Source: an optimization exercise on an open RTL-to-GDS flow (aim: small area, a short achievable clock period and few clock cycles per item). Production flows keep margins and buffers that such runs may drop. Where RTL was checked, it was by simulation tests only, not by an equivalence proof against the original. Some runs may be left out. An edit can pass the tests and still lose a function that they never use. No functional check of the RTL was part of runs 1 to 3, 8 and 9.

==> run_1/layer_met1.png <==
Supply wires on this layer in grey. Cells faint in the background.
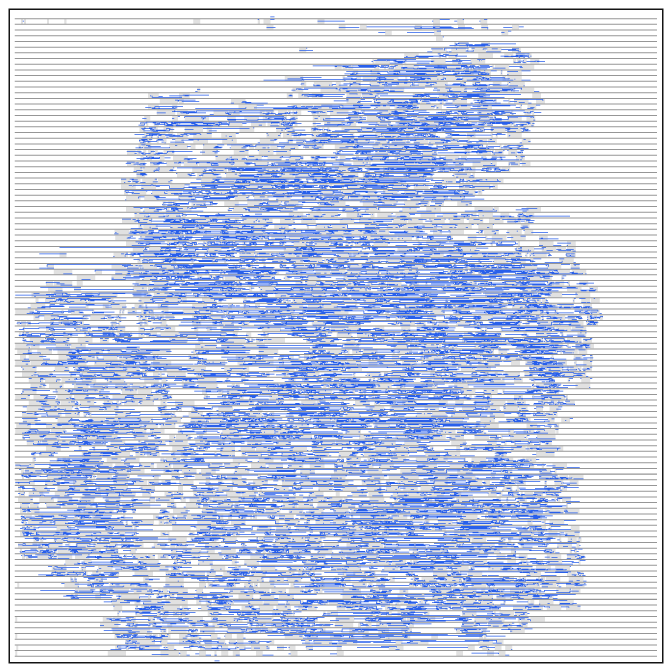
==> run_1/layer_met2.png <==
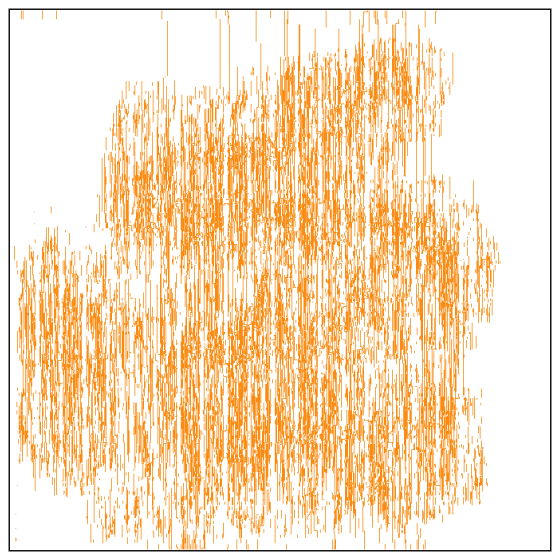
==> run_1/layer_met3.png <==
Scale bar: 100 um. Cells faint in the background.
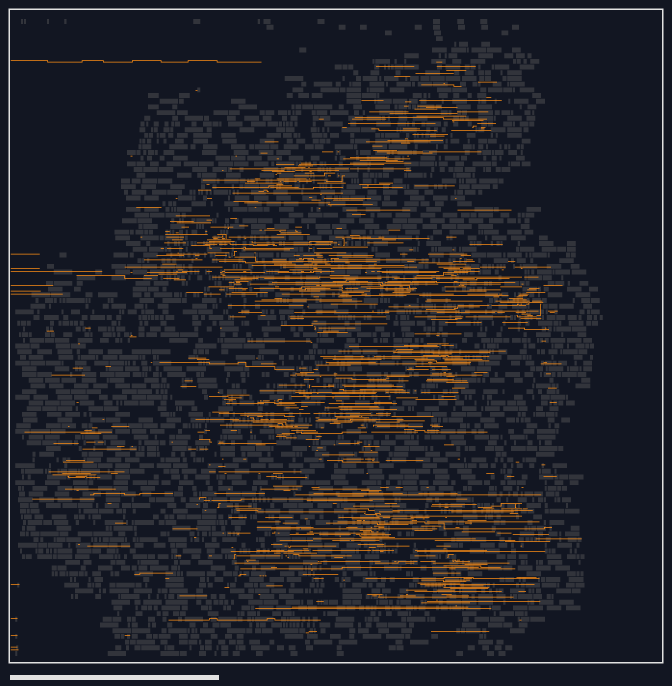
==> run_1/layer_met4.png <==
Scale bar: 100 um. Supply wires on this layer in grey.
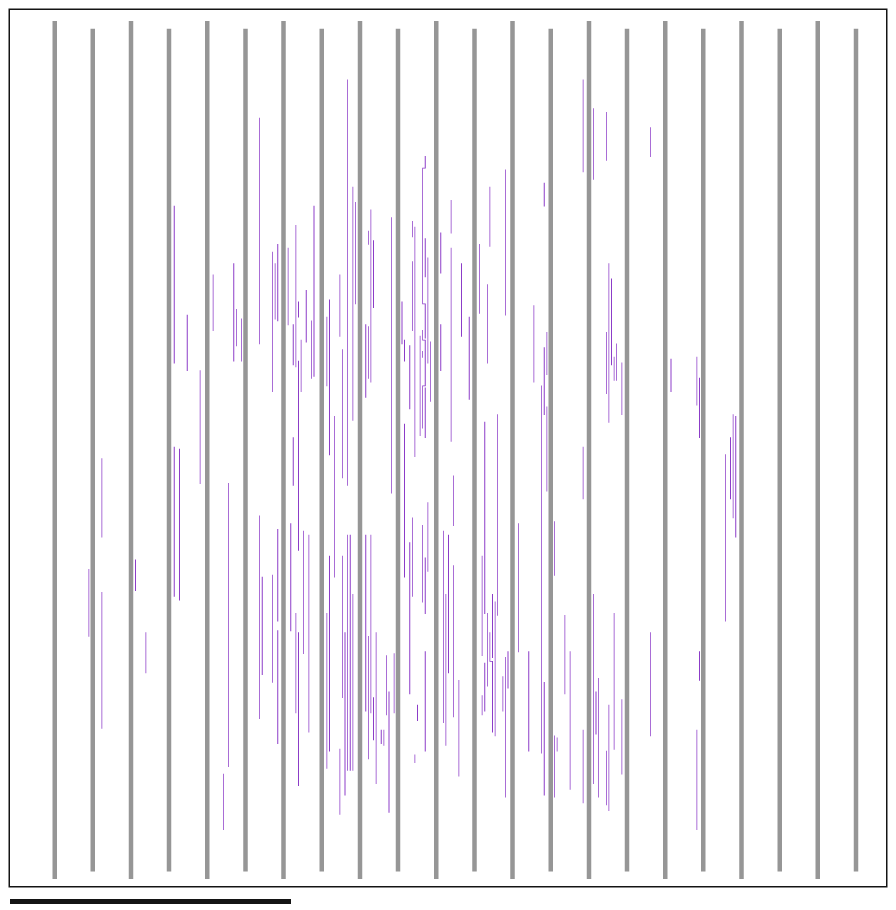
## flow/design.v in outline (module list and top-level ports)
// module fa: 4 lines
// module ha: 4 lines
// module mul: 3451 lines
// module random: 574 lines
// module barnsley: 45 lines
module barnsley #(
    parameter FP_WIDTH = 25,
    parameter FP_INT = 5
    ) (
    input  wire clk,
    input  wire reset,
    output wire [19:0] iter_max,
    input  wire iter_change,
    output reg  done,
    output wire complete,
    output reg  signed [FP_WIDTH-1:0] xn,
    output reg  signed [FP_WIDTH-1:0] yn
    );
  // ...
==> flow/run.sh <==
#!/bin/bash
# synth_recipe.tcl (not shown) runs the flow's synth.tcl, then flattens the netlist and writes it again
# the make line also repeats each setting of config.mk as NAME=value (left out here)
make -C /OpenROAD-flow-scripts/flow DESIGN_CONFIG=/design/flow/config.mk WORK_HOME=/design/flow/orfs CLKGATE_MAP_FILE= SYNTH_SCRIPT=/design/flow/synth_recipe.tcl finish
==> flow/config.mk <==
export PLATFORM = sky130hd
export DESIGN_NAME = barnsley
export DESIGN_NICKNAME = barnsley
export VERILOG_FILES = /design/flow/design.v
export SDC_FILE = /design/flow/constraint.sdc
export NUM_CORES = 4
export LEC_CHECK = 0
export CAP_MARGIN = 20
export CORE_MARGIN = 2
export CORE_UTILIZATION = 40
export SLEW_MARGIN = 20
export SYNTH_HIERARCHICAL = 1
==> flow/constraint.sdc <==
create_clock -name core_clock -period 15.0 [get_ports {clk}]
set_input_delay 3.0000 -clock core_clock [delete_from_list [all_inputs] [get_ports {clk}]]
set_output_delay 3.0000 -clock core_clock [all_outputs]
set_load 0.01 [all_outputs]
==> impl_metrics.tcl, run 1 <==
set metrics [dict create \
    run_status "no timing/DRC/antenna violations" \
    nWellTaps 1254 \
    synth_edf_count 0 \
    required_ns 15.37 \
    postCtsResizedCells 0 \
    nets 4749 \
    slew_headroom 0.241 \
    synth-simple-area-share 0.117 \
    wirelength_met1_um 48700 \
    met2WireLength_um 58400 \
    drc 0 \
    holdPathStages 1 \
    buffers 140 \
    setup_tns_ns 0 \
    yosys_warnings 8 \
    finalHoldViolCount 0 \
    initial_core_util 0.405 \
    synth-async-reset-ratio 0.991 \
    setup.worst_path.end_class "register" \
    worstPathArrival_ns 9.27 \
    cts_max_path_buffers 2 \
    fp.coreArea_sq_um 93500 \
    worst_path_max_delay_cell "dfrtp_4" \
    insertedDiodeCount 0 \
    worstRegToRegCells 27 \
    setup_viol 0 \
    clk_latency_ns 0.50 \
    largest_reg_flops 31 \
    gp_congestion 0.943 \
    ys.flop_type "dfrtp_1" \
    ant_nets 0 \
    synth.avg_cell_area_sq_um 10.0 \
    fillCellCount 9091 \
    rrSetupSlack_ns 6.10 \
    fin_area_sq_um 39500 \
    die_w_um 312 \
    die-area_sq_um 97000 \
    holdWs_ns 0.493 \
    grt_pass1_wl_um 192000 \
    final-clk-cell-share 0.0149 \
    synth_mux_area_frac 0.0284 \
    fin_ws_ns 6.10 \
    postCtsSetupBuffers 0 \
    synth_top_family_by_area "adder cells" \
    multi_input_gates 3052 \
    clock-root-buffer "clkbuf_16" \
    worstPathMaxFanout 70 \
    rsz0062_at_grt "false" \
    regArea_sq_um 2870 \
    grt_start_max_net_pins 71 \
    track_usage 0.261 \
    multiInputGateArea_sq_um 32300 \
]
-- layer_met1.png (at the start) --
nets with wire on the layer: 4338
longest straight run: 105 um
GRT met1 Usage: 0.334
via count: 28494
total wire length: 124000 um

-- layer_met2.png (at the start) --
wire length on this layer: 58.4 mm
main direction: vertical
share of all routed wire: 47%
longest straight run: 105 um
met2 Use GR: 0.421

-- layer_met3.png (at the start) --
nets with wire on the layer: 439
longest straight run: 117 um
share of all routed wire: 9.2%
wire length on this layer: 11500 um
main direction: horizontal
GR Util met3: 0.0609

-- layer_met4.png (at the start) --
share of all routed wire: 4.8%
wire length on this layer: 5920 um
nets with wire on the layer: 135
main direction: vertical

--- run 2: outline of the changes from run 1 ---
flow/design.v: 4084 -> 4085 lines; modules unchanged: 4
  lc: new, 3 lines
  mul: edited, 3451 -> 3449 lines
==> module lc as of run 2 <==
module lc(input wire g, input wire p, input wire c, input wire x, output wire s);
    assign s = x ^ (g | (p & c));
endmodule
==> impl_metrics.tcl, run 2 <==
set metrics [dict create \
    worstPathMaxFanout 59 \
    nWellTaps 1265 \
    finalHoldViolCount 0 \
    synth.avg_cell_area_sq_um 9.94 \
    layout.nonclk_buf_frac 0.0309 \
    grt-ovfl-total 0 \
    gp_congestion 0.967 \
    initial_core_util 0.405 \
    final-clk-cell-share 0.0140 \
    drt-pass1-iter-count 8 \
    fp.coreArea_sq_um 95300 \
    topRoutingLayerUsed "met4" \
    grt_pass1_vias 32008 \
    fin_area_sq_um 40300 \
    setup_tns_ns 0 \
    synth-simple-area-share 0.117 \
    nets 4862 \
    nFlopsAndLatches 113 \
    buffers 143 \
    met2WireLength_um 60600 \
    synth-async-reset-ratio 0.991 \
    synth_mux_area_frac 0.0278 \
    setup.worst_path.end_class "register" \
    num-nonclk-inverters 260 \
    grt_use_met3 0.0576 \
    grt_pass1_wl_um 199000 \
    die-area_sq_um 99000 \
    worst_path_max_delay_cell "buf_4" \
    holdPathStages 1 \
    insertedDiodeCount 1 \
    dpl.hpwl_um 95500 \
    rsz0062_at_grt "false" \
    worstPathArrival_ns 8.90 \
    synth_edf_count 0 \
    syn_inst 3882 \
    largest_reg_flops 31 \
    holdWs_ns 0.508 \
    multi_input_gates 3155 \
    rrSetupSlack_ns 6.46 \
    yosys_warnings 8 \
    die_w_um 315 \
    grt_start_max_net_pins 129 \
    multiInputGateArea_sq_um 33100 \
    cts_max_path_buffers 2 \
    track_usage 0.268 \
    drc 0 \
    ys.flop_type "dfrtp_1" \
    seq_share 0.0713 \
    postCtsResizedCells 0 \
    ant_nets 0 \
    yosysSeqAreaShare 0.0739 \
    run_status "no timing/DRC/antenna violations" \
    slew_headroom 0.271 \
    postCtsSetupBuffers 0 \
    regArea_sq_um 2870 \
    wirelength_met1_um 50200 \
    synth_top_family_by_area "adder cells" \
    fin_ws_ns 6.46 \
    placed_cell_area_sq_um 39700 \
    clock-root-buffer "clkbuf_16" \
    synthAdderAreaFrac 0.548 \
    worstRegToRegCells 22 \
    wl_per_cell_um 25.9 \
    required_ns 15.37 \
    clk_latency_ns 0.51 \
    fillCellCount 9219 \
]
==> run_2/layer_met4.png <==
Scale bar: 100 um. Supply wires on this layer in grey.
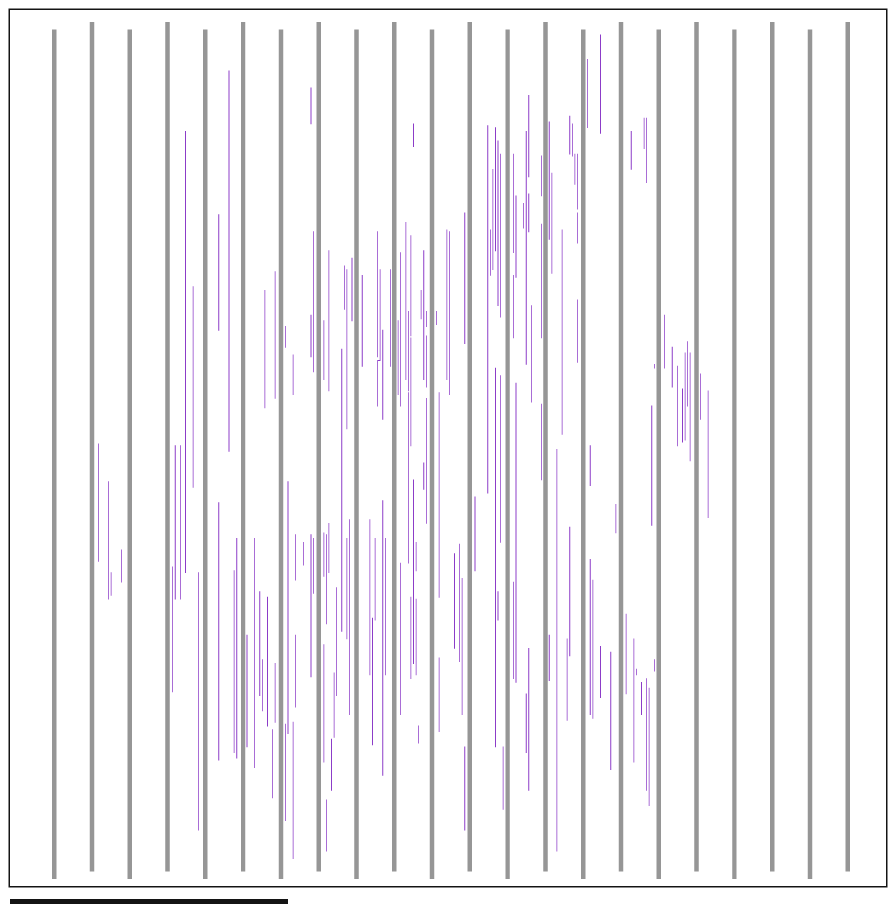
longest straight run: 158 um
main direction: vertical
total wire length: 129000 um
via count: 29725

==> run_2/layer_met1.png <==
Supply wires on this layer in grey. Cells faint in the background.
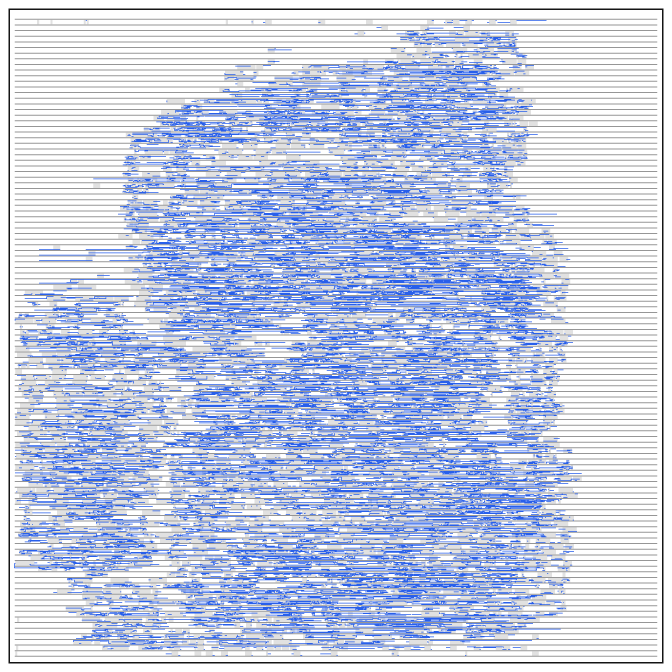
main direction: horizontal
share of all routed wire: 39%
GRT met1 Usage: 0.347

==> run_2/layer_met2.png <==
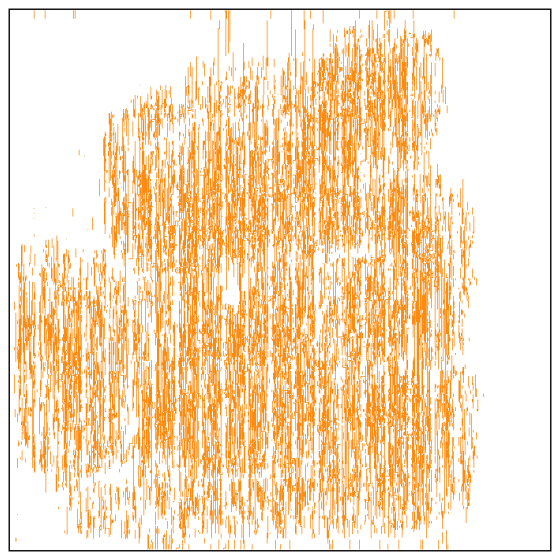
wire length on this layer: 60.6 mm
main direction: vertical
longest straight run: 94.7 um
met2 Use GR: 0.431

==> run_2/layer_met3.png <==
Scale bar: 100 um. Cells faint in the background.
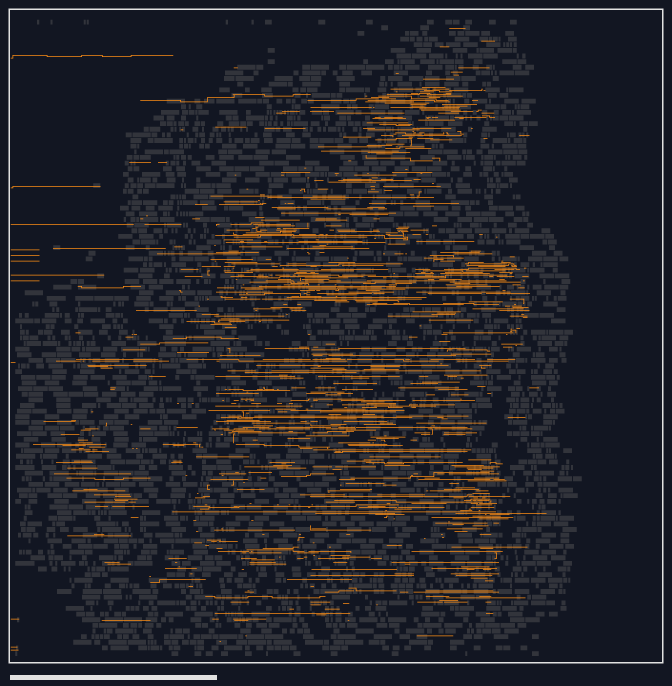

--- run 3: outline of the changes from run 2 ---
flow/design.v: 4085 -> 4129 lines; modules unchanged: 3
  mul: edited, 3449 -> 3449 lines
  random: edited, 574 -> 618 lines
  barnsley: edited, 45 -> 45 lines
==> module barnsley as of run 3 <==
module barnsley #(
    parameter FP_WIDTH = 25,
    parameter FP_INT = 5
    ) (
    input  wire clk,
    input  wire reset,
    output wire [19:0] iter_max,
    input  wire iter_change,
    output reg  done,
    output wire complete,
    output reg  signed [FP_WIDTH-1:0] xn,
    output reg  signed [FP_WIDTH-1:0] yn
    );
    reg  [13:0] n;           
    reg  [1:0]  lvl;         
    reg         iter_reg;
    always @(posedge clk)
        iter_reg <= iter_change;
    wire iter_button = iter_change & ~iter_reg;
    assign iter_max = (lvl == 2'd0) ? 20'd1000 :
                      (lvl == 2'd1) ? 20'd4000 :
                      (lvl == 2'd2) ? 20'd7000 : 20'd10000;
    assign complete = (n == iter_max[13:0]);
    wire gen = ~complete;
    wire [81-1:0] ctl;
    random random_inst(.clk(clk), .reset(reset), .request(gen), .ctl(ctl));
    wire [FP_WIDTH-1:0] x_nxt, y_nxt;
    mul step_inst(.x(xn), .y(yn), .ctl(ctl), .xo(x_nxt), .yo(y_nxt));
    always @(posedge clk or posedge reset) begin
        if (reset) begin
            xn <= 0; yn <= 0;
            n <= 0; done <= 0;
            lvl <= 0;
        end else begin
            if (iter_button && lvl != 2'd3)
                lvl <= lvl + 2'd1;
            done <= gen;
            n <= n + {13'd0, gen};
            if (gen) begin
                xn <= x_nxt;
                yn <= y_nxt;
            end
        end
    end
endmodule
==> run_3/layer_met3.png <==
Scale bar: 100 um. Cells faint in the background.
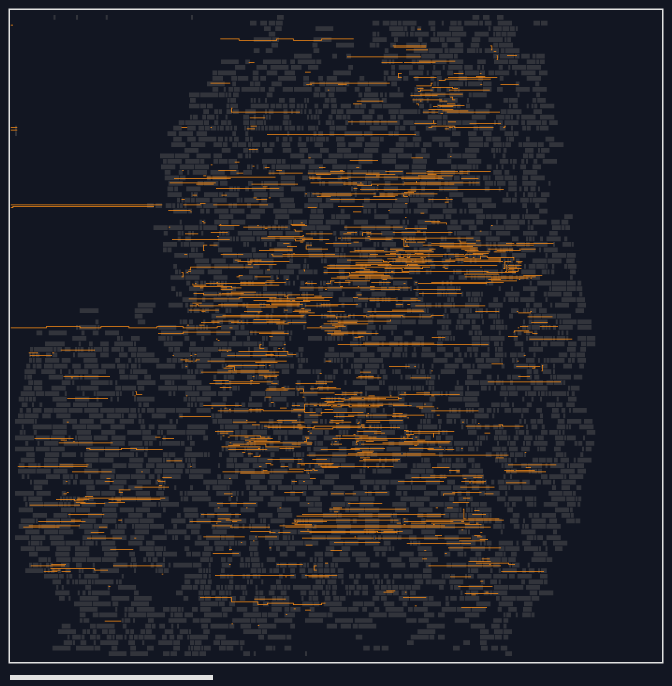
share of all routed wire: 7.6%
main direction: horizontal
wire length on this layer: 9730 um
nets with wire on the layer: 357
longest straight run: 101 um
via count: 30350
total wire length: 127000 um
GR Util met3: 0.0448

==> run_3/layer_met1.png <==
Supply wires on this layer in grey. Cells faint in the background.
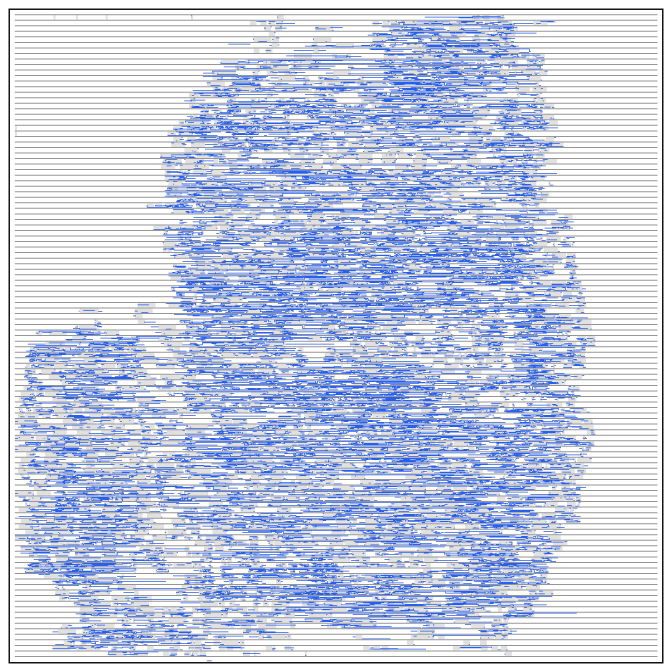
share of all routed wire: 38%
nets with wire on the layer: 4492
longest straight run: 135 um
wire length on this layer: 48.5 mm
main direction: horizontal
GRT met1 Usage: 0.313

==> run_3/layer_met2.png <==
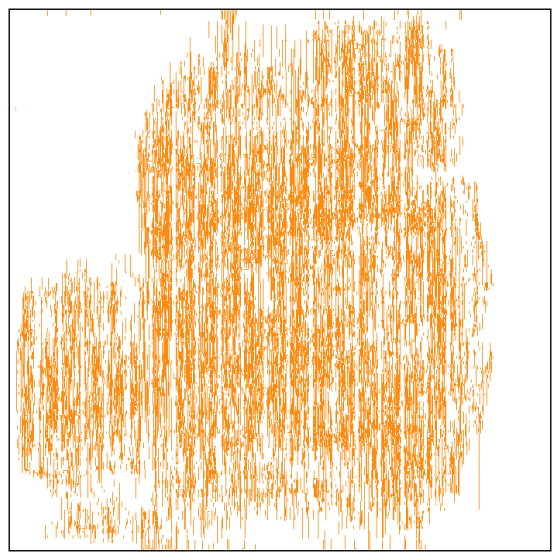
met2 Use GR: 0.426

==> impl_metrics.tcl, run 3 <==
set metrics [dict create \
    die_w_um 321 \
    via_per_inst 6.02 \
    postCtsResizedCells 0 \
    syn_inst 4001 \
    worst-path-stages 20 \
    insertedDiodeCount 0 \
    initial_core_util 0.402 \
    fin_skew_ns 0.0190 \
    ys_types 82 \
    rrSetupSlack_ns 6.89 \
    multiInputGateArea_sq_um 34000 \
    worstPathMaxFanout 144 \
    utilization 0.415 \
    yosysSeqAreaShare 0.0711 \
    postCtsSetupBuffers 0 \
    setup_tns_ns 0 \
    track_usage 0.254 \
    buffers 149 \
    holdPathStages 1 \
    ys.flop_type "dfrtp_1" \
    nFlopsAndLatches 113 \
    synth-async-reset-ratio 0.991 \
    cts_buffers 17 \
    cts_tree "built" \
    synthAdderAreaFrac 0.528 \
    largest_reg_flops 31 \
    synth-simple-area-share 0.101 \
    synth_edf_count 0 \
    fillCellCount 9476 \
    nWellTaps 1298 \
    yosysTopAreaCell "fa_1" \
    met2WireLength_um 62300 \
    finalHoldViolCount 0 \
    setup.worst_path.end_class "register" \
    drc 0 \
    layout.nonclk_buf_frac 0.0314 \
    slew_headroom 0.301 \
    finalNonFillerCells 5039 \
    antenna_found_initial 3 \
    crit_type "reg2reg" \
    clk_pin_slew_ns 0.06 \
    clock-root-buffer "clkbuf_16" \
    fp.coreArea_sq_um 99700 \
    busiest_layer "met2" \
    worstMarginPinSlew_ns 1.05 \
    ys_top_cells_by_count "870 x fa_1, 447 x nand2_1, 301 x ha_1" \
    drt-pass1-iter-count 6 \
    fmax_mhz 123 \
    regArea_sq_um 2870 \
    synth_top_family_by_area "adder cells" \
    multi_input_area_share 0.821 \
    nets 4902 \
    clk_latency_ns 0.48 \
    fin_ws_ns 6.89 \
    grt_pass1_vias 33200 \
    start_kind "register" \
    grt_pass1_wl_um 200000 \
    required_ns 15.35 \
    topRoutingLayerUsed "met5" \
    wl_per_cell_um 25.3 \
    grt-ovfl-total 0 \
    ant_nets 0 \
    synth_mux_area_frac 0.0466 \
    num-nonclk-inverters 285 \
    rows 116 \
    fin_area_sq_um 41400 \
    run_status "no timing/DRC/antenna violations" \
    dpl.hpwl_um 86900 \
    critPathBufInv 2 \
    final-clk-cell-share 0.0136 \
    grt_start_max_net_pins 153 \
    wirelength_met1_um 48500 \
    multi_input_gates 3162 \
    drv_slew 0 \
    synth.avg_cell_area_sq_um 10.0 \
    gp_congestion 0.901 \
    setup_viol 0 \
    n_clock_buffer 17 \
    yosys_warnings 8 \
    worstRegToRegCells 20 \
    worst_path_max_delay_cell "dfrtp_4" \
    synth.area.top_cells "fa_1 43%, ha_1 9.4%, dfrtp_1 5.6%" \
    place_ws_ns 7.02 \
    worstPathArrival_ns 8.47 \
    placed_cell_area_sq_um 40900 \
    cts_max_path_buffers 2 \
    syn-cell-area_sq_um 40100 \
    seq_share 0.0694 \
    rsz0062_at_grt "false" \
    cts_hold_buf 0 \
    clock_sinks 113 \
    die-area_sq_um 103000 \
    post-synth-top-count-cell "fa_1" \
    holdWs_ns 0.484 \
]
--- run 4: outline of the changes from run 3 ---
flow/design.v: 4129 -> 2677 lines; modules unchanged: 0
  mul: edited, 3449 -> 2605 lines
  random: edited, 618 -> 21 lines
  barnsley: edited, 45 -> 45 lines
  removed: fa, ha, lc
==> module barnsley as of run 4 <==
module barnsley #(
    parameter FP_WIDTH=25,
    parameter FP_INT=5
    ) (
    input  wire clk,
    input  wire reset,
    output wire [19:0] iter_max,
    input  wire iter_change,
    output reg  done,
    output wire complete,
    output reg  signed [FP_WIDTH-1:0] xn,
    output reg  signed [FP_WIDTH-1:0] yn
    );
    reg  [13:0] n;           
    reg  [1:0]  lvl;         
    reg         iter_reg;
    always @(posedge clk)
        iter_reg <= iter_change;
    wire iter_button = iter_change & ~iter_reg;
    assign iter_max = (lvl == 2'd0) ? 20'd1000 :
                      (lvl == 2'd1) ? 20'd4000 :
                      (lvl == 2'd2) ? 20'd7000 : 20'd10000;
    assign complete = (n == iter_max[13:0]);
    wire gen = ~complete;
    wire [3:0] m;
    random random_inst(.clk(clk), .reset(reset), .request(gen), .m(m));
    wire [FP_WIDTH-1:0] x_nxt, y_nxt;
    mul step_inst(.x(xn), .y(yn), .m(m), .xo(x_nxt), .yo(y_nxt));
    always @(posedge clk or posedge reset) begin
        if (reset) begin
            xn <= 0; yn <= 0;
            n <= 0; done <= 0;
            lvl <= 0;
        end else begin
            if (iter_button && lvl != 2'd3)
                lvl <= lvl + 2'd1;
            done <= gen;
            n <= n + {13'd0, gen};
            if (gen) begin
                xn <= x_nxt;
                yn <= y_nxt;
            end
        end
    end
endmodule
==> module random as of run 4 <==
module random(
    input  wire clk,
    input  wire reset,
    input  wire request,
    output reg  [3:0] m
    );
    reg [30:0] t;
    wire [30:0] t_next = t * 31'd22695477 + 31'd1;
    wire [3:0] m_t = (t < 31'd21474836)   ? 4'b0001 :
                     (t < 31'd1846835936) ? 4'b0010 :
                     (t < 31'd1997159792) ? 4'b0100 : 4'b1000;
    always @(posedge clk or posedge reset) begin
        if (reset) begin
            t <= 31'd295041202;    
            m <= 4'b0001;          
        end else if (request) begin
            t <= t_next;
            m <= m_t;
        end
    end
endmodule
--- a/flow/config.mk
+++ b/flow/config.mk
@@ -10,3 +10,2 @@
 export CORE_UTILIZATION = 40
 export SLEW_MARGIN = 20
-export SYNTH_HIERARCHICAL = 1
==> impl_metrics.tcl, run 4 <==
set metrics [dict create \
    num-nonclk-inverters 1230 \
    finalHoldViolCount 0 \
    cts_max_path_buffers 2 \
    nets 5988 \
    critPathBufInv 7 \
    postCtsSetupBuffers 0 \
    synthAdderAreaFrac 0.540 \
    synth.area.top_cells "fa_1 45%, inv_1 11%, ha_1 8.7%" \
    rsz0062_at_grt "false" \
    nFlopsAndLatches 103 \
    regArea_sq_um 2600 \
    synth-async-reset-ratio 0.990 \
    holdPathStages 1 \
    die-area_sq_um 108000 \
    slew_headroom 0.152 \
    final-clk-cell-share 0.00656 \
    worst_path_max_delay_cell "inv_2" \
    rrSetupSlack_ns 3.04 \
    seq_share 0.0586 \
    grt_pass1_vias 35105 \
    setup.worst_path.end_class "register" \
    fp.coreArea_sq_um 104000 \
    cts_hold_buf 0 \
    synth.avg_cell_area_sq_um 8.77 \
    clk_pin_slew_ns 0.08 \
    crit_type "reg2reg" \
    start_kind "register" \
    postCtsResizedCells 0 \
    holdWs_ns 0.499 \
    grt_use_met3 0.0684 \
    buffers 121 \
    layout.nonclk_buf_frac 0.0243 \
    busiest_layer "met2" \
    setup_tns_ns 0 \
    ys.flop_type "dfrtp_1" \
    gp_congestion 1.04 \
    initial_core_util 0.405 \
    antenna_found_initial 7 \
    nWellTaps 1380 \
    synth_mux_area_frac 0.00274 \
    ant_nets 0 \
    finalNonFillerCells 6129 \
    topRoutingLayerUsed "met5" \
    largest_reg_flops 31 \
    wl_per_cell_um 24.8 \
    placed_cell_area_sq_um 44200 \
    clock_sinks 103 \
    grt_start_max_net_pins 98 \
    required_ns 15.30 \
    yosysSeqAreaShare 0.0616 \
    post-synth-top-count-cell "inv_1" \
    via_per_inst 5.52 \
    dpl.hpwl_um 127000 \
    run_status "no timing/DRC/antenna violations" \
    worstRegToRegCells 39 \
    yosys_warnings 2 \
    grt_pass1_wl_um 230000 \
    rows 118 \
    fmax_mhz 83.6 \
    clk_latency_ns 0.44 \
    multi_input_gates 3278 \
    ys_types 97 \
    cts_tree "built" \
    insertedDiodeCount 1 \
    worstPathMaxFanout 32 \
    place_ws_ns 3.20 \
    yosysTopAreaCell "fa_1" \
    fin_area_sq_um 44400 \
    worstPathArrival_ns 12.26 \
    ys_top_cells_by_count "1222 x inv_1, 950 x fa_1, 405 x nand2_1" \
    utilization 0.428 \
    die_w_um 328 \
    cts_buffers 9 \
    drc 0 \
    synth_edf_count 0 \
    met2WireLength_um 66300 \
    syn_inst 4796 \
    setup_viol 0 \
    clock-root-buffer "clkbuf_16" \
    grt-ovfl-total 0 \
    drt-pass1-iter-count 6 \
    drv_slew 0 \
    n_clock_buffer 9 \
]
Testbench counts for the RTL of run 4, summed over its fixed seeds: cycles 80,000, points 80,000.
==> run_4/layer_met1.png <==
Supply wires on this layer in grey. Cells faint in the background.
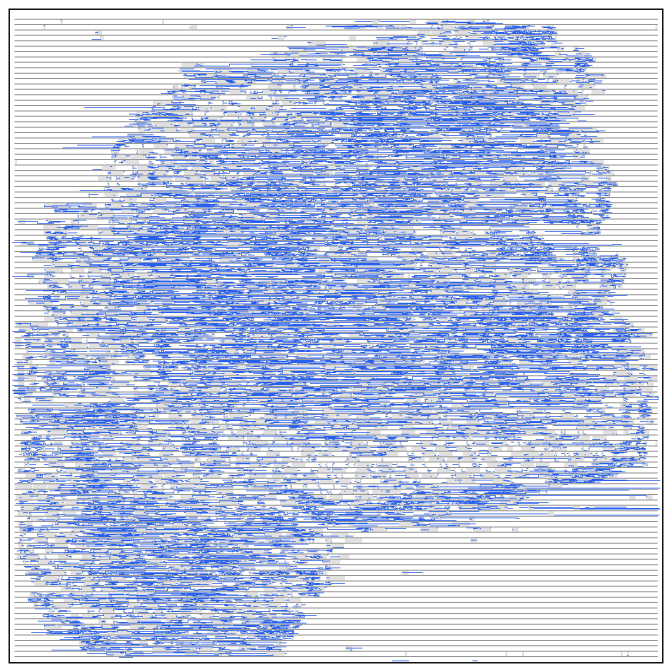
longest straight run: 105 um
main direction: horizontal
wire length on this layer: 62.5 mm
nets with wire on the layer: 5670
via count: 33833
total wire length: 152000 um
GRT met1 Usage: 0.405

==> run_4/layer_met2.png <==
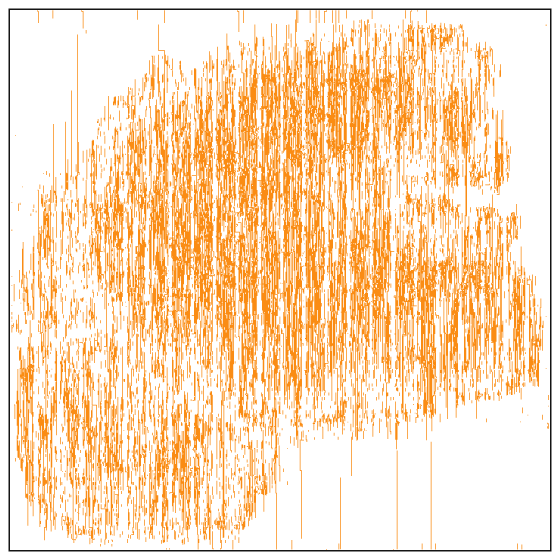
longest straight run: 108 um
wire length on this layer: 66.3 mm
share of all routed wire: 44%
nets with wire on the layer: 5034
main direction: vertical
met2 Use GR: 0.434

==> run_4/layer_met4.png <==
Scale bar: 100 um. Supply wires on this layer in grey.
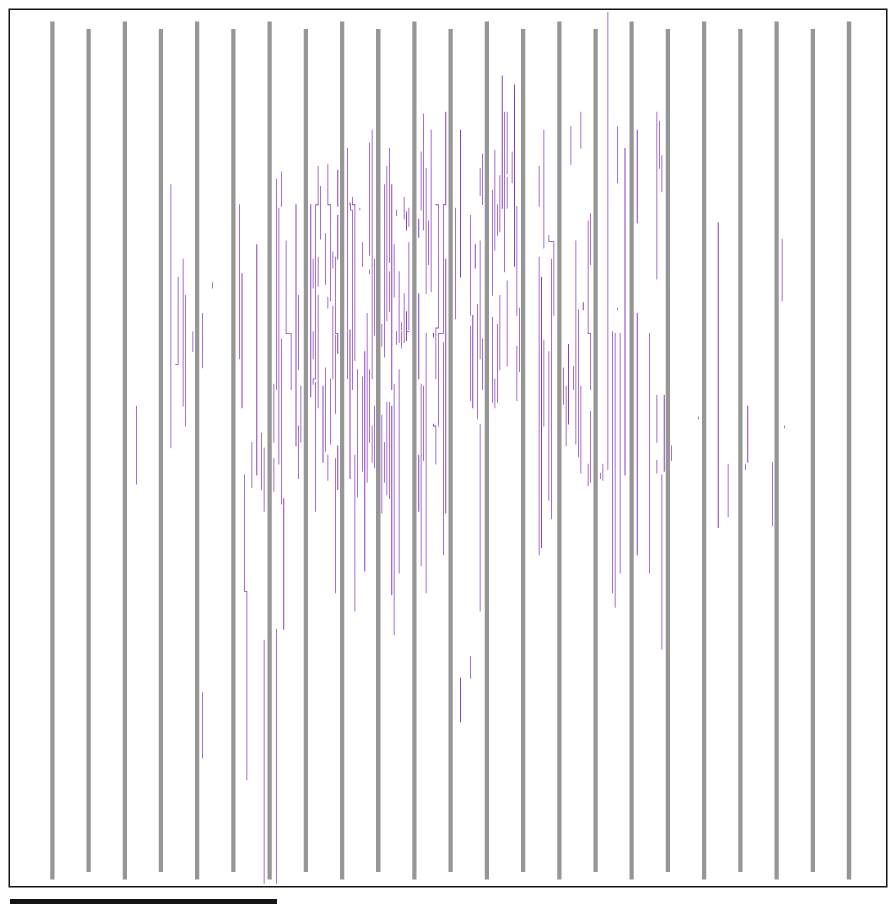
share of all routed wire: 5.0%
nets with wire on the layer: 159

==> run 5: too many edits to list; what changed since run 4 <==
flow/design.v: 2677 -> 4155 lines; modules unchanged: 0
  fa: new, 4 lines
  ha: new, 4 lines
  lc: new, 3 lines
  mul: edited, 2605 -> 3464 lines
  random: edited, 21 -> 627 lines
  barnsley: edited, 45 -> 47 lines
==> module barnsley as of run 5 <==
module barnsley #(
    parameter FP_WIDTH = 25,
    parameter FP_INT = 5
    ) (
    input  wire clk,
    input  wire reset,
    output wire [19:0] iter_max,
    input  wire iter_change,
    output reg  done,
    output wire complete,
    output reg  signed [FP_WIDTH-1:0] xn,
    output reg  signed [FP_WIDTH-1:0] yn
    );
    reg  [13:0] n;           
    reg  [1:0]  lvl;         
    reg         iter_reg;
    always @(posedge clk)
        iter_reg <= iter_change;
    wire iter_button = iter_change & ~iter_reg;
    assign iter_max = (lvl == 2'd0) ? 20'd1000 :
                      (lvl == 2'd1) ? 20'd4000 :
                      (lvl == 2'd2) ? 20'd7000 : 20'd10000;
    assign complete = (n == iter_max[13:0]);
    wire gen = ~complete;
    wire [13:0] n_d = n + {13'd0, gen};
    wire [1:0] lvl_d = (iter_button && lvl != 2'd3) ? lvl + 2'd1 : lvl;
    wire hold = (n_d == ((lvl_d == 2'd0) ? 14'd1000 :
                         (lvl_d == 2'd1) ? 14'd4000 :
                         (lvl_d == 2'd2) ? 14'd7000 : 14'd10000));
    wire [83-1:0] ctl;
    random random_inst(.clk(clk), .reset(reset), .request(gen), .hold(hold), .ctl(ctl));
    wire [FP_WIDTH-1:0] x_nxt, y_nxt;
    mul step_inst(.x(xn), .y(yn), .ctl(ctl), .xo(x_nxt), .yo(y_nxt));
    always @(posedge clk or posedge reset) begin
        if (reset) begin
            xn <= 0; yn <= 0;
            n <= 0; done <= 0;
            lvl <= 0;
        end else begin
            lvl <= lvl_d;
            done <= gen;
            n <= n_d;
            xn <= x_nxt;
            yn <= y_nxt;
        end
    end
endmodule
==> module ha as of run 5 <==
module ha(input wire a, input wire b, output wire s, output wire co);
    assign s  = a ^ b;
    assign co = a & b;
endmodule
==> module lc as of run 5 <==
module lc(input wire g, input wire p, input wire c, input wire x, output wire s);
    assign s = x ^ (g | (p & c));
endmodule
==> module fa as of run 5 <==
module fa(input wire a, input wire b, input wire c, output wire s, output wire co);
    assign s  = a ^ b ^ c;
    assign co = (a & b) | (a & c) | (b & c);
endmodule
--- a/flow/config.mk
+++ b/flow/config.mk
@@ -10,2 +10,3 @@
 export CORE_UTILIZATION = 40
 export SLEW_MARGIN = 20
+export SYNTH_HIERARCHICAL = 1
==> run_5/layer_met4.png <==
Scale bar: 100 um. Supply wires on this layer in grey.
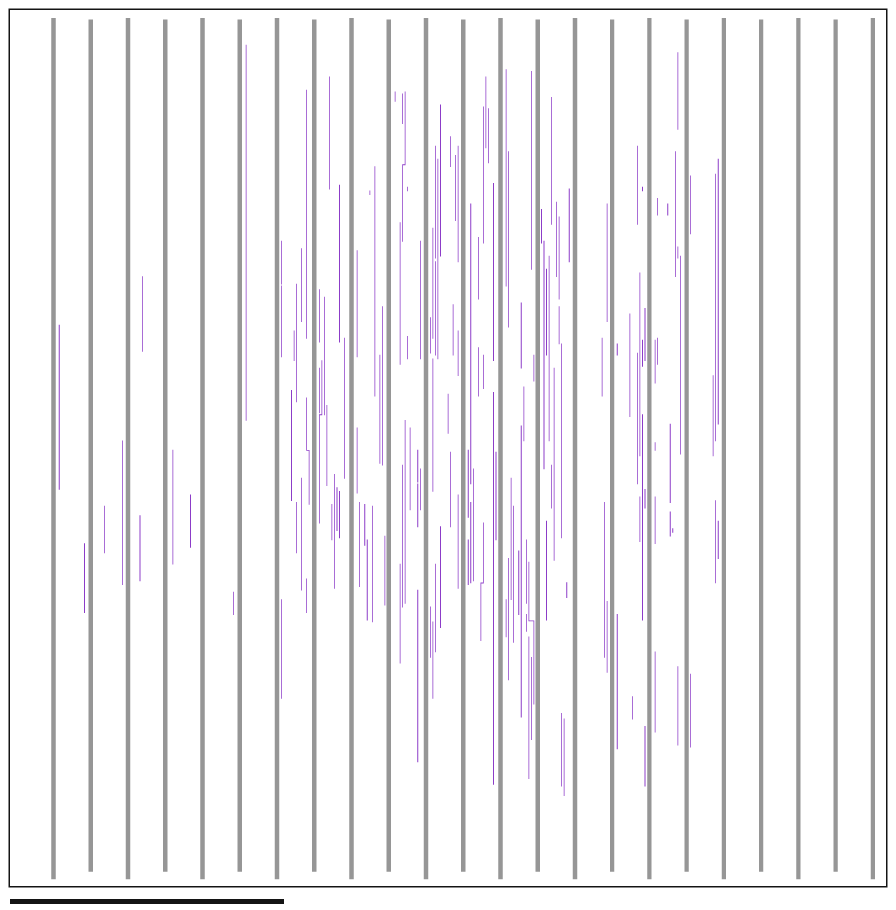
via count: 30512
total wire length: 130000 um

==> run_5/routing.png <==
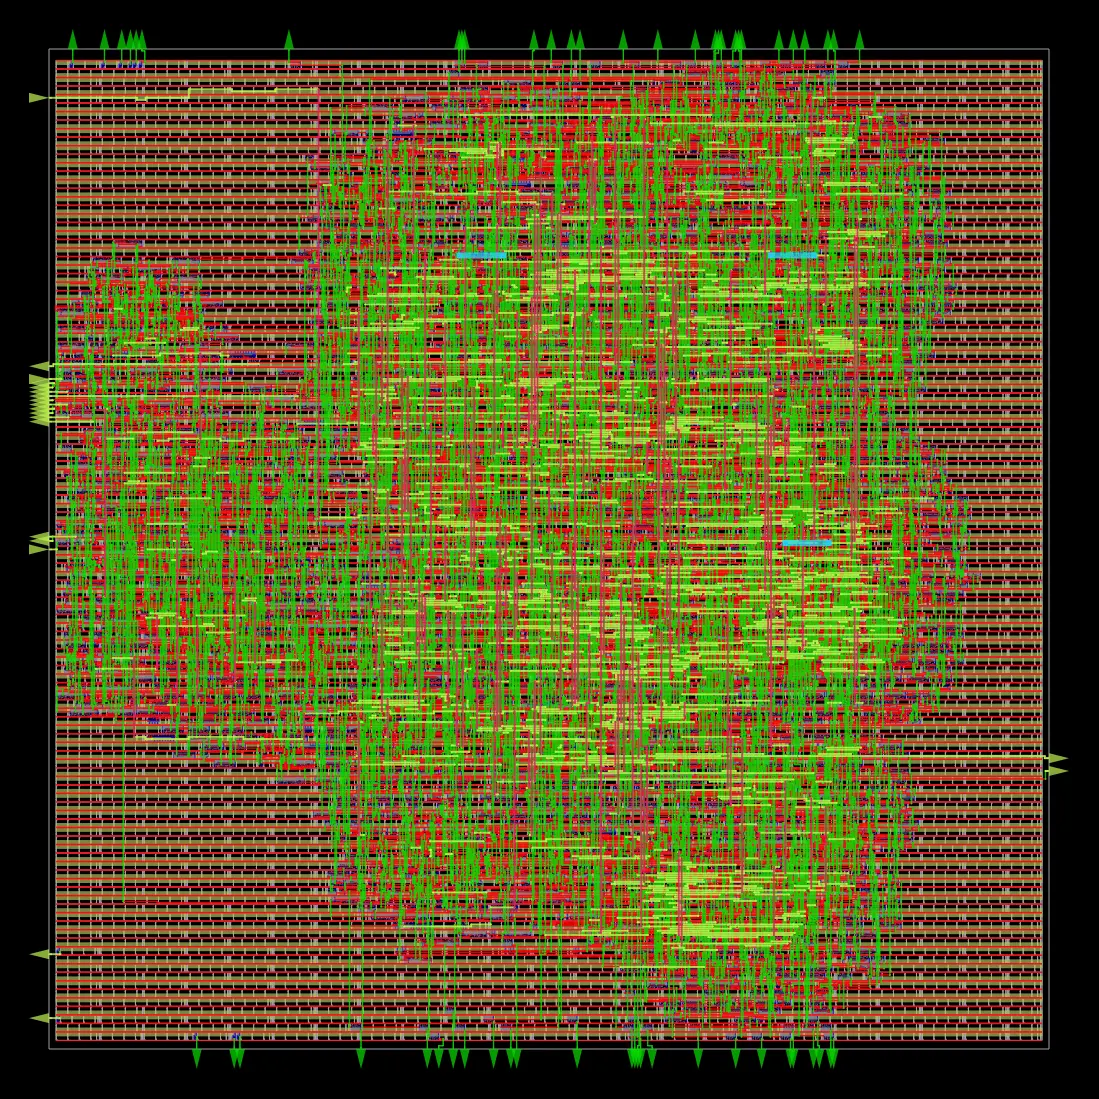
Total Routing Usage GR: 0.258
met3 WL post-DR: 11000 um
routed len/inst: 26.1 um

==> run_5/layer_met3.png <==
Scale bar: 100 um. Cells faint in the background.
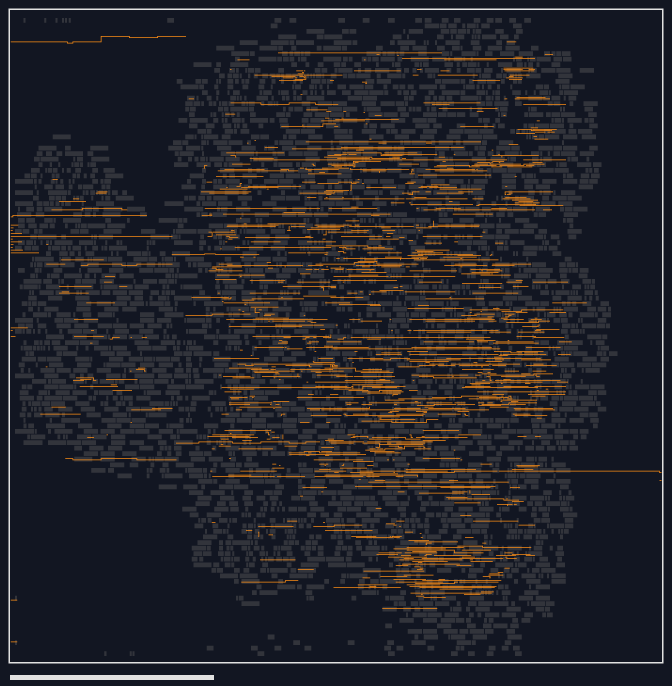
GR Util met3: 0.0459

==> impl_metrics.tcl, run 5 <==
set metrics [dict create \
    run_status "no timing/DRC/antenna violations" \
    multi_input_area_share 0.815 \
    rows 115 \
    yosysSeqAreaShare 0.0762 \
    met2WireLength_um 62100 \
    synth.area.top_cells "fa_1 44%, ha_1 9.6%, dfrtp_1 6.0%" \
    n_clock_buffer 19 \
    holdPathStages 1 \
    rsz0062_at_grt "false" \
    worst_path_max_delay_cell "dfrtp_4" \
    busiest_layer "met2" \
    synth_top_family_by_area "adder cells" \
    ant_nets 0 \
    largest_reg_flops 31 \
    topRoutingLayerUsed "met5" \
    initial_core_util 0.404 \
    yosys_warnings 8 \
    cts_max_path_buffers 2 \
    ys.flop_type "dfrtp_1" \
    critPathBufInv 2 \
    finalHoldViolCount 0 \
    clock-root-buffer "clkbuf_16" \
    wirelength_met1_um 50700 \
    synth-async-reset-ratio 0.992 \
    layout.nonclk_buf_frac 0.0310 \
    worstPathMaxFanout 63 \
    multi_input_gates 3092 \
    final-clk-cell-share 0.0135 \
    cts_hold_buf 0 \
    die_w_um 319 \
    buffers 145 \
    grt_use_met2 0.429 \
    utilization 0.418 \
    synthAdderAreaFrac 0.537 \
    postCtsSetupBuffers 0 \
    grt_pass1_wl_um 201000 \
    rrSetupSlack_ns 6.96 \
    place_ws_ns 7.11 \
    die-area_sq_um 102000 \
    fin_ws_ns 6.96 \
    holdWs_ns 0.586 \
    fmax_mhz 124 \
    insertedDiodeCount 1 \
    cts_tree "built" \
    post-synth-top-count-cell "fa_1" \
    regArea_sq_um 3050 \
    clock_sinks 120 \
    yosysTopAreaCell "fa_1" \
    dpl.hpwl_um 88600 \
    gp_congestion 0.898 \
    clk_latency_ns 0.52 \
    grt_pass1_vias 32630 \
    finalNonFillerCells 4975 \
    synth.avg_cell_area_sq_um 10.1 \
    clk_pin_slew_ns 0.07 \
    grt.met1_usage 0.330 \
    grt_start_max_net_pins 158 \
    setup_viol 0 \
    worst-path-stages 19 \
    slew_headroom 0.320 \
    worstMarginPinSlew_ns 1.02 \
    setup.worst_path.end_class "register" \
    syn-cell-area_sq_um 39700 \
    placed_cell_area_sq_um 40600 \
    antenna_found_initial 3 \
    synth-simple-area-share 0.0947 \
]
Testbench counts for the RTL of run 5, summed over its fixed seeds: cycles 80,000, points 80,000.
==> run 6, diff against run 5 <==
--- a/flow/config.mk
+++ b/flow/config.mk
@@ -5,8 +5,8 @@
 export SDC_FILE = /design/flow/constraint.sdc
 export NUM_CORES = 4
 export LEC_CHECK = 0
-export CAP_MARGIN = 20
+export CAP_MARGIN = 85
 export CORE_MARGIN = 2
 export CORE_UTILIZATION = 40
-export SLEW_MARGIN = 20
+export SLEW_MARGIN = 90
 export SYNTH_HIERARCHICAL = 1
==> run_6/worst_path.png <==
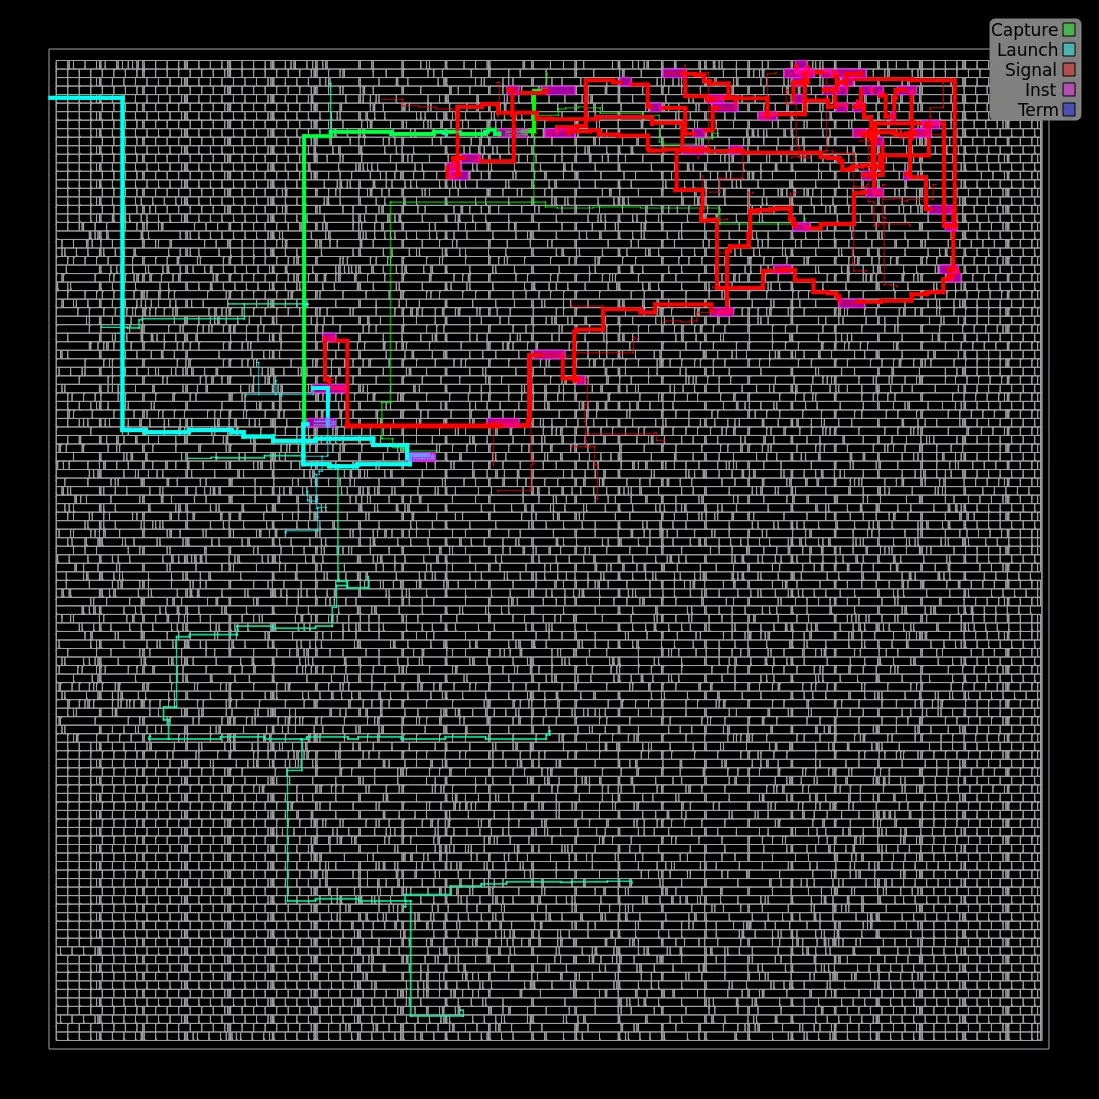
Final Util: 0.704
Fin Setup TNS: -0.0580 ns

==> run_6/layer_met2.png <==
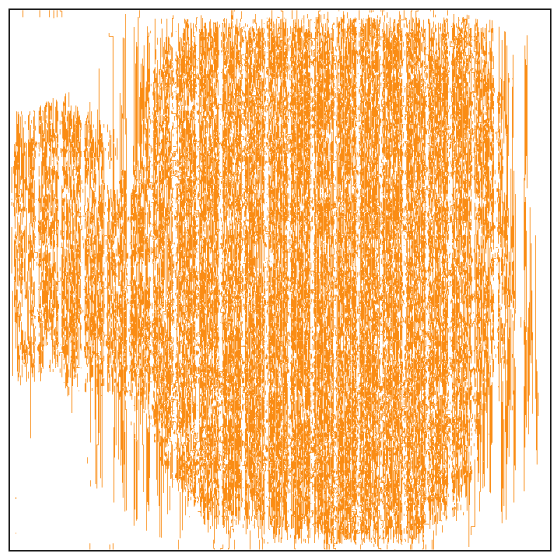
share of all routed wire: 38%
wire length on this layer: 106 mm
met2 Use GR: 0.580
via count: 48463
total wire length: 276000 um

==> run_6/routing.png <==
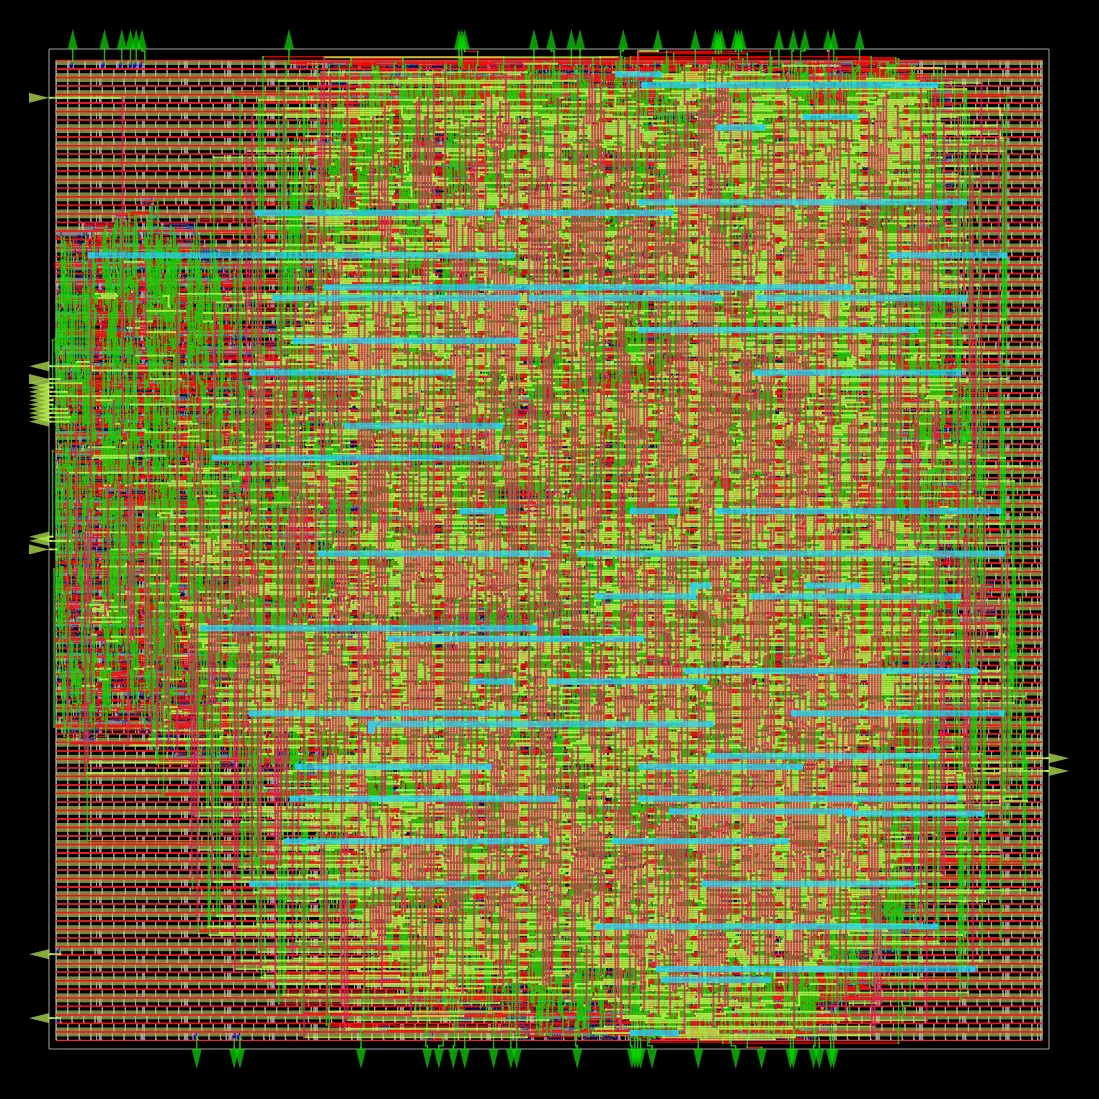
Total Routing Usage GR: 0.383
Met1 Routed Length: 78000 um
routed len/inst: 43.0 um
met3 WL post-DR: 51400 um
top layer in use: met5

==> impl_metrics.tcl, run 6 <==
set metrics [dict create \
    run_status "complete, but fails checks" \
    violations "setup timing" \
    drv_slew 0 \
    final-clk-cell-share 0.00828 \
    crit_type "reg2reg" \
    gp_congestion 0.898 \
    finalNonFillerCells 6425 \
    holdWs_ns 0.537 \
    yosysTopAreaCell "fa_1" \
    drt-pass1-iter-count 12 \
    synth_mux_area_frac 0.0312 \
    multiInputGateArea_sq_um 46100 \
    busiest_layer "met2" \
    clock_sinks 120 \
    largest_reg_flops 31 \
    clock-root-buffer "clkbuf_16" \
    initial_core_util 0.404 \
    layout.nonclk_buf_frac 0.232 \
    synthAdderAreaFrac 0.537 \
    synth_edf_count 0 \
    critPathBufInv 35 \
    worst_path_max_delay_cell "clkdlybuf4s50_1" \
    post-synth-top-count-cell "fa_1" \
    fp.coreArea_sq_um 98400 \
    final_cell_mix "715 x fa_1, 533 x clkdlybuf4s50_1, 287 x buf_6, 225 x o21ai_4, 201 x inv_1" \
    worstMarginPinSlew_ns 0.743 \
    worst-path-stages 48 \
    fin_ws_ns -0.0580 \
    fmax_mhz 66.4 \
    buffers 1572 \
    placed_cell_area_sq_um 62500 \
    synth-simple-area-share 0.0947 \
    synth_top_family_by_area "adder cells" \
    grt_start_max_net_pins 21 \
    postCtsSetupBuffers 7 \
    nWellTaps 1287 \
    critPathTopFamily "buffers and inverters" \
    cts_max_path_buffers 2 \
    nFlopsAndLatches 120 \
    fin_area_sq_um 69300 \
    regArea_sq_um 3340 \
    cts_buffers 17 \
    nets 6285 \
    yosys_warnings 8 \
    setup_viol 1 \
    worstPathArrival_ns 15.56 \
    multi_input_area_share 0.665 \
    syn-cell-area_sq_um 39700 \
    dpl.hpwl_um 146000 \
    die_w_um 319 \
    grt_pass1_vias 44947 \
    insertedDiodeCount 24 \
    rrSetupSlack_ns -0.06 \
    clk_pin_slew_ns 0.12 \
    synth-async-reset-ratio 0.992 \
    grt.met1_usage 0.407 \
    postCtsResizedCells 36 \
    place_ws_ns -5.80 \
    grt_pass1_wl_um 288000 \
    grt_use_met3 0.175 \
    slew_headroom 0.503 \
    fin_skew_ns 0.0482 \
    worstPathMaxFanout 10 \
    ant_nets 0 \
    multi_input_gates 3092 \
    cts_tree "built" \
    rows 115 \
    setup.worst_path.end_class "register" \
    ys_top_cells_by_count "876 x fa_1, 346 x nand2_1, 305 x ha_1" \
    grt-ovfl-total 0 \
    synthXorXnorAreaFrac 0.0200 \
    drc 0 \
    die-area_sq_um 102000 \
    ys_types 89 \
    via_per_inst 7.54 \
    yosysSeqAreaShare 0.0762 \
    n_clock_buffer 20 \
    ys.flop_type "dfrtp_1" \
    holdPathStages 1 \
    syn_inst 3941 \
    clk_latency_ns 0.56 \
    seq_share 0.0482 \
    cts_hold_buf 0 \
    met2WireLength_um 106000 \
    fillCellCount 5201 \
    num-nonclk-inverters 298 \
    finalHoldViolCount 0 \
    worstRegToRegCells 48 \
]
==> run 7, diff against run 6 <==
--- a/flow/config.mk
+++ b/flow/config.mk
@@ -5,8 +5,8 @@
 export SDC_FILE = /design/flow/constraint.sdc
 export NUM_CORES = 4
 export LEC_CHECK = 0
-export CAP_MARGIN = 85
+export CAP_MARGIN = 50
 export CORE_MARGIN = 2
 export CORE_UTILIZATION = 40
-export SLEW_MARGIN = 90
+export SLEW_MARGIN = 75
 export SYNTH_HIERARCHICAL = 1
==> run_7/layer_met1.png <==
Supply wires on this layer in grey. Cells faint in the background.
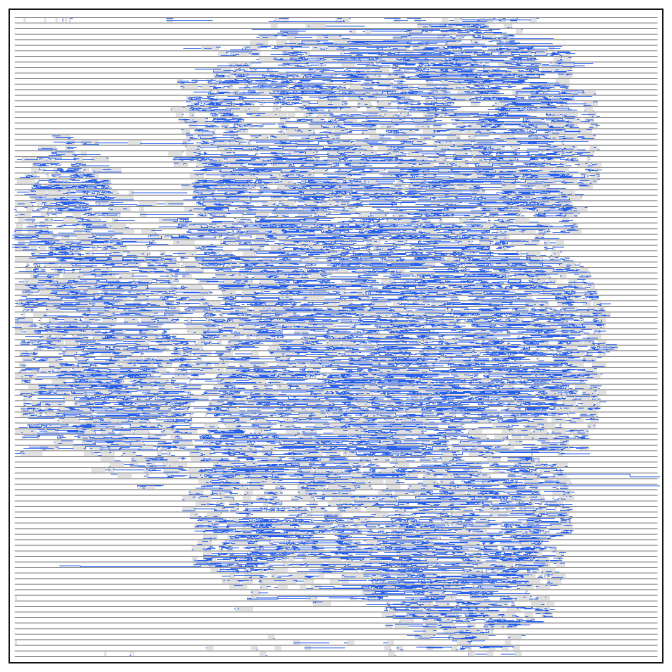
main direction: horizontal
longest straight run: 129 um
nets with wire on the layer: 4464
wire length on this layer: 50.6 mm
share of all routed wire: 39%
total wire length: 129000 um
via count: 30520
GRT met1 Usage: 0.332

==> run_7/layer_met2.png <==
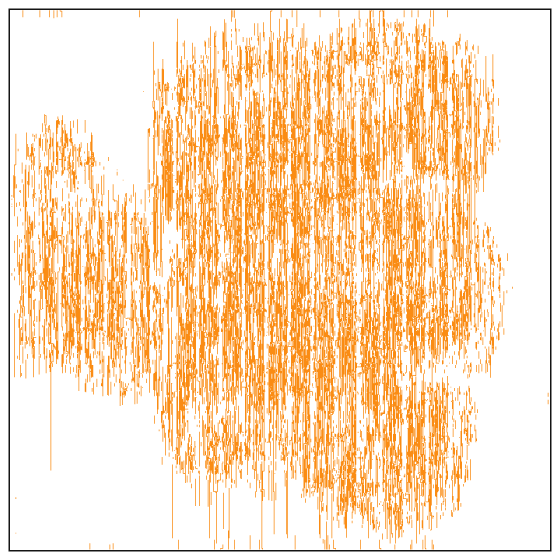
share of all routed wire: 48%
nets with wire on the layer: 4081
wire length on this layer: 62.6 mm
met2 Use GR: 0.426

==> run_7/layer_met4.png <==
Scale bar: 100 um. Supply wires on this layer in grey.
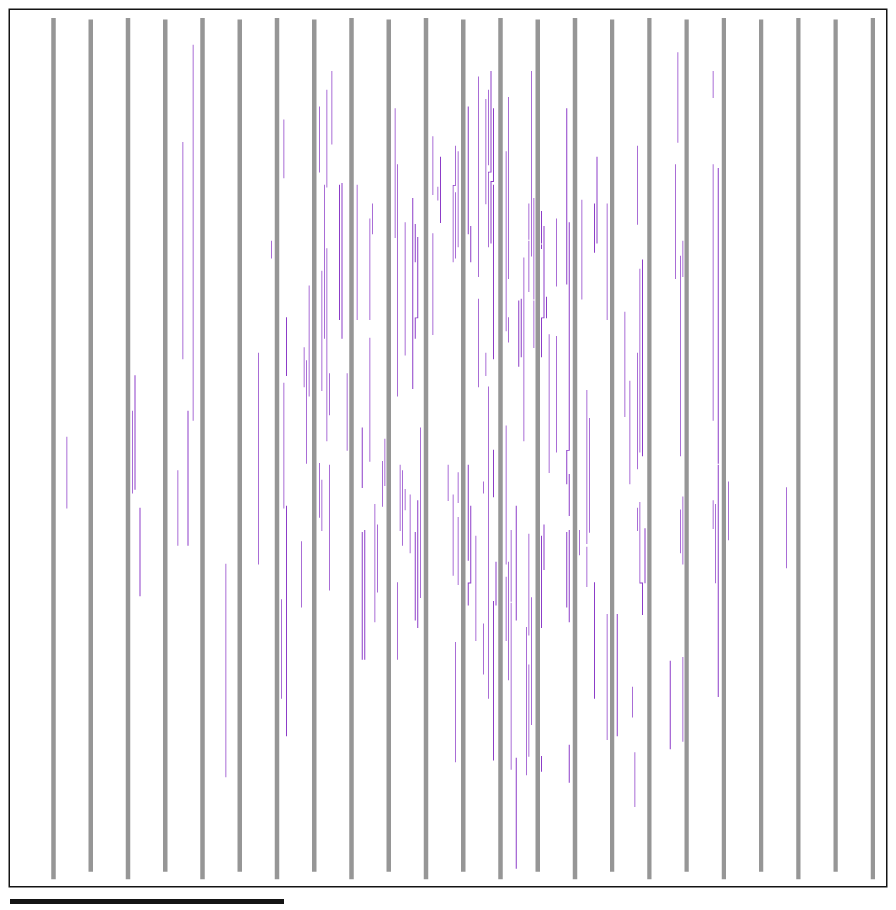
nets with wire on the layer: 120
longest straight run: 137 um
share of all routed wire: 4.7%
main direction: vertical

==> impl_metrics.tcl, run 7 <==
set metrics [dict create \
    grt_use_met3 0.0425 \
    initial_core_util 0.404 \
    gp_congestion 0.898 \
    place_ws_ns 7.65 \
    post-synth-top-count-cell "fa_1" \
    drv_slew 0 \
    synthAdderAreaFrac 0.537 \
    cts_tree "built" \
    final_cell_mix "876 x fa_1, 346 x nand2_1, 305 x ha_1, 256 x inv_1, 250 x o21ai_0" \
    buffers 183 \
    met2WireLength_um 62600 \
    critPathTopFamily "adder cells" \
    synth_edf_count 0 \
    fin_area_sq_um 42500 \
    synthXorXnorAreaFrac 0.0200 \
    yosysTopAreaCell "fa_1" \
    die_w_um 319 \
    setup.worst_path.end_class "register" \
    crit_type "reg2reg" \
    nets 4896 \
    yosysSeqAreaShare 0.0762 \
    wl_met3_um 10100 \
    insertedDiodeCount 0 \
    num-nonclk-inverters 298 \
    synth.area.top_cells "fa_1 44%, ha_1 9.6%, dfrtp_1 6.0%" \
    nWellTaps 1287 \
    worstPathMaxFanout 47 \
    critPathBufInv 5 \
    synth_top_family_by_area "adder cells" \
    postCtsSetupBuffers 0 \
    dpl.hpwl_um 91800 \
    run_status "no timing/DRC/antenna violations" \
    synth_mux_area_frac 0.0312 \
    wl_per_cell_um 25.8 \
    ys.flop_type "dfrtp_1" \
    required_ns 15.36 \
    worst-path-stages 23 \
    die-area_sq_um 102000 \
    fillCellCount 9425 \
    multiInputGateArea_sq_um 33800 \
    n_clock_buffer 18 \
    clk_pin_slew_ns 0.07 \
    holdWs_ns 0.571 \
    placed_cell_area_sq_um 41800 \
    grt_start_max_net_pins 53 \
    fmax_mhz 134 \
    clock-root-buffer "clkbuf_16" \
    rsz0062_at_grt "false" \
    postCtsResizedCells 0 \
    synth.avg_cell_area_sq_um 10.1 \
    cts_hold_buf 0 \
    fp.coreArea_sq_um 98400 \
]
## Run 8: large edit since run 7, in outline
flow/design.v: 4155 -> 4104 lines; modules unchanged: 3
  mul: edited, 3464 -> 3464 lines
  random: edited, 627 -> 576 lines
  barnsley: edited, 47 -> 47 lines
==> module barnsley as of run 8 <==
module barnsley #(
    parameter FP_WIDTH = 25,
    parameter FP_INT = 5
    ) (
    input  wire clk,
    input  wire reset,
    output wire [19:0] iter_max,
    input  wire iter_change,
    output reg  done,
    output wire complete,
    output reg  signed [FP_WIDTH-1:0] xn,
    output reg  signed [FP_WIDTH-1:0] yn
    );
    reg  [13:0] n;           
    reg  [1:0]  lvl;         
    reg         iter_reg;
    always @(posedge clk)
        iter_reg <= iter_change;
    wire iter_button = iter_change & ~iter_reg;
    assign iter_max = (lvl == 2'd0) ? 20'd1000 :
                      (lvl == 2'd1) ? 20'd4000 :
                      (lvl == 2'd2) ? 20'd7000 : 20'd10000;
    assign complete = (n == iter_max[13:0]);
    wire gen = ~complete;
    wire [13:0] n_d = n + {13'd0, gen};
    wire [1:0] lvl_d = (iter_button && lvl != 2'd3) ? lvl + 2'd1 : lvl;
    wire hold = (n_d == ((lvl_d == 2'd0) ? 14'd1000 :
                         (lvl_d == 2'd1) ? 14'd4000 :
                         (lvl_d == 2'd2) ? 14'd7000 : 14'd10000));
    wire [32-1:0] ctl;
    random random_inst(.clk(clk), .reset(reset), .request(gen), .hold(hold), .ctl(ctl));
    wire [FP_WIDTH-1:0] x_nxt, y_nxt;
    mul step_inst(.x(xn), .y(yn), .ctl(ctl), .xo(x_nxt), .yo(y_nxt));
    always @(posedge clk or posedge reset) begin
        if (reset) begin
            xn <= 0; yn <= 0;
            n <= 0; done <= 0;
            lvl <= 0;
        end else begin
            lvl <= lvl_d;
            done <= gen;
            n <= n_d;
            xn <= x_nxt;
            yn <= y_nxt;
        end
    end
endmodule
==> impl_metrics.tcl, run 8 <==
set metrics [dict create \
    multi_input_area_share 0.784 \
    gp_congestion 1.03 \
    post-synth-top-count-cell "fa_1" \
    track_usage 0.302 \
    drv_slew 0 \
    postCtsSetupBuffers 0 \
    worst_path_max_delay_cell "dfstp_4" \
    required_ns 15.41 \
    worstPathArrival_ns 7.92 \
    largest_reg_flops 32 \
    ys_types 90 \
    cts_buffers 17 \
    final_cell_mix "875 x fa_1, 428 x nand2_1, 303 x ha_1, 263 x inv_1, 223 x o21ai_0" \
    rrSetupSlack_ns 7.49 \
    buffers 183 \
    regArea_sq_um 3490 \
    worstRegToRegCells 23 \
    ys.flop_type "dfrtp_1" \
    synthAdderAreaFrac 0.558 \
    critPathTopFamily "adder cells" \
    grt_start_max_net_pins 53 \
    fillCellCount 9074 \
    seq_share 0.0839 \
    ys_top_cells_by_count "876 x fa_1, 429 x nand2_1, 303 x ha_1, 303 x inv_1, 289 x o21ai_0" \
    cts_max_path_buffers 2 \
    worst-path-stages 23 \
    rsz0062_at_grt "false" \
    dpl.hpwl_um 109000 \
    run_status "no timing/DRC/antenna violations" \
    placed_cell_area_sq_um 40700 \
    cts_hold_buf 0 \
    topRoutingLayerUsed "met5" \
    drc 0 \
    multi_input_gates 3034 \
    wl_met3_um 18000 \
    synth.avg_cell_area_sq_um 10.0 \
    synth.area.top_cells "fa_1 46%, ha_1 9.9%, dfrtp_1 6.7%" \
    rows 113 \
    setup.worst_path.end_class "register" \
    n_clock_buffer 19 \
    grt-ovfl-total 0 \
    final-clk-cell-share 0.0145 \
    nFlopsAndLatches 135 \
    wirelength_met1_um 51800 \
    synth_top_family_by_area "adder cells" \
    synth-simple-area-share 0.0916 \
    grt_pass1_wl_um 219000 \
    syn_inst 3815 \
    antenna_found_initial 2 \
    via_per_inst 6.33 \
    fin_area_sq_um 41600 \
    postCtsResizedCells 0 \
    critPathBufInv 4 \
    synth_mux_area_frac 0.0168 \
    finalHoldViolCount 0 \
    synthXorXnorAreaFrac 0.0204 \
    finalNonFillerCells 4990 \
    fmax_mhz 133 \
    syn-cell-area_sq_um 38200 \
    num-nonclk-inverters 338 \
    wl_per_cell_um 29.2 \
    insertedDiodeCount 3 \
    nWellTaps 1265 \
    holdWs_ns 0.536 \
    place_ws_ns 7.64 \
    die_w_um 313 \
]
==> run_8/layer_met1.png <==
Supply wires on this layer in grey. Cells faint in the background.
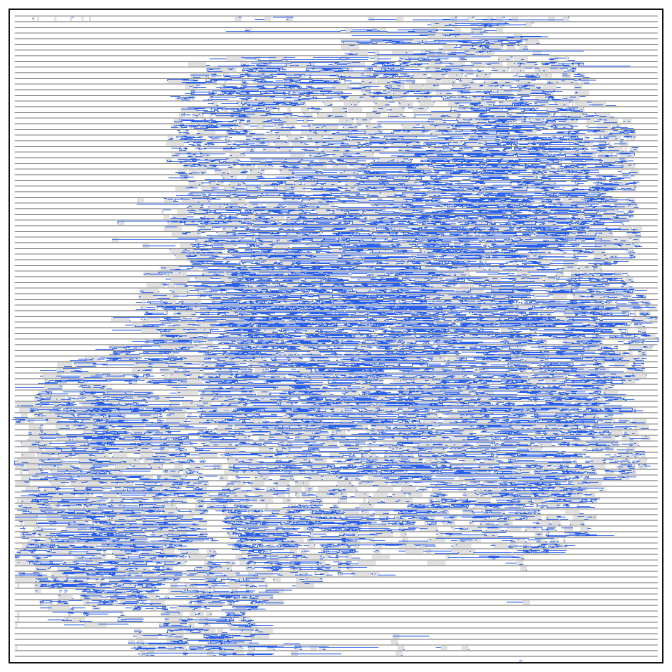
main direction: horizontal
wire length on this layer: 51.8 mm
nets with wire on the layer: 4484
longest straight run: 74.5 um
share of all routed wire: 36%
total wire length: 146000 um
GRT met1 Usage: 0.369
via count: 31599

==> run_8/layer_met2.png <==
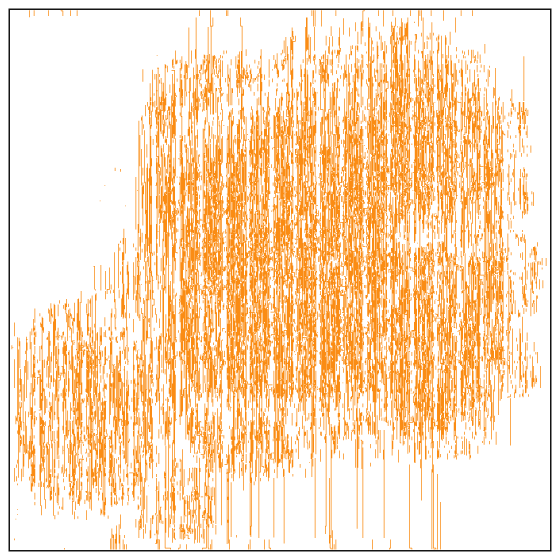
wire length on this layer: 64.7 mm
nets with wire on the layer: 4200
longest straight run: 110 um
share of all routed wire: 44%
main direction: vertical
met2 Use GR: 0.463

==> run_8/layer_met3.png <==
Scale bar: 100 um. Cells faint in the background.
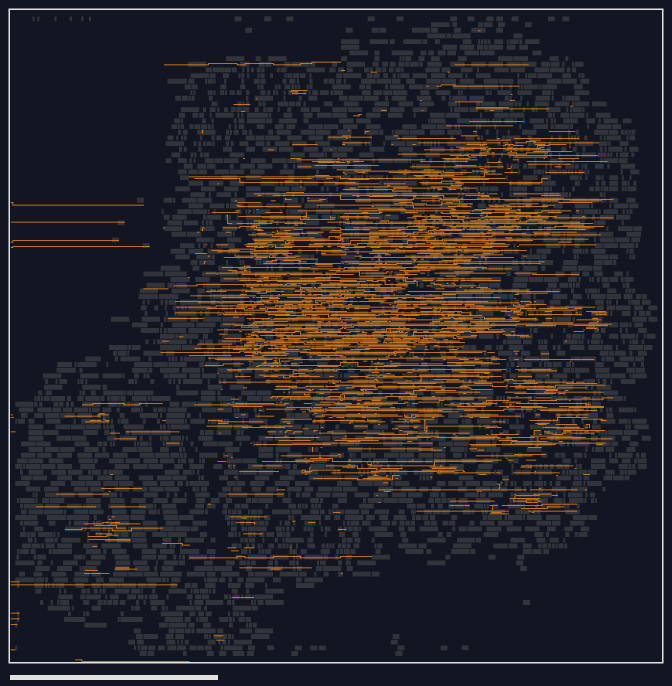
longest straight run: 119 um
nets with wire on the layer: 651
GR Util met3: 0.104

--- run 9: outline of the changes from run 8 ---
flow/design.v: 4104 -> 4026 lines; modules unchanged: 3
  mul: edited, 3464 -> 3339 lines
  random: edited, 576 -> 619 lines
  barnsley: edited, 47 -> 51 lines
==> module barnsley as of run 9 <==
module barnsley #(
    parameter FP_WIDTH = 25,
    parameter FP_INT = 5
    ) (
    input  wire clk,
    input  wire reset,
    output wire [19:0] iter_max,
    input  wire iter_change,
    output reg  done,
    output wire complete,
    output wire signed [FP_WIDTH-1:0] xn,
    output reg  signed [FP_WIDTH-1:0] yn
    );
    reg  [13:0] n;           
    reg  [1:0]  lvl;         
    reg         iter_reg;
    always @(posedge clk)
        iter_reg <= iter_change;
    wire iter_button = iter_change & ~iter_reg;
    assign iter_max = (lvl == 2'd0) ? 20'd1000 :
                      (lvl == 2'd1) ? 20'd4000 :
                      (lvl == 2'd2) ? 20'd7000 : 20'd10000;
    assign complete = (n == iter_max[13:0]);
    wire gen = ~complete;
    wire [13:0] n_d = n + {13'd0, gen};
    wire [1:0] lvl_d = (iter_button && lvl != 2'd3) ? lvl + 2'd1 : lvl;
    wire hold = (n_d == ((lvl_d == 2'd0) ? 14'd1000 :
                         (lvl_d == 2'd1) ? 14'd4000 :
                         (lvl_d == 2'd2) ? 14'd7000 : 14'd10000));
    wire [63-1:0] ctl;
    random random_inst(.clk(clk), .reset(reset), .request(gen), .hold(hold), .ctl(ctl));
    reg  [23-1:0] x;
    assign xn = {{2{x[22]}}, x};
    wire [23-1:0] x_nxt;
    wire [FP_WIDTH-1:0] y_nxt;
    mul step_inst(.x(x), .y(yn), .ctl(ctl), .xo(x_nxt), .yo(y_nxt));
    always @(posedge clk or posedge reset) begin
        if (reset) begin
            n <= 0; done <= 0;
            lvl <= 0;
        end else begin
            lvl <= lvl_d;
            done <= gen;
            n <= n_d;
        end
    end
    always @(posedge clk) begin
        x  <= x_nxt;
        yn <= y_nxt;
    end
endmodule
==> run_9/routing.png <==
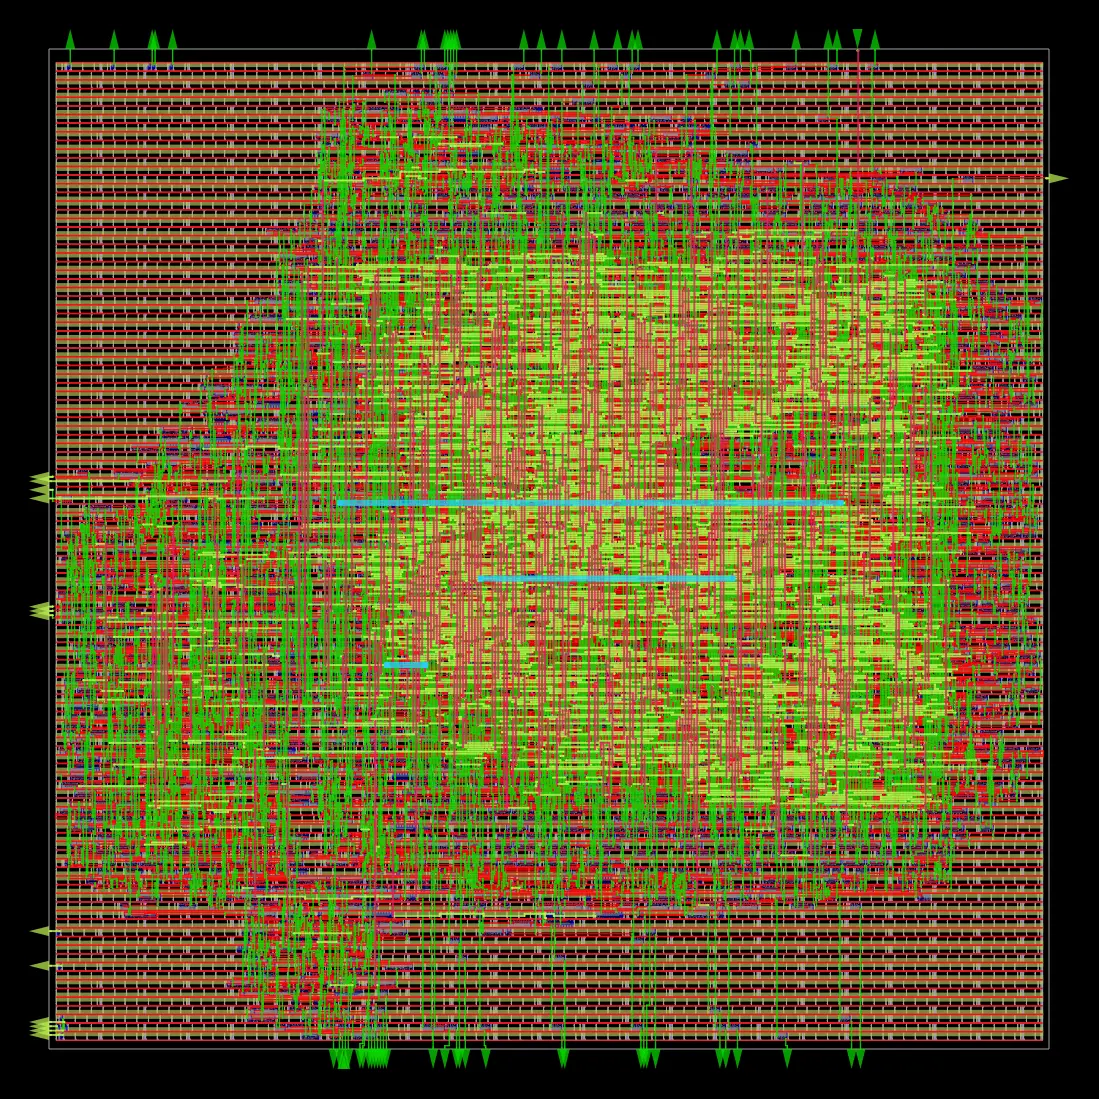
Met1 Routed Length: 54700 um
routed len/inst: 31.3 um
metal2 WL: 67200 um
met3 WL post-DR: 22400 um

==> run_9/layer_met3.png <==
Scale bar: 100 um. Cells faint in the background.
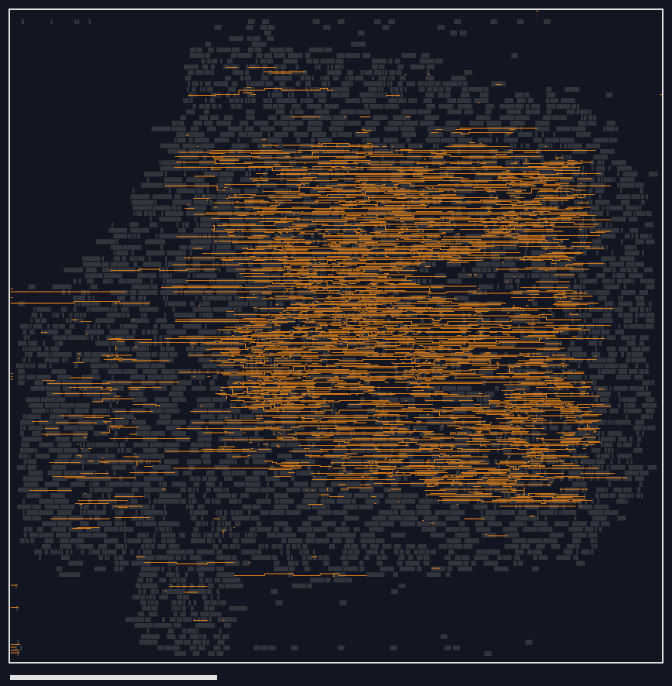
via count: 33248
GR Util met3: 0.131
total wire length: 158000 um

==> run_9/layer_met1.png <==
Supply wires on this layer in grey. Cells faint in the background.
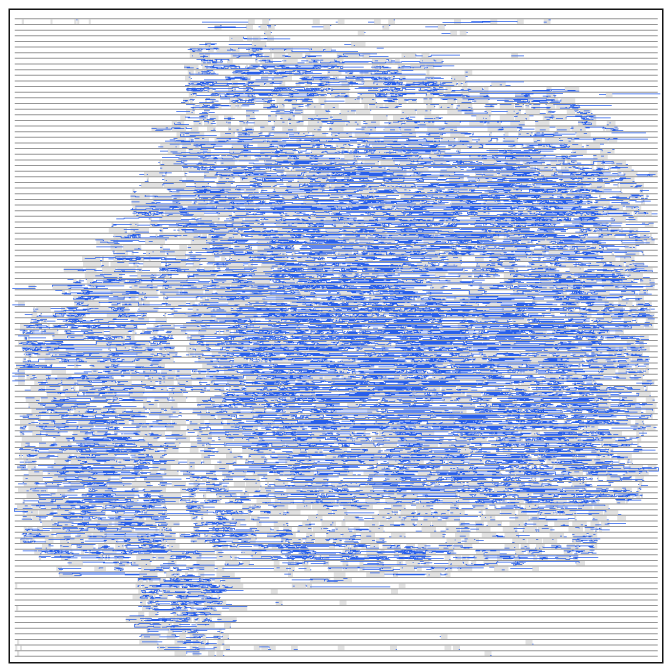
nets with wire on the layer: 4516
share of all routed wire: 35%
longest straight run: 86.5 um
GRT met1 Usage: 0.393

==> impl_metrics.tcl, run 9 <==
set metrics [dict create \
    ant_nets 0 \
    run_status "no timing/DRC/antenna violations" \
    multiInputGateArea_sq_um 32300 \
    syn-cell-area_sq_um 38500 \
    setup.worst_path.end_class "register" \
    place_ws_ns 7.87 \
    initial_core_util 0.404 \
    required_ns 15.39 \
    die_w_um 314 \
    n_clock_buffer 17 \
    insertedDiodeCount 9 \
    syn_inst 3880 \
    critPathTopFamily "adder cells" \
    worst-path-stages 22 \
    grt_use_met2 0.478 \
    rsz0062_at_grt "false" \
    placed_cell_area_sq_um 41300 \
    holdPathStages 1 \
    finalHoldViolCount 0 \
    critPathBufInv 5 \
    largest_reg_flops 63 \
    fillCellCount 9115 \
    via_per_inst 6.58 \
    ys_top_cells_by_count "841 x fa_1, 345 x inv_1, 305 x ha_1" \
    rows 113 \
    worst_path_max_delay_cell "or4_4" \
    synth-async-reset-ratio 0.715 \
    busiest_layer "met2" \
    drc 0 \
    synth.area.top_cells "fa_1 44%, ha_1 9.9%, dfrtp_1 4.7%" \
    fmax_mhz 135 \
    clk_latency_ns 0.50 \
    regArea_sq_um 4230 \
    post-synth-top-count-cell "fa_1" \
    synth.avg_cell_area_sq_um 9.93 \
    drt-pass1-iter-count 12 \
    ys_types 93 \
    track_usage 0.324 \
    utilization 0.445 \
    synth_edf_count 0 \
    yosysSeqAreaShare 0.107 \
    drv_slew 0 \
    grt_pass1_vias 34842 \
    num-nonclk-inverters 359 \
    cts_max_path_buffers 2 \
    clk_pin_slew_ns 0.09 \
    worstPathArrival_ns 7.79 \
    holdWs_ns 0.499 \
    worstPathMaxFanout 29 \
    rrSetupSlack_ns 7.60 \
    worstRegToRegCells 22 \
    topRoutingLayerUsed "met5" \
    synthXorXnorAreaFrac 0.0209 \
    fin_ws_ns 7.60 \
    dpl.hpwl_um 113000 \
    multi_input_area_share 0.761 \
    clock_sinks 172 \
    fin_area_sq_um 42400 \
    cts_tree "built" \
    yosysTopAreaCell "fa_1" \
    cts_buffers 17 \
    synthAdderAreaFrac 0.536 \
    crit_type "reg2reg" \
    antenna_found_initial 3 \
    nFlopsAndLatches 172 \
    setup_tns_ns 0 \
    cts_hold_buf 0 \
    nets 4912 \
    yosys_warnings 8 \
    seq_share 0.0999 \
]
## Run 10: large edit since run 9, in outline
flow/design.v: 4026 -> 3985 lines; modules unchanged: 3
  mul: edited, 3339 -> 3339 lines
  random: edited, 619 -> 578 lines
  barnsley: edited, 51 -> 51 lines
==> module barnsley as of run 10 <==
module barnsley #(
    parameter FP_WIDTH = 25,
    parameter FP_INT = 5
    ) (
    input  wire clk,
    input  wire reset,
    output wire [19:0] iter_max,
    input  wire iter_change,
    output reg  done,
    output wire complete,
    output wire signed [FP_WIDTH-1:0] xn,
    output reg  signed [FP_WIDTH-1:0] yn
    );
    reg  [13:0] n;           
    reg  [1:0]  lvl;         
    reg         iter_reg;
    always @(posedge clk)
        iter_reg <= iter_change;
    wire iter_button = iter_change & ~iter_reg;
    assign iter_max = (lvl == 2'd0) ? 20'd1000 :
                      (lvl == 2'd1) ? 20'd4000 :
                      (lvl == 2'd2) ? 20'd7000 : 20'd10000;
    assign complete = (n == iter_max[13:0]);
    wire gen = ~complete;
    wire [13:0] n_d = n + {13'd0, gen};
    wire [1:0] lvl_d = (iter_button && lvl != 2'd3) ? lvl + 2'd1 : lvl;
    wire hold = (n_d == ((lvl_d == 2'd0) ? 14'd1000 :
                         (lvl_d == 2'd1) ? 14'd4000 :
                         (lvl_d == 2'd2) ? 14'd7000 : 14'd10000));
    wire [34-1:0] ctl;
    random random_inst(.clk(clk), .reset(reset), .request(gen), .hold(hold), .ctl(ctl));
    reg  [23-1:0] x;
    assign xn = {{2{x[22]}}, x};
    wire [23-1:0] x_nxt;
    wire [FP_WIDTH-1:0] y_nxt;
    mul step_inst(.x(x), .y(yn), .ctl(ctl), .xo(x_nxt), .yo(y_nxt));
    always @(posedge clk or posedge reset) begin
        if (reset) begin
            n <= 0; done <= 0;
            lvl <= 0;
        end else begin
            lvl <= lvl_d;
            done <= gen;
            n <= n_d;
        end
    end
    always @(posedge clk) begin
        x  <= x_nxt;
        yn <= y_nxt;
    end
endmodule
--- a/flow/config.mk
+++ b/flow/config.mk
@@ -8,5 +8,5 @@
 export CAP_MARGIN = 50
 export CORE_MARGIN = 2
-export CORE_UTILIZATION = 40
+export CORE_UTILIZATION = 60
 export SLEW_MARGIN = 75
 export SYNTH_HIERARCHICAL = 1
==> run_10/layer_met2.png <==
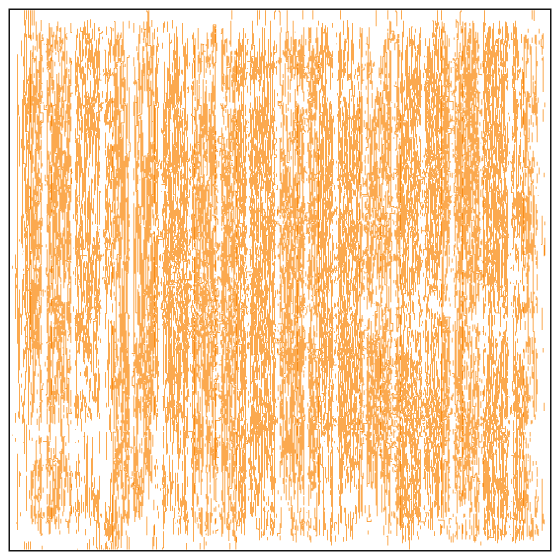
nets with wire on the layer: 4262
longest straight run: 135 um
total wire length: 149000 um
via count: 31870
met2 Use GR: 0.713

==> run_10/layer_met3.png <==
Scale bar: 100 um. Cells faint in the background.
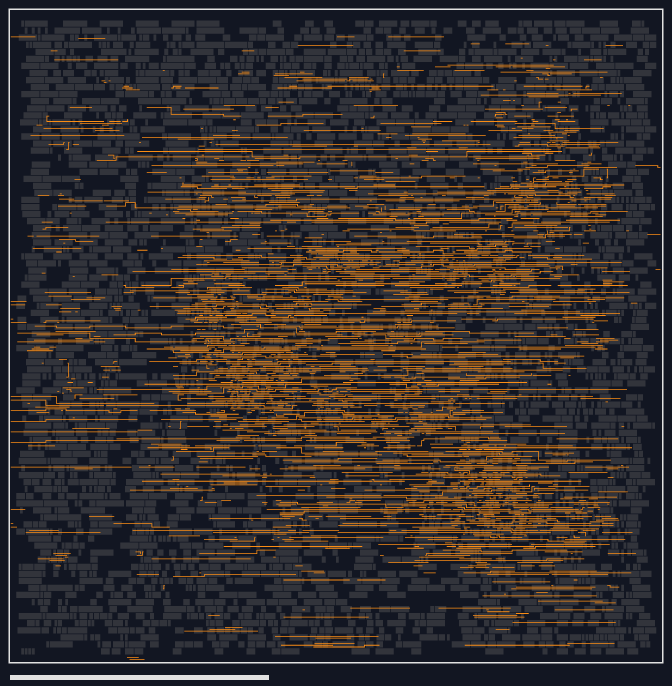
GR Util met3: 0.210

==> run_10/worst_path.png <==
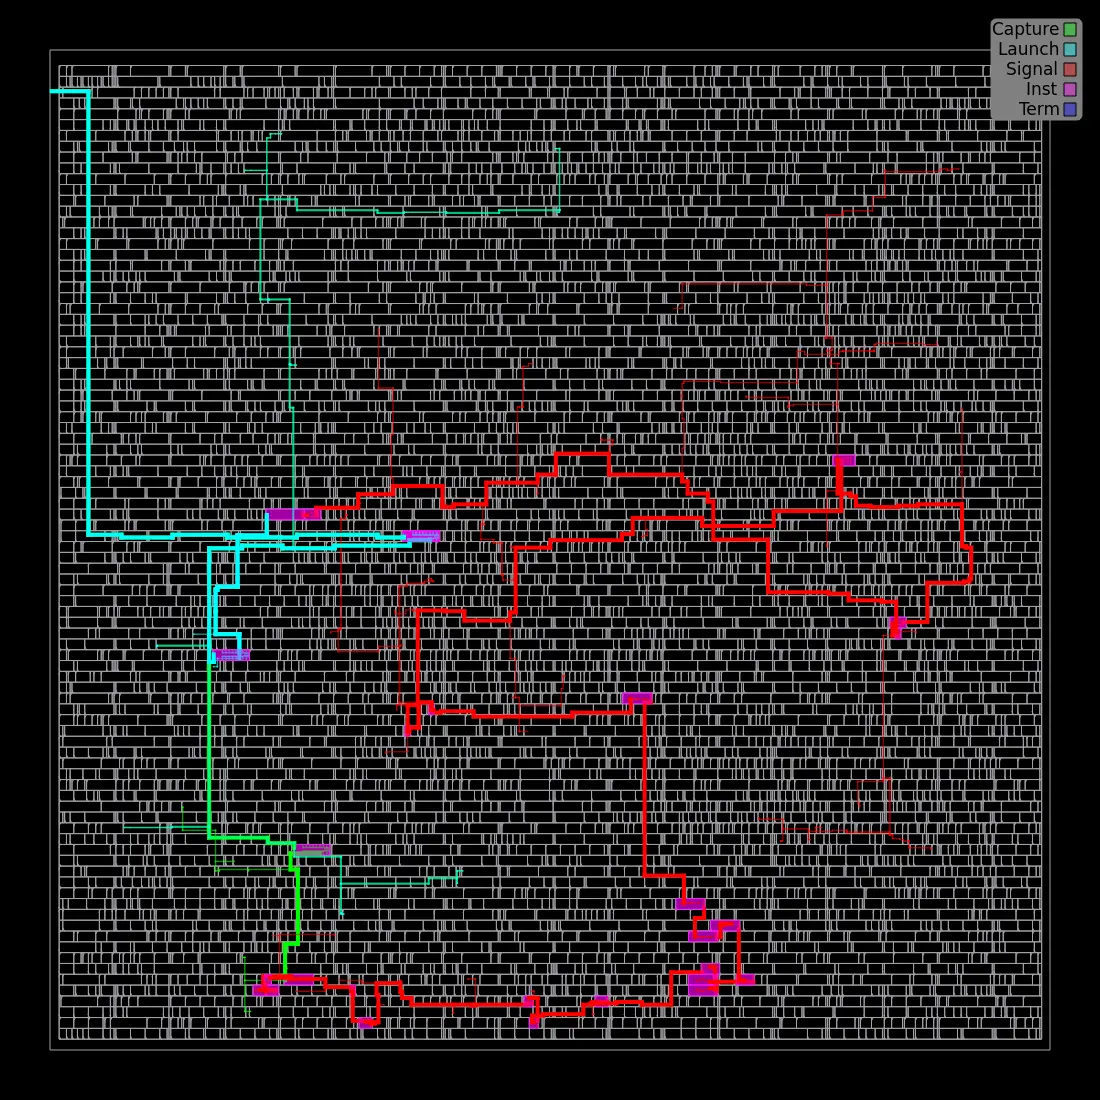
Final Util: 0.658
Setup WS post-layout: 7.41 ns
final instance count without filler cells: 4478
post-layout min period: 7.59 ns
Fin Setup TNS: 0 ns

==> impl_metrics.tcl, run 10 <==
set metrics [dict create \
    worstPathArrival_ns 7.92 \
    synthXorXnorAreaFrac 0.0207 \
    wl_per_cell_um 33.3 \
    clock_sinks 135 \
    ant_nets 0 \
    busiest_layer "met2" \
    rrSetupSlack_ns 7.41 \
    synth-async-reset-ratio 0.637 \
    synth.area.top_cells "fa_1 46%, ha_1 10%, nand2_1 4.9%" \
    met2WireLength_um 63900 \
    regArea_sq_um 3280 \
    nets 4826 \
    drt-pass1-iter-count 15 \
    worst-path-stages 22 \
    placed_cell_area_sq_um 38700 \
    post-synth-top-count-cell "fa_1" \
    holdPathStages 1 \
    syn_inst 3742 \
    cts_buffers 17 \
    fin_skew_ns 0.0151 \
    rsz0062_at_grt "false" \
    worst_path_max_delay_cell "fa_1" \
    setup_viol 0 \
    fmax_mhz 132 \
    yosysTopAreaCell "fa_1" \
    seq_share 0.0824 \
    clock-root-buffer "clkbuf_16" \
    synth_mux_area_frac 0.0108 \
    critPathTopFamily "adder cells" \
    topRoutingLayerUsed "met5" \
    final_cell_mix "834 x fa_1, 477 x nand2_1, 302 x ha_1, 254 x nor2_1, 242 x inv_1" \
    antenna_found_initial 9 \
    ys.flop_type "dfrtp_1" \
    multi_input_area_share 0.794 \
    multi_input_gates 3011 \
    insertedDiodeCount 4 \
    n_clock_buffer 19 \
    wirelength_met1_um 48600 \
    yosys_warnings 8 \
    ys_types 94 \
    syn-cell-area_sq_um 36700 \
    holdWs_ns 0.552 \
    buffers 208 \
    dpl.hpwl_um 112000 \
    synthAdderAreaFrac 0.562 \
    synth.avg_cell_area_sq_um 9.82 \
    required_ns 15.33 \
    grt.met1_usage 0.555 \
    grt_pass1_wl_um 220000 \
    run_status "no timing/DRC/antenna violations" \
    clk_pin_slew_ns 0.07 \
    synth-simple-area-share 0.112 \
    postCtsSetupBuffers 0 \
    track_usage 0.484 \
    nWellTaps 782 \
    fp.coreArea_sq_um 60500 \
    grt_start_max_net_pins 45 \
    multiInputGateArea_sq_um 31600 \
    nFlopsAndLatches 135 \
    ys_top_cells_by_count "841 x fa_1, 480 x nand2_1, 303 x ha_1" \
    grt_pass1_vias 33736 \
    yosysSeqAreaShare 0.0865 \
    via_per_inst 7.12 \
    wl_met3_um 20900 \
]
Testbench counts for the RTL of run 10, summed over its fixed seeds: cycles 80,000, points 80,000.
==> run 11, diff against run 10 <==
--- a/flow/config.mk
+++ b/flow/config.mk
@@ -7,6 +7,7 @@
 export LEC_CHECK = 0
 export CAP_MARGIN = 50
 export CORE_MARGIN = 2
-export CORE_UTILIZATION = 60
+export CORE_UTILIZATION = 40
+export PLACE_DENSITY = 0.85
 export SLEW_MARGIN = 75
 export SYNTH_HIERARCHICAL = 1
==> run_11/layer_met2.png <==
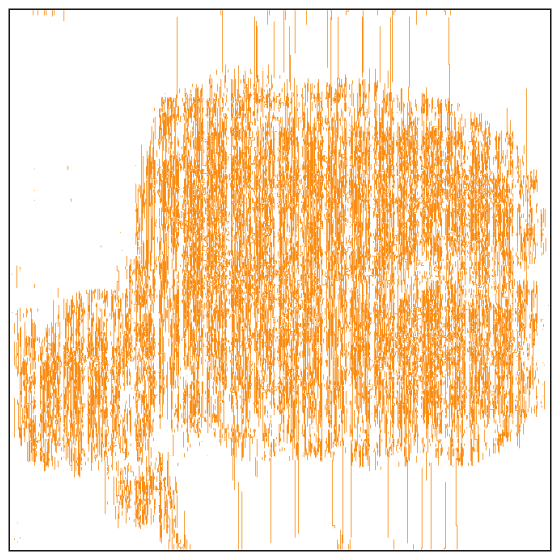
total wire length: 141000 um
via count: 31480
met2 Use GR: 0.456

==> run_11/worst_path.png <==
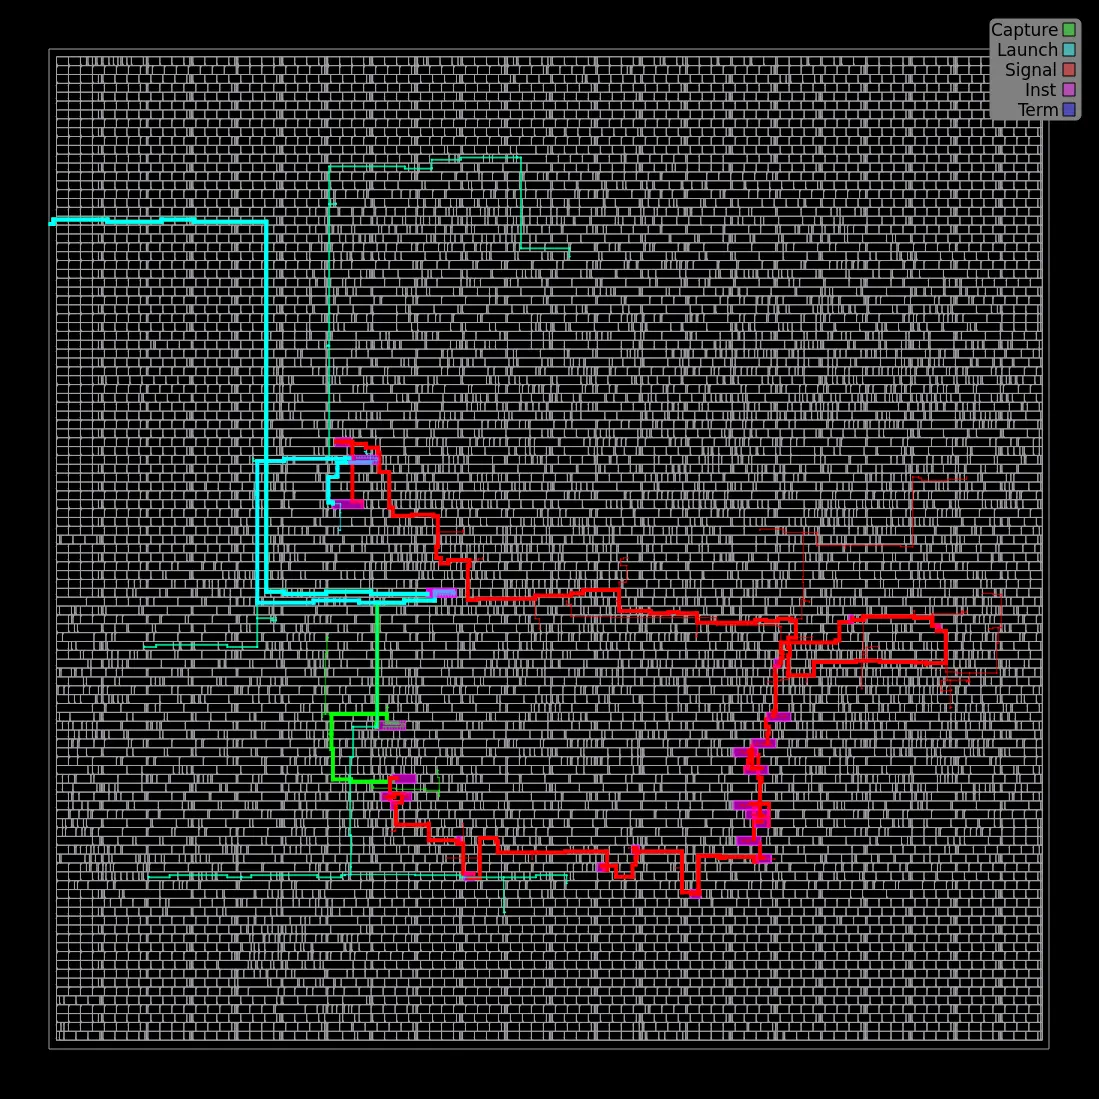
Final Util: 0.440
final instance count without filler cells: 4880
Setup WS post-layout: 7.52 ns
post-layout min period: 7.48 ns

==> impl_metrics.tcl, run 11 <==
set metrics [dict create \
    via_per_inst 6.45 \
    topRoutingLayerUsed "met5" \
    multi_input_area_share 0.786 \
    regArea_sq_um 3250 \
    die_w_um 307 \
    ys_types 94 \
    holdWs_ns 0.551 \
    clock-root-buffer "clkbuf_16" \
    clk_latency_ns 0.48 \
    layout.nonclk_buf_frac 0.0513 \
    synthAdderAreaFrac 0.562 \
    dpl.hpwl_um 108000 \
    drc 0 \
    wl_met3_um 19800 \
    num-nonclk-inverters 306 \
    cts_buffers 17 \
    start_kind "register" \
    wl_per_cell_um 29.0 \
    fin_skew_ns 0.0130 \
    final-clk-cell-share 0.0144 \
    ys.flop_type "dfrtp_1" \
    synth-async-reset-ratio 0.637 \
    cts_hold_buf 0 \
    initial_core_util 0.402 \
    postCtsResizedCells 0 \
    rows 111 \
    synthXorXnorAreaFrac 0.0207 \
    nWellTaps 1186 \
    nFlopsAndLatches 135 \
    placed_cell_area_sq_um 39200 \
    wirelength_met1_um 47700 \
    insertedDiodeCount 6 \
    synth-simple-area-share 0.112 \
    ant_nets 0 \
    required_ns 15.37 \
    synth.area.top_cells "fa_1 46%, ha_1 10%, nand2_1 4.9%" \
    ys_top_cells_by_count "841 x fa_1, 480 x nand2_1, 303 x ha_1" \
    fillCellCount 8445 \
    rrSetupSlack_ns 7.52 \
    postCtsSetupBuffers 0 \
    grt.met1_usage 0.353 \
    largest_reg_flops 34 \
    run_status "no timing/DRC/antenna violations" \
    grt_pass1_vias 33600 \
    grt_pass1_wl_um 212000 \
    drt-pass1-iter-count 8 \
    clock_sinks 135 \
    place_ws_ns 7.70 \
    setup_viol 0 \
    synth_edf_count 0 \
    worstRegToRegCells 21 \
    worst_path_max_delay_cell "dfstp_2" \
    post-synth-top-count-cell "fa_1" \
    multiInputGateArea_sq_um 31600 \
    final_cell_mix "835 x fa_1, 477 x nand2_1, 303 x ha_1, 256 x nor2_1, 244 x inv_1" \
    rsz0062_at_grt "false" \
    critPathTopFamily "adder cells" \
    busiest_layer "met2" \
    setup_tns_ns 0 \
    grt-ovfl-total 0 \
    crit_type "reg2reg" \
    fin_area_sq_um 40200 \
    cts_max_path_buffers 2 \
    yosys_warnings 8 \
    gp_congestion 1.10 \
    synth.avg_cell_area_sq_um 9.82 \
    worstPathArrival_ns 7.84 \
    drv_slew 0 \
    worstPathMaxFanout 32 \
    antenna_found_initial 7 \
    grt_start_max_net_pins 60 \
    syn-cell-area_sq_um 36700 \
    clk_pin_slew_ns 0.07 \
    n_clock_buffer 17 \
    holdPathStages 1 \
    fmax_mhz 134 \
    synth_top_family_by_area "adder cells" \
    yosysTopAreaCell "fa_1" \
    cts_tree "built" \
    met2WireLength_um 61400 \
    nets 4822 \
    track_usage 0.304 \
    die-area_sq_um 94300 \
    finalHoldViolCount 0 \
]
==> run_11/layer_met3.png <==
Scale bar: 100 um. Cells faint in the background.
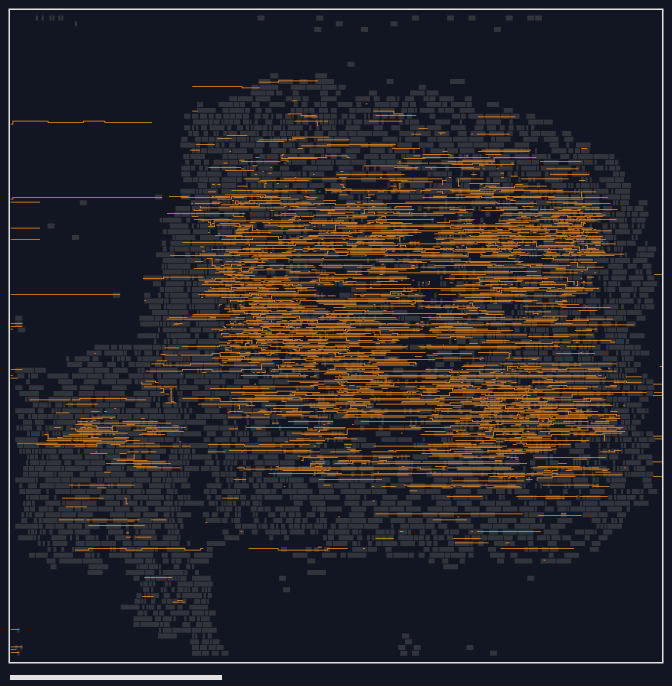
main direction: horizontal
nets with wire on the layer: 775
GR Util met3: 0.130

==> run 12, diff against run 11 <==
--- a/flow/config.mk
+++ b/flow/config.mk
@@ -8,6 +8,5 @@
 export CAP_MARGIN = 50
 export CORE_MARGIN = 2
 export CORE_UTILIZATION = 40
-export PLACE_DENSITY = 0.85
 export SLEW_MARGIN = 75
 export SYNTH_HIERARCHICAL = 1
==> run_12/layer_met4.png <==
Scale bar: 100 um. Supply wires on this layer in grey.
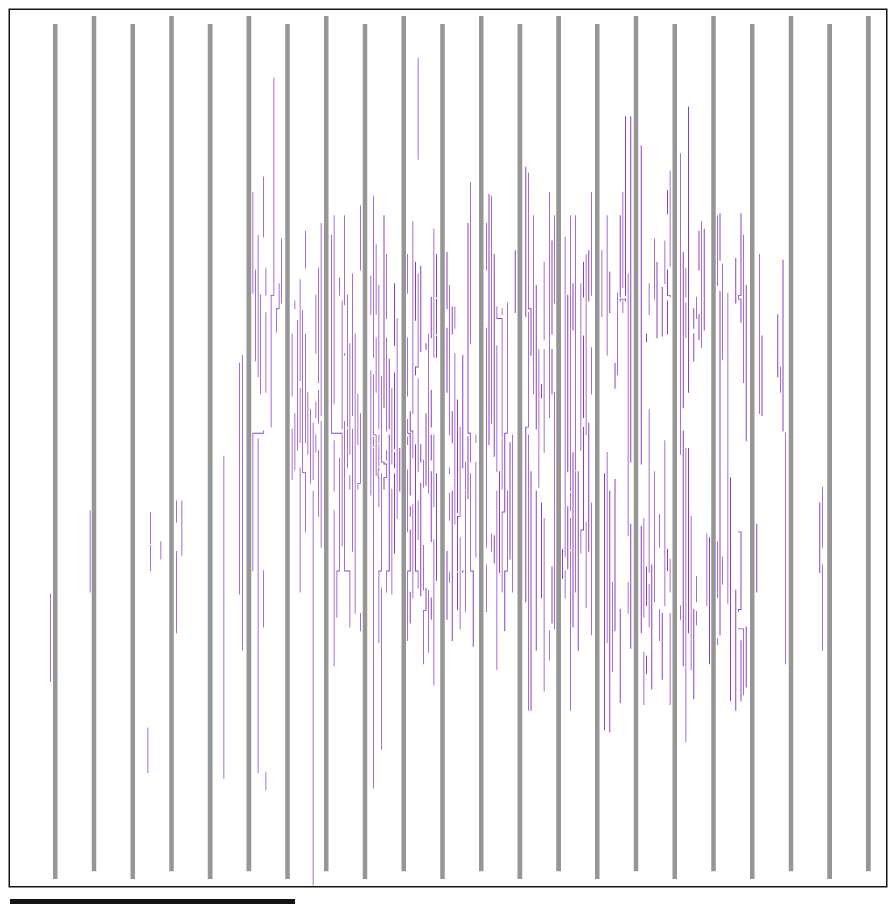
total wire length: 143000 um
via count: 30555

==> run_12/worst_path.png <==
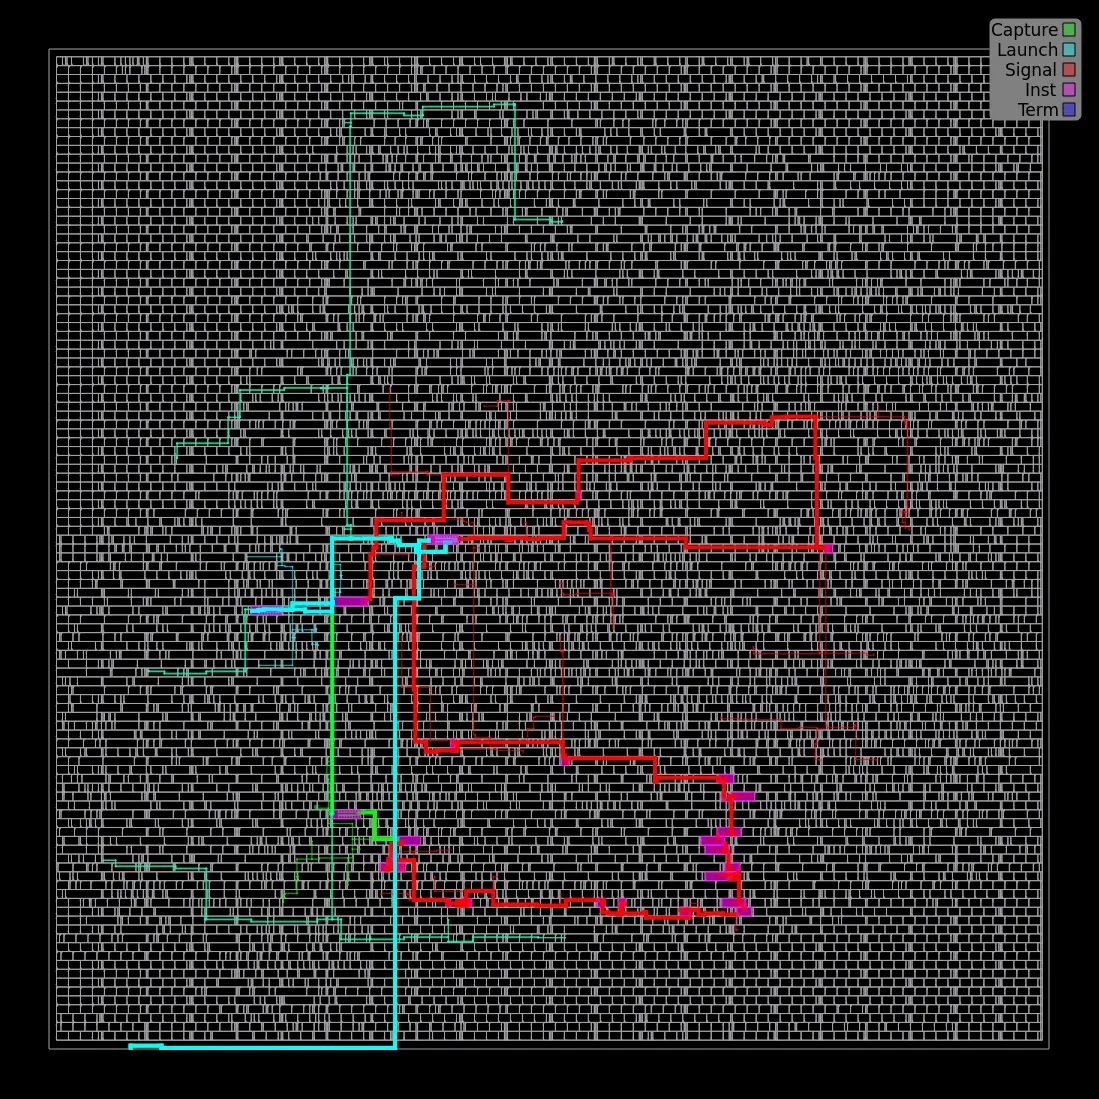
post-layout min period: 7.41 ns
Final Util: 0.440

==> run_12/layer_met3.png <==
Scale bar: 100 um. Cells faint in the background.
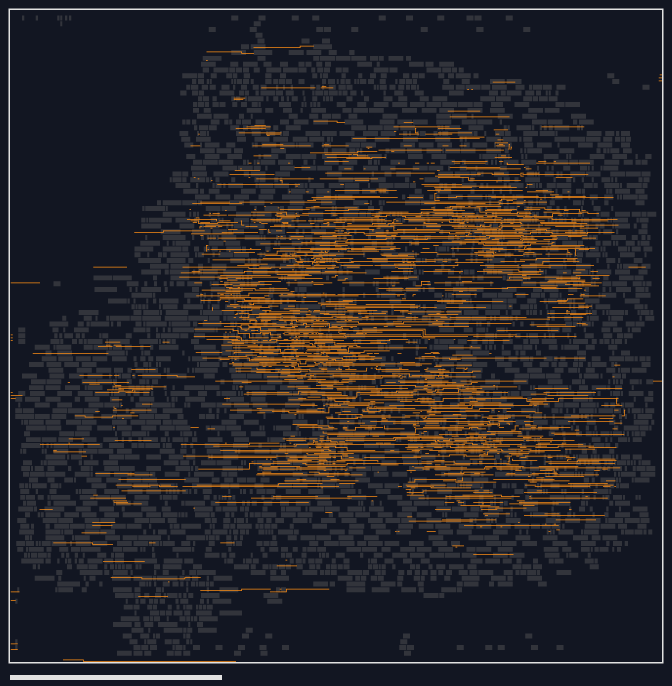
GR Util met3: 0.107

==> impl_metrics.tcl, run 12 <==
set metrics [dict create \
    nFlopsAndLatches 135 \
    met2WireLength_um 62700 \
    gp_congestion 1.02 \
    nWellTaps 1186 \
    grt_pass1_vias 32246 \
    topRoutingLayerUsed "met5" \
    start_kind "register" \
    n_clock_buffer 20 \
    clk_latency_ns 0.49 \
    initial_core_util 0.402 \
    rsz0062_at_grt "false" \
    fin_area_sq_um 40200 \
    clk_pin_slew_ns 0.06 \
    num-nonclk-inverters 306 \
    antenna_found_initial 2 \
    worst_path_max_delay_cell "dfstp_4" \
    synth_top_family_by_area "adder cells" \
    multi_input_gates 3011 \
    dpl.hpwl_um 108000 \
    holdWs_ns 0.542 \
    ys_types 94 \
    ys_top_cells_by_count "841 x fa_1, 480 x nand2_1, 303 x ha_1" \
    die-area_sq_um 94300 \
    worstRegToRegCells 22 \
    multiInputGateArea_sq_um 31600 \
    grt_pass1_wl_um 212000 \
    insertedDiodeCount 3 \
    ys.flop_type "dfrtp_1" \
    placed_cell_area_sq_um 39200 \
    regArea_sq_um 3260 \
    fmax_mhz 135 \
    holdPathStages 1 \
    critPathBufInv 3 \
    critPathTopFamily "adder cells" \
    wl_per_cell_um 29.3 \
    multi_input_area_share 0.787 \
    worstPathMaxFanout 20 \
    run_status "no timing/DRC/antenna violations" \
    track_usage 0.309 \
    final_cell_mix "835 x fa_1, 480 x nand2_1, 303 x ha_1, 254 x nor2_1, 249 x inv_1" \
    clock-root-buffer "clkbuf_16" \
    setup_tns_ns 0 \
    rows 111 \
    die_w_um 307 \
    synthXorXnorAreaFrac 0.0207 \
    worst-path-stages 22 \
    yosys_warnings 8 \
    fin_skew_ns 0.0141 \
    fin_ws_ns 7.59 \
    final-clk-cell-share 0.0151 \
    nets 4818 \
    buffers 200 \
    drc 0 \
    post-synth-top-count-cell "fa_1" \
    required_ns 15.37 \
    fillCellCount 8796 \
    largest_reg_flops 34 \
    syn_inst 3742 \
    finalNonFillerCells 4873 \
    synth-async-reset-ratio 0.637 \
    postCtsResizedCells 0 \
    via_per_inst 6.27 \
    wirelength_met1_um 51100 \
    syn-cell-area_sq_um 36700 \
    synth_mux_area_frac 0.0108 \
    yosysTopAreaCell "fa_1" \
    place_ws_ns 7.61 \
    wl_met3_um 17300 \
    synthAdderAreaFrac 0.562 \
    crit_type "reg2reg" \
    setup.worst_path.end_class "register" \
    synth-simple-area-share 0.112 \
    synth.area.top_cells "fa_1 46%, ha_1 10%, nand2_1 4.9%" \
    postCtsSetupBuffers 0 \
    finalHoldViolCount 0 \
    grt-ovfl-total 0 \
    grt_use_met2 0.465 \
    synth_edf_count 0 \
    grt.met1_usage 0.376 \
    cts_tree "built" \
    synth.avg_cell_area_sq_um 9.82 \
]

==> layout pictures side by side <==
Signal wires on met1.
Supply wires on this layer in grey. Cells faint in the background.
image #1
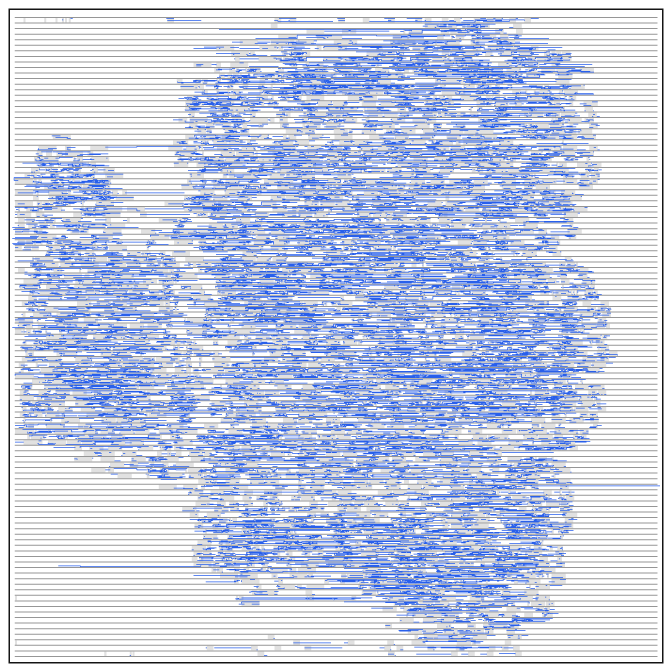
image #2
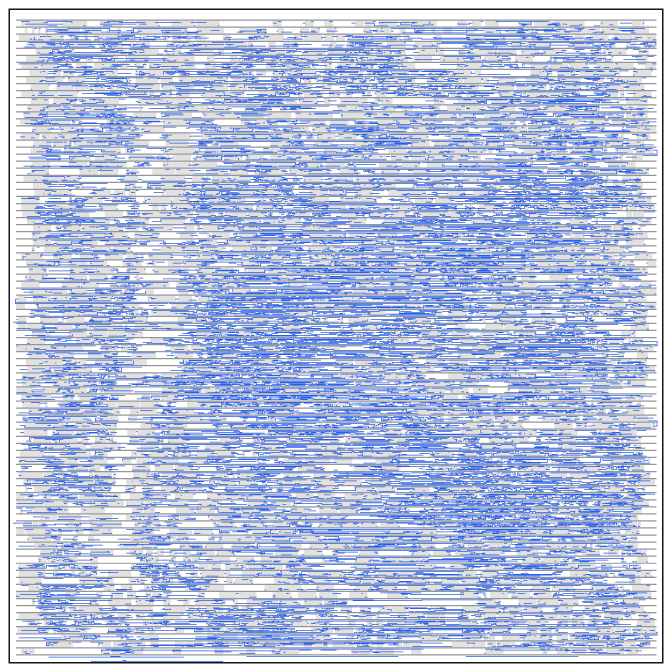
image #3
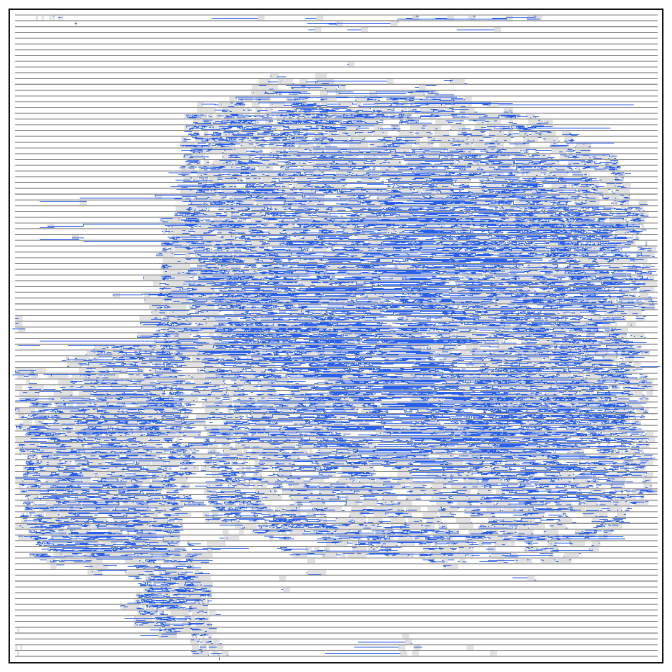
image #3 -> run 11
image #1 -> run 5
image #2 -> run 10


## Gallery

M3 wires.
Scale bar: 100 um. Cells faint in the background.
(a)
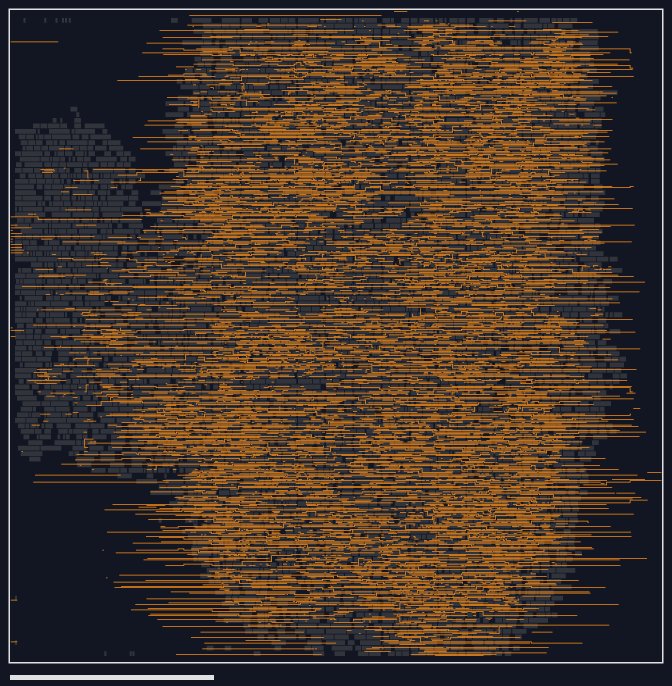
(b)
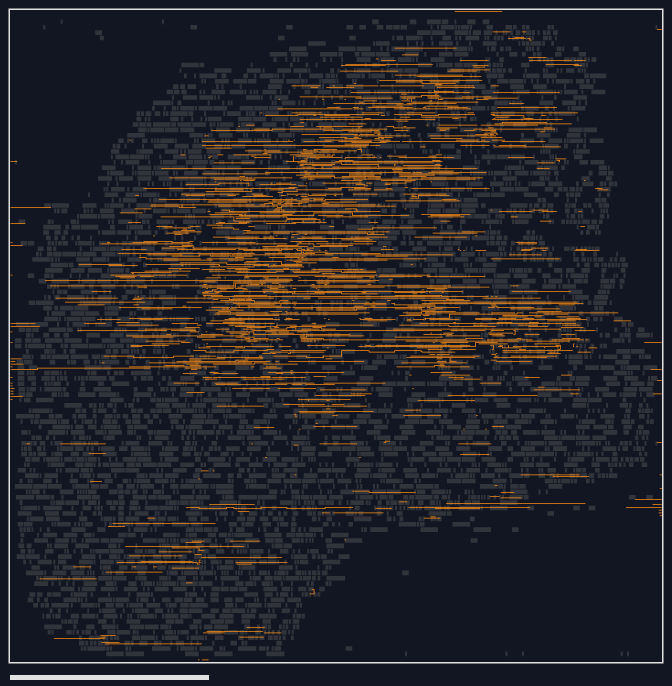
(c)
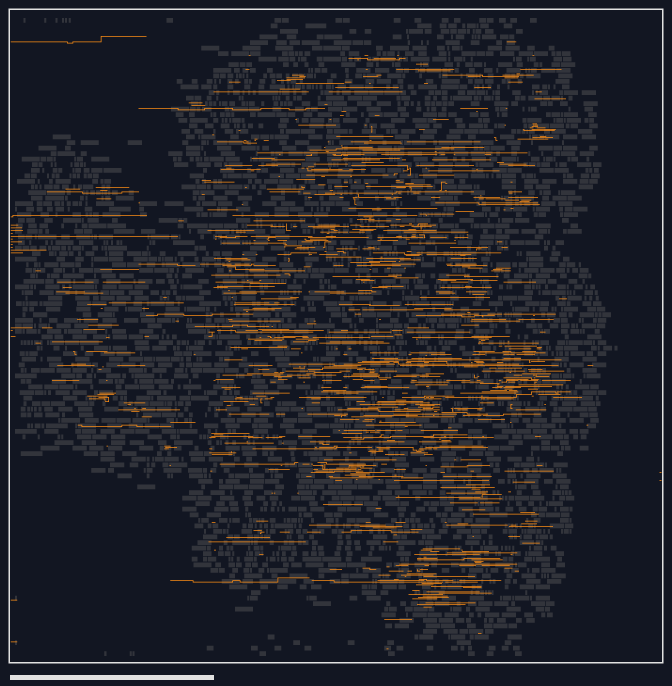
run 7 -> (c)
run 4 -> (b)
run 6 -> (a)

Key to (c):
nets with wire on the layer: 418
longest straight run: 132 um
wire length on this layer: 10100 um
main direction: horizontal
share of all routed wire: 7.8%

-- separate check: timing with driven ports --
The results above use ideal ports. As a check the final layouts listed here were re-extracted and re-timed, cells and wires unchanged. Step 1: set_driving_cell puts a clkbuf_16 on clk and a buf_2 on each other input, an assumption about the parent block. Step 2 times the ports against the registers' clock, not the clock port: input delays grow and output delays shrink by t, the midpoint of the rising clock arrivals with the driver on. Slacks: no drivers / after step 1 / after step 2; pairs: no drivers / after step 1.
| run | shift t [ns] | slack for setup (ns) | clock arrival spread, ns |
|---|---|---|---|
| run 1 | 0.552 | 6.101 / 6.101 / 6.101 | 0.024 / 0.023 |
| run 2 | 0.550 | 6.465 / 6.465 / 6.465 | 0.033 / 0.033 |
| run 3 | 0.526 | 6.887 / 6.887 / 6.887 | 0.019 / 0.019 |
| run 4 | 0.503 | 3.039 / 3.039 / 3.039 | 0.038 / 0.038 |
| run 5 | 0.564 | 6.965 / 6.965 / 6.965 | 0.034 / 0.035 |
| run 6 | 0.603 | -0.058 / -0.058 / -0.058 | 0.048 / 0.048 |
| run 7 | 0.548 | 7.525 / 7.525 / 7.525 | 0.025 / 0.025 |
| run 8 | 0.532 | 7.490 / 7.490 / 7.490 | 0.019 / 0.019 |
| run 9 | 0.572 | 7.601 / 7.601 / 7.601 | 0.021 / 0.020 |
| run 10 | 0.510 | 7.411 / 7.411 / 7.411 | 0.015 / 0.015 |
| run 11 | 0.526 | 7.524 / 7.524 / 7.524 | 0.013 / 0.013 |
| run 12 | 0.544 | 7.593 / 7.593 / 7.593 | 0.014 / 0.014 |
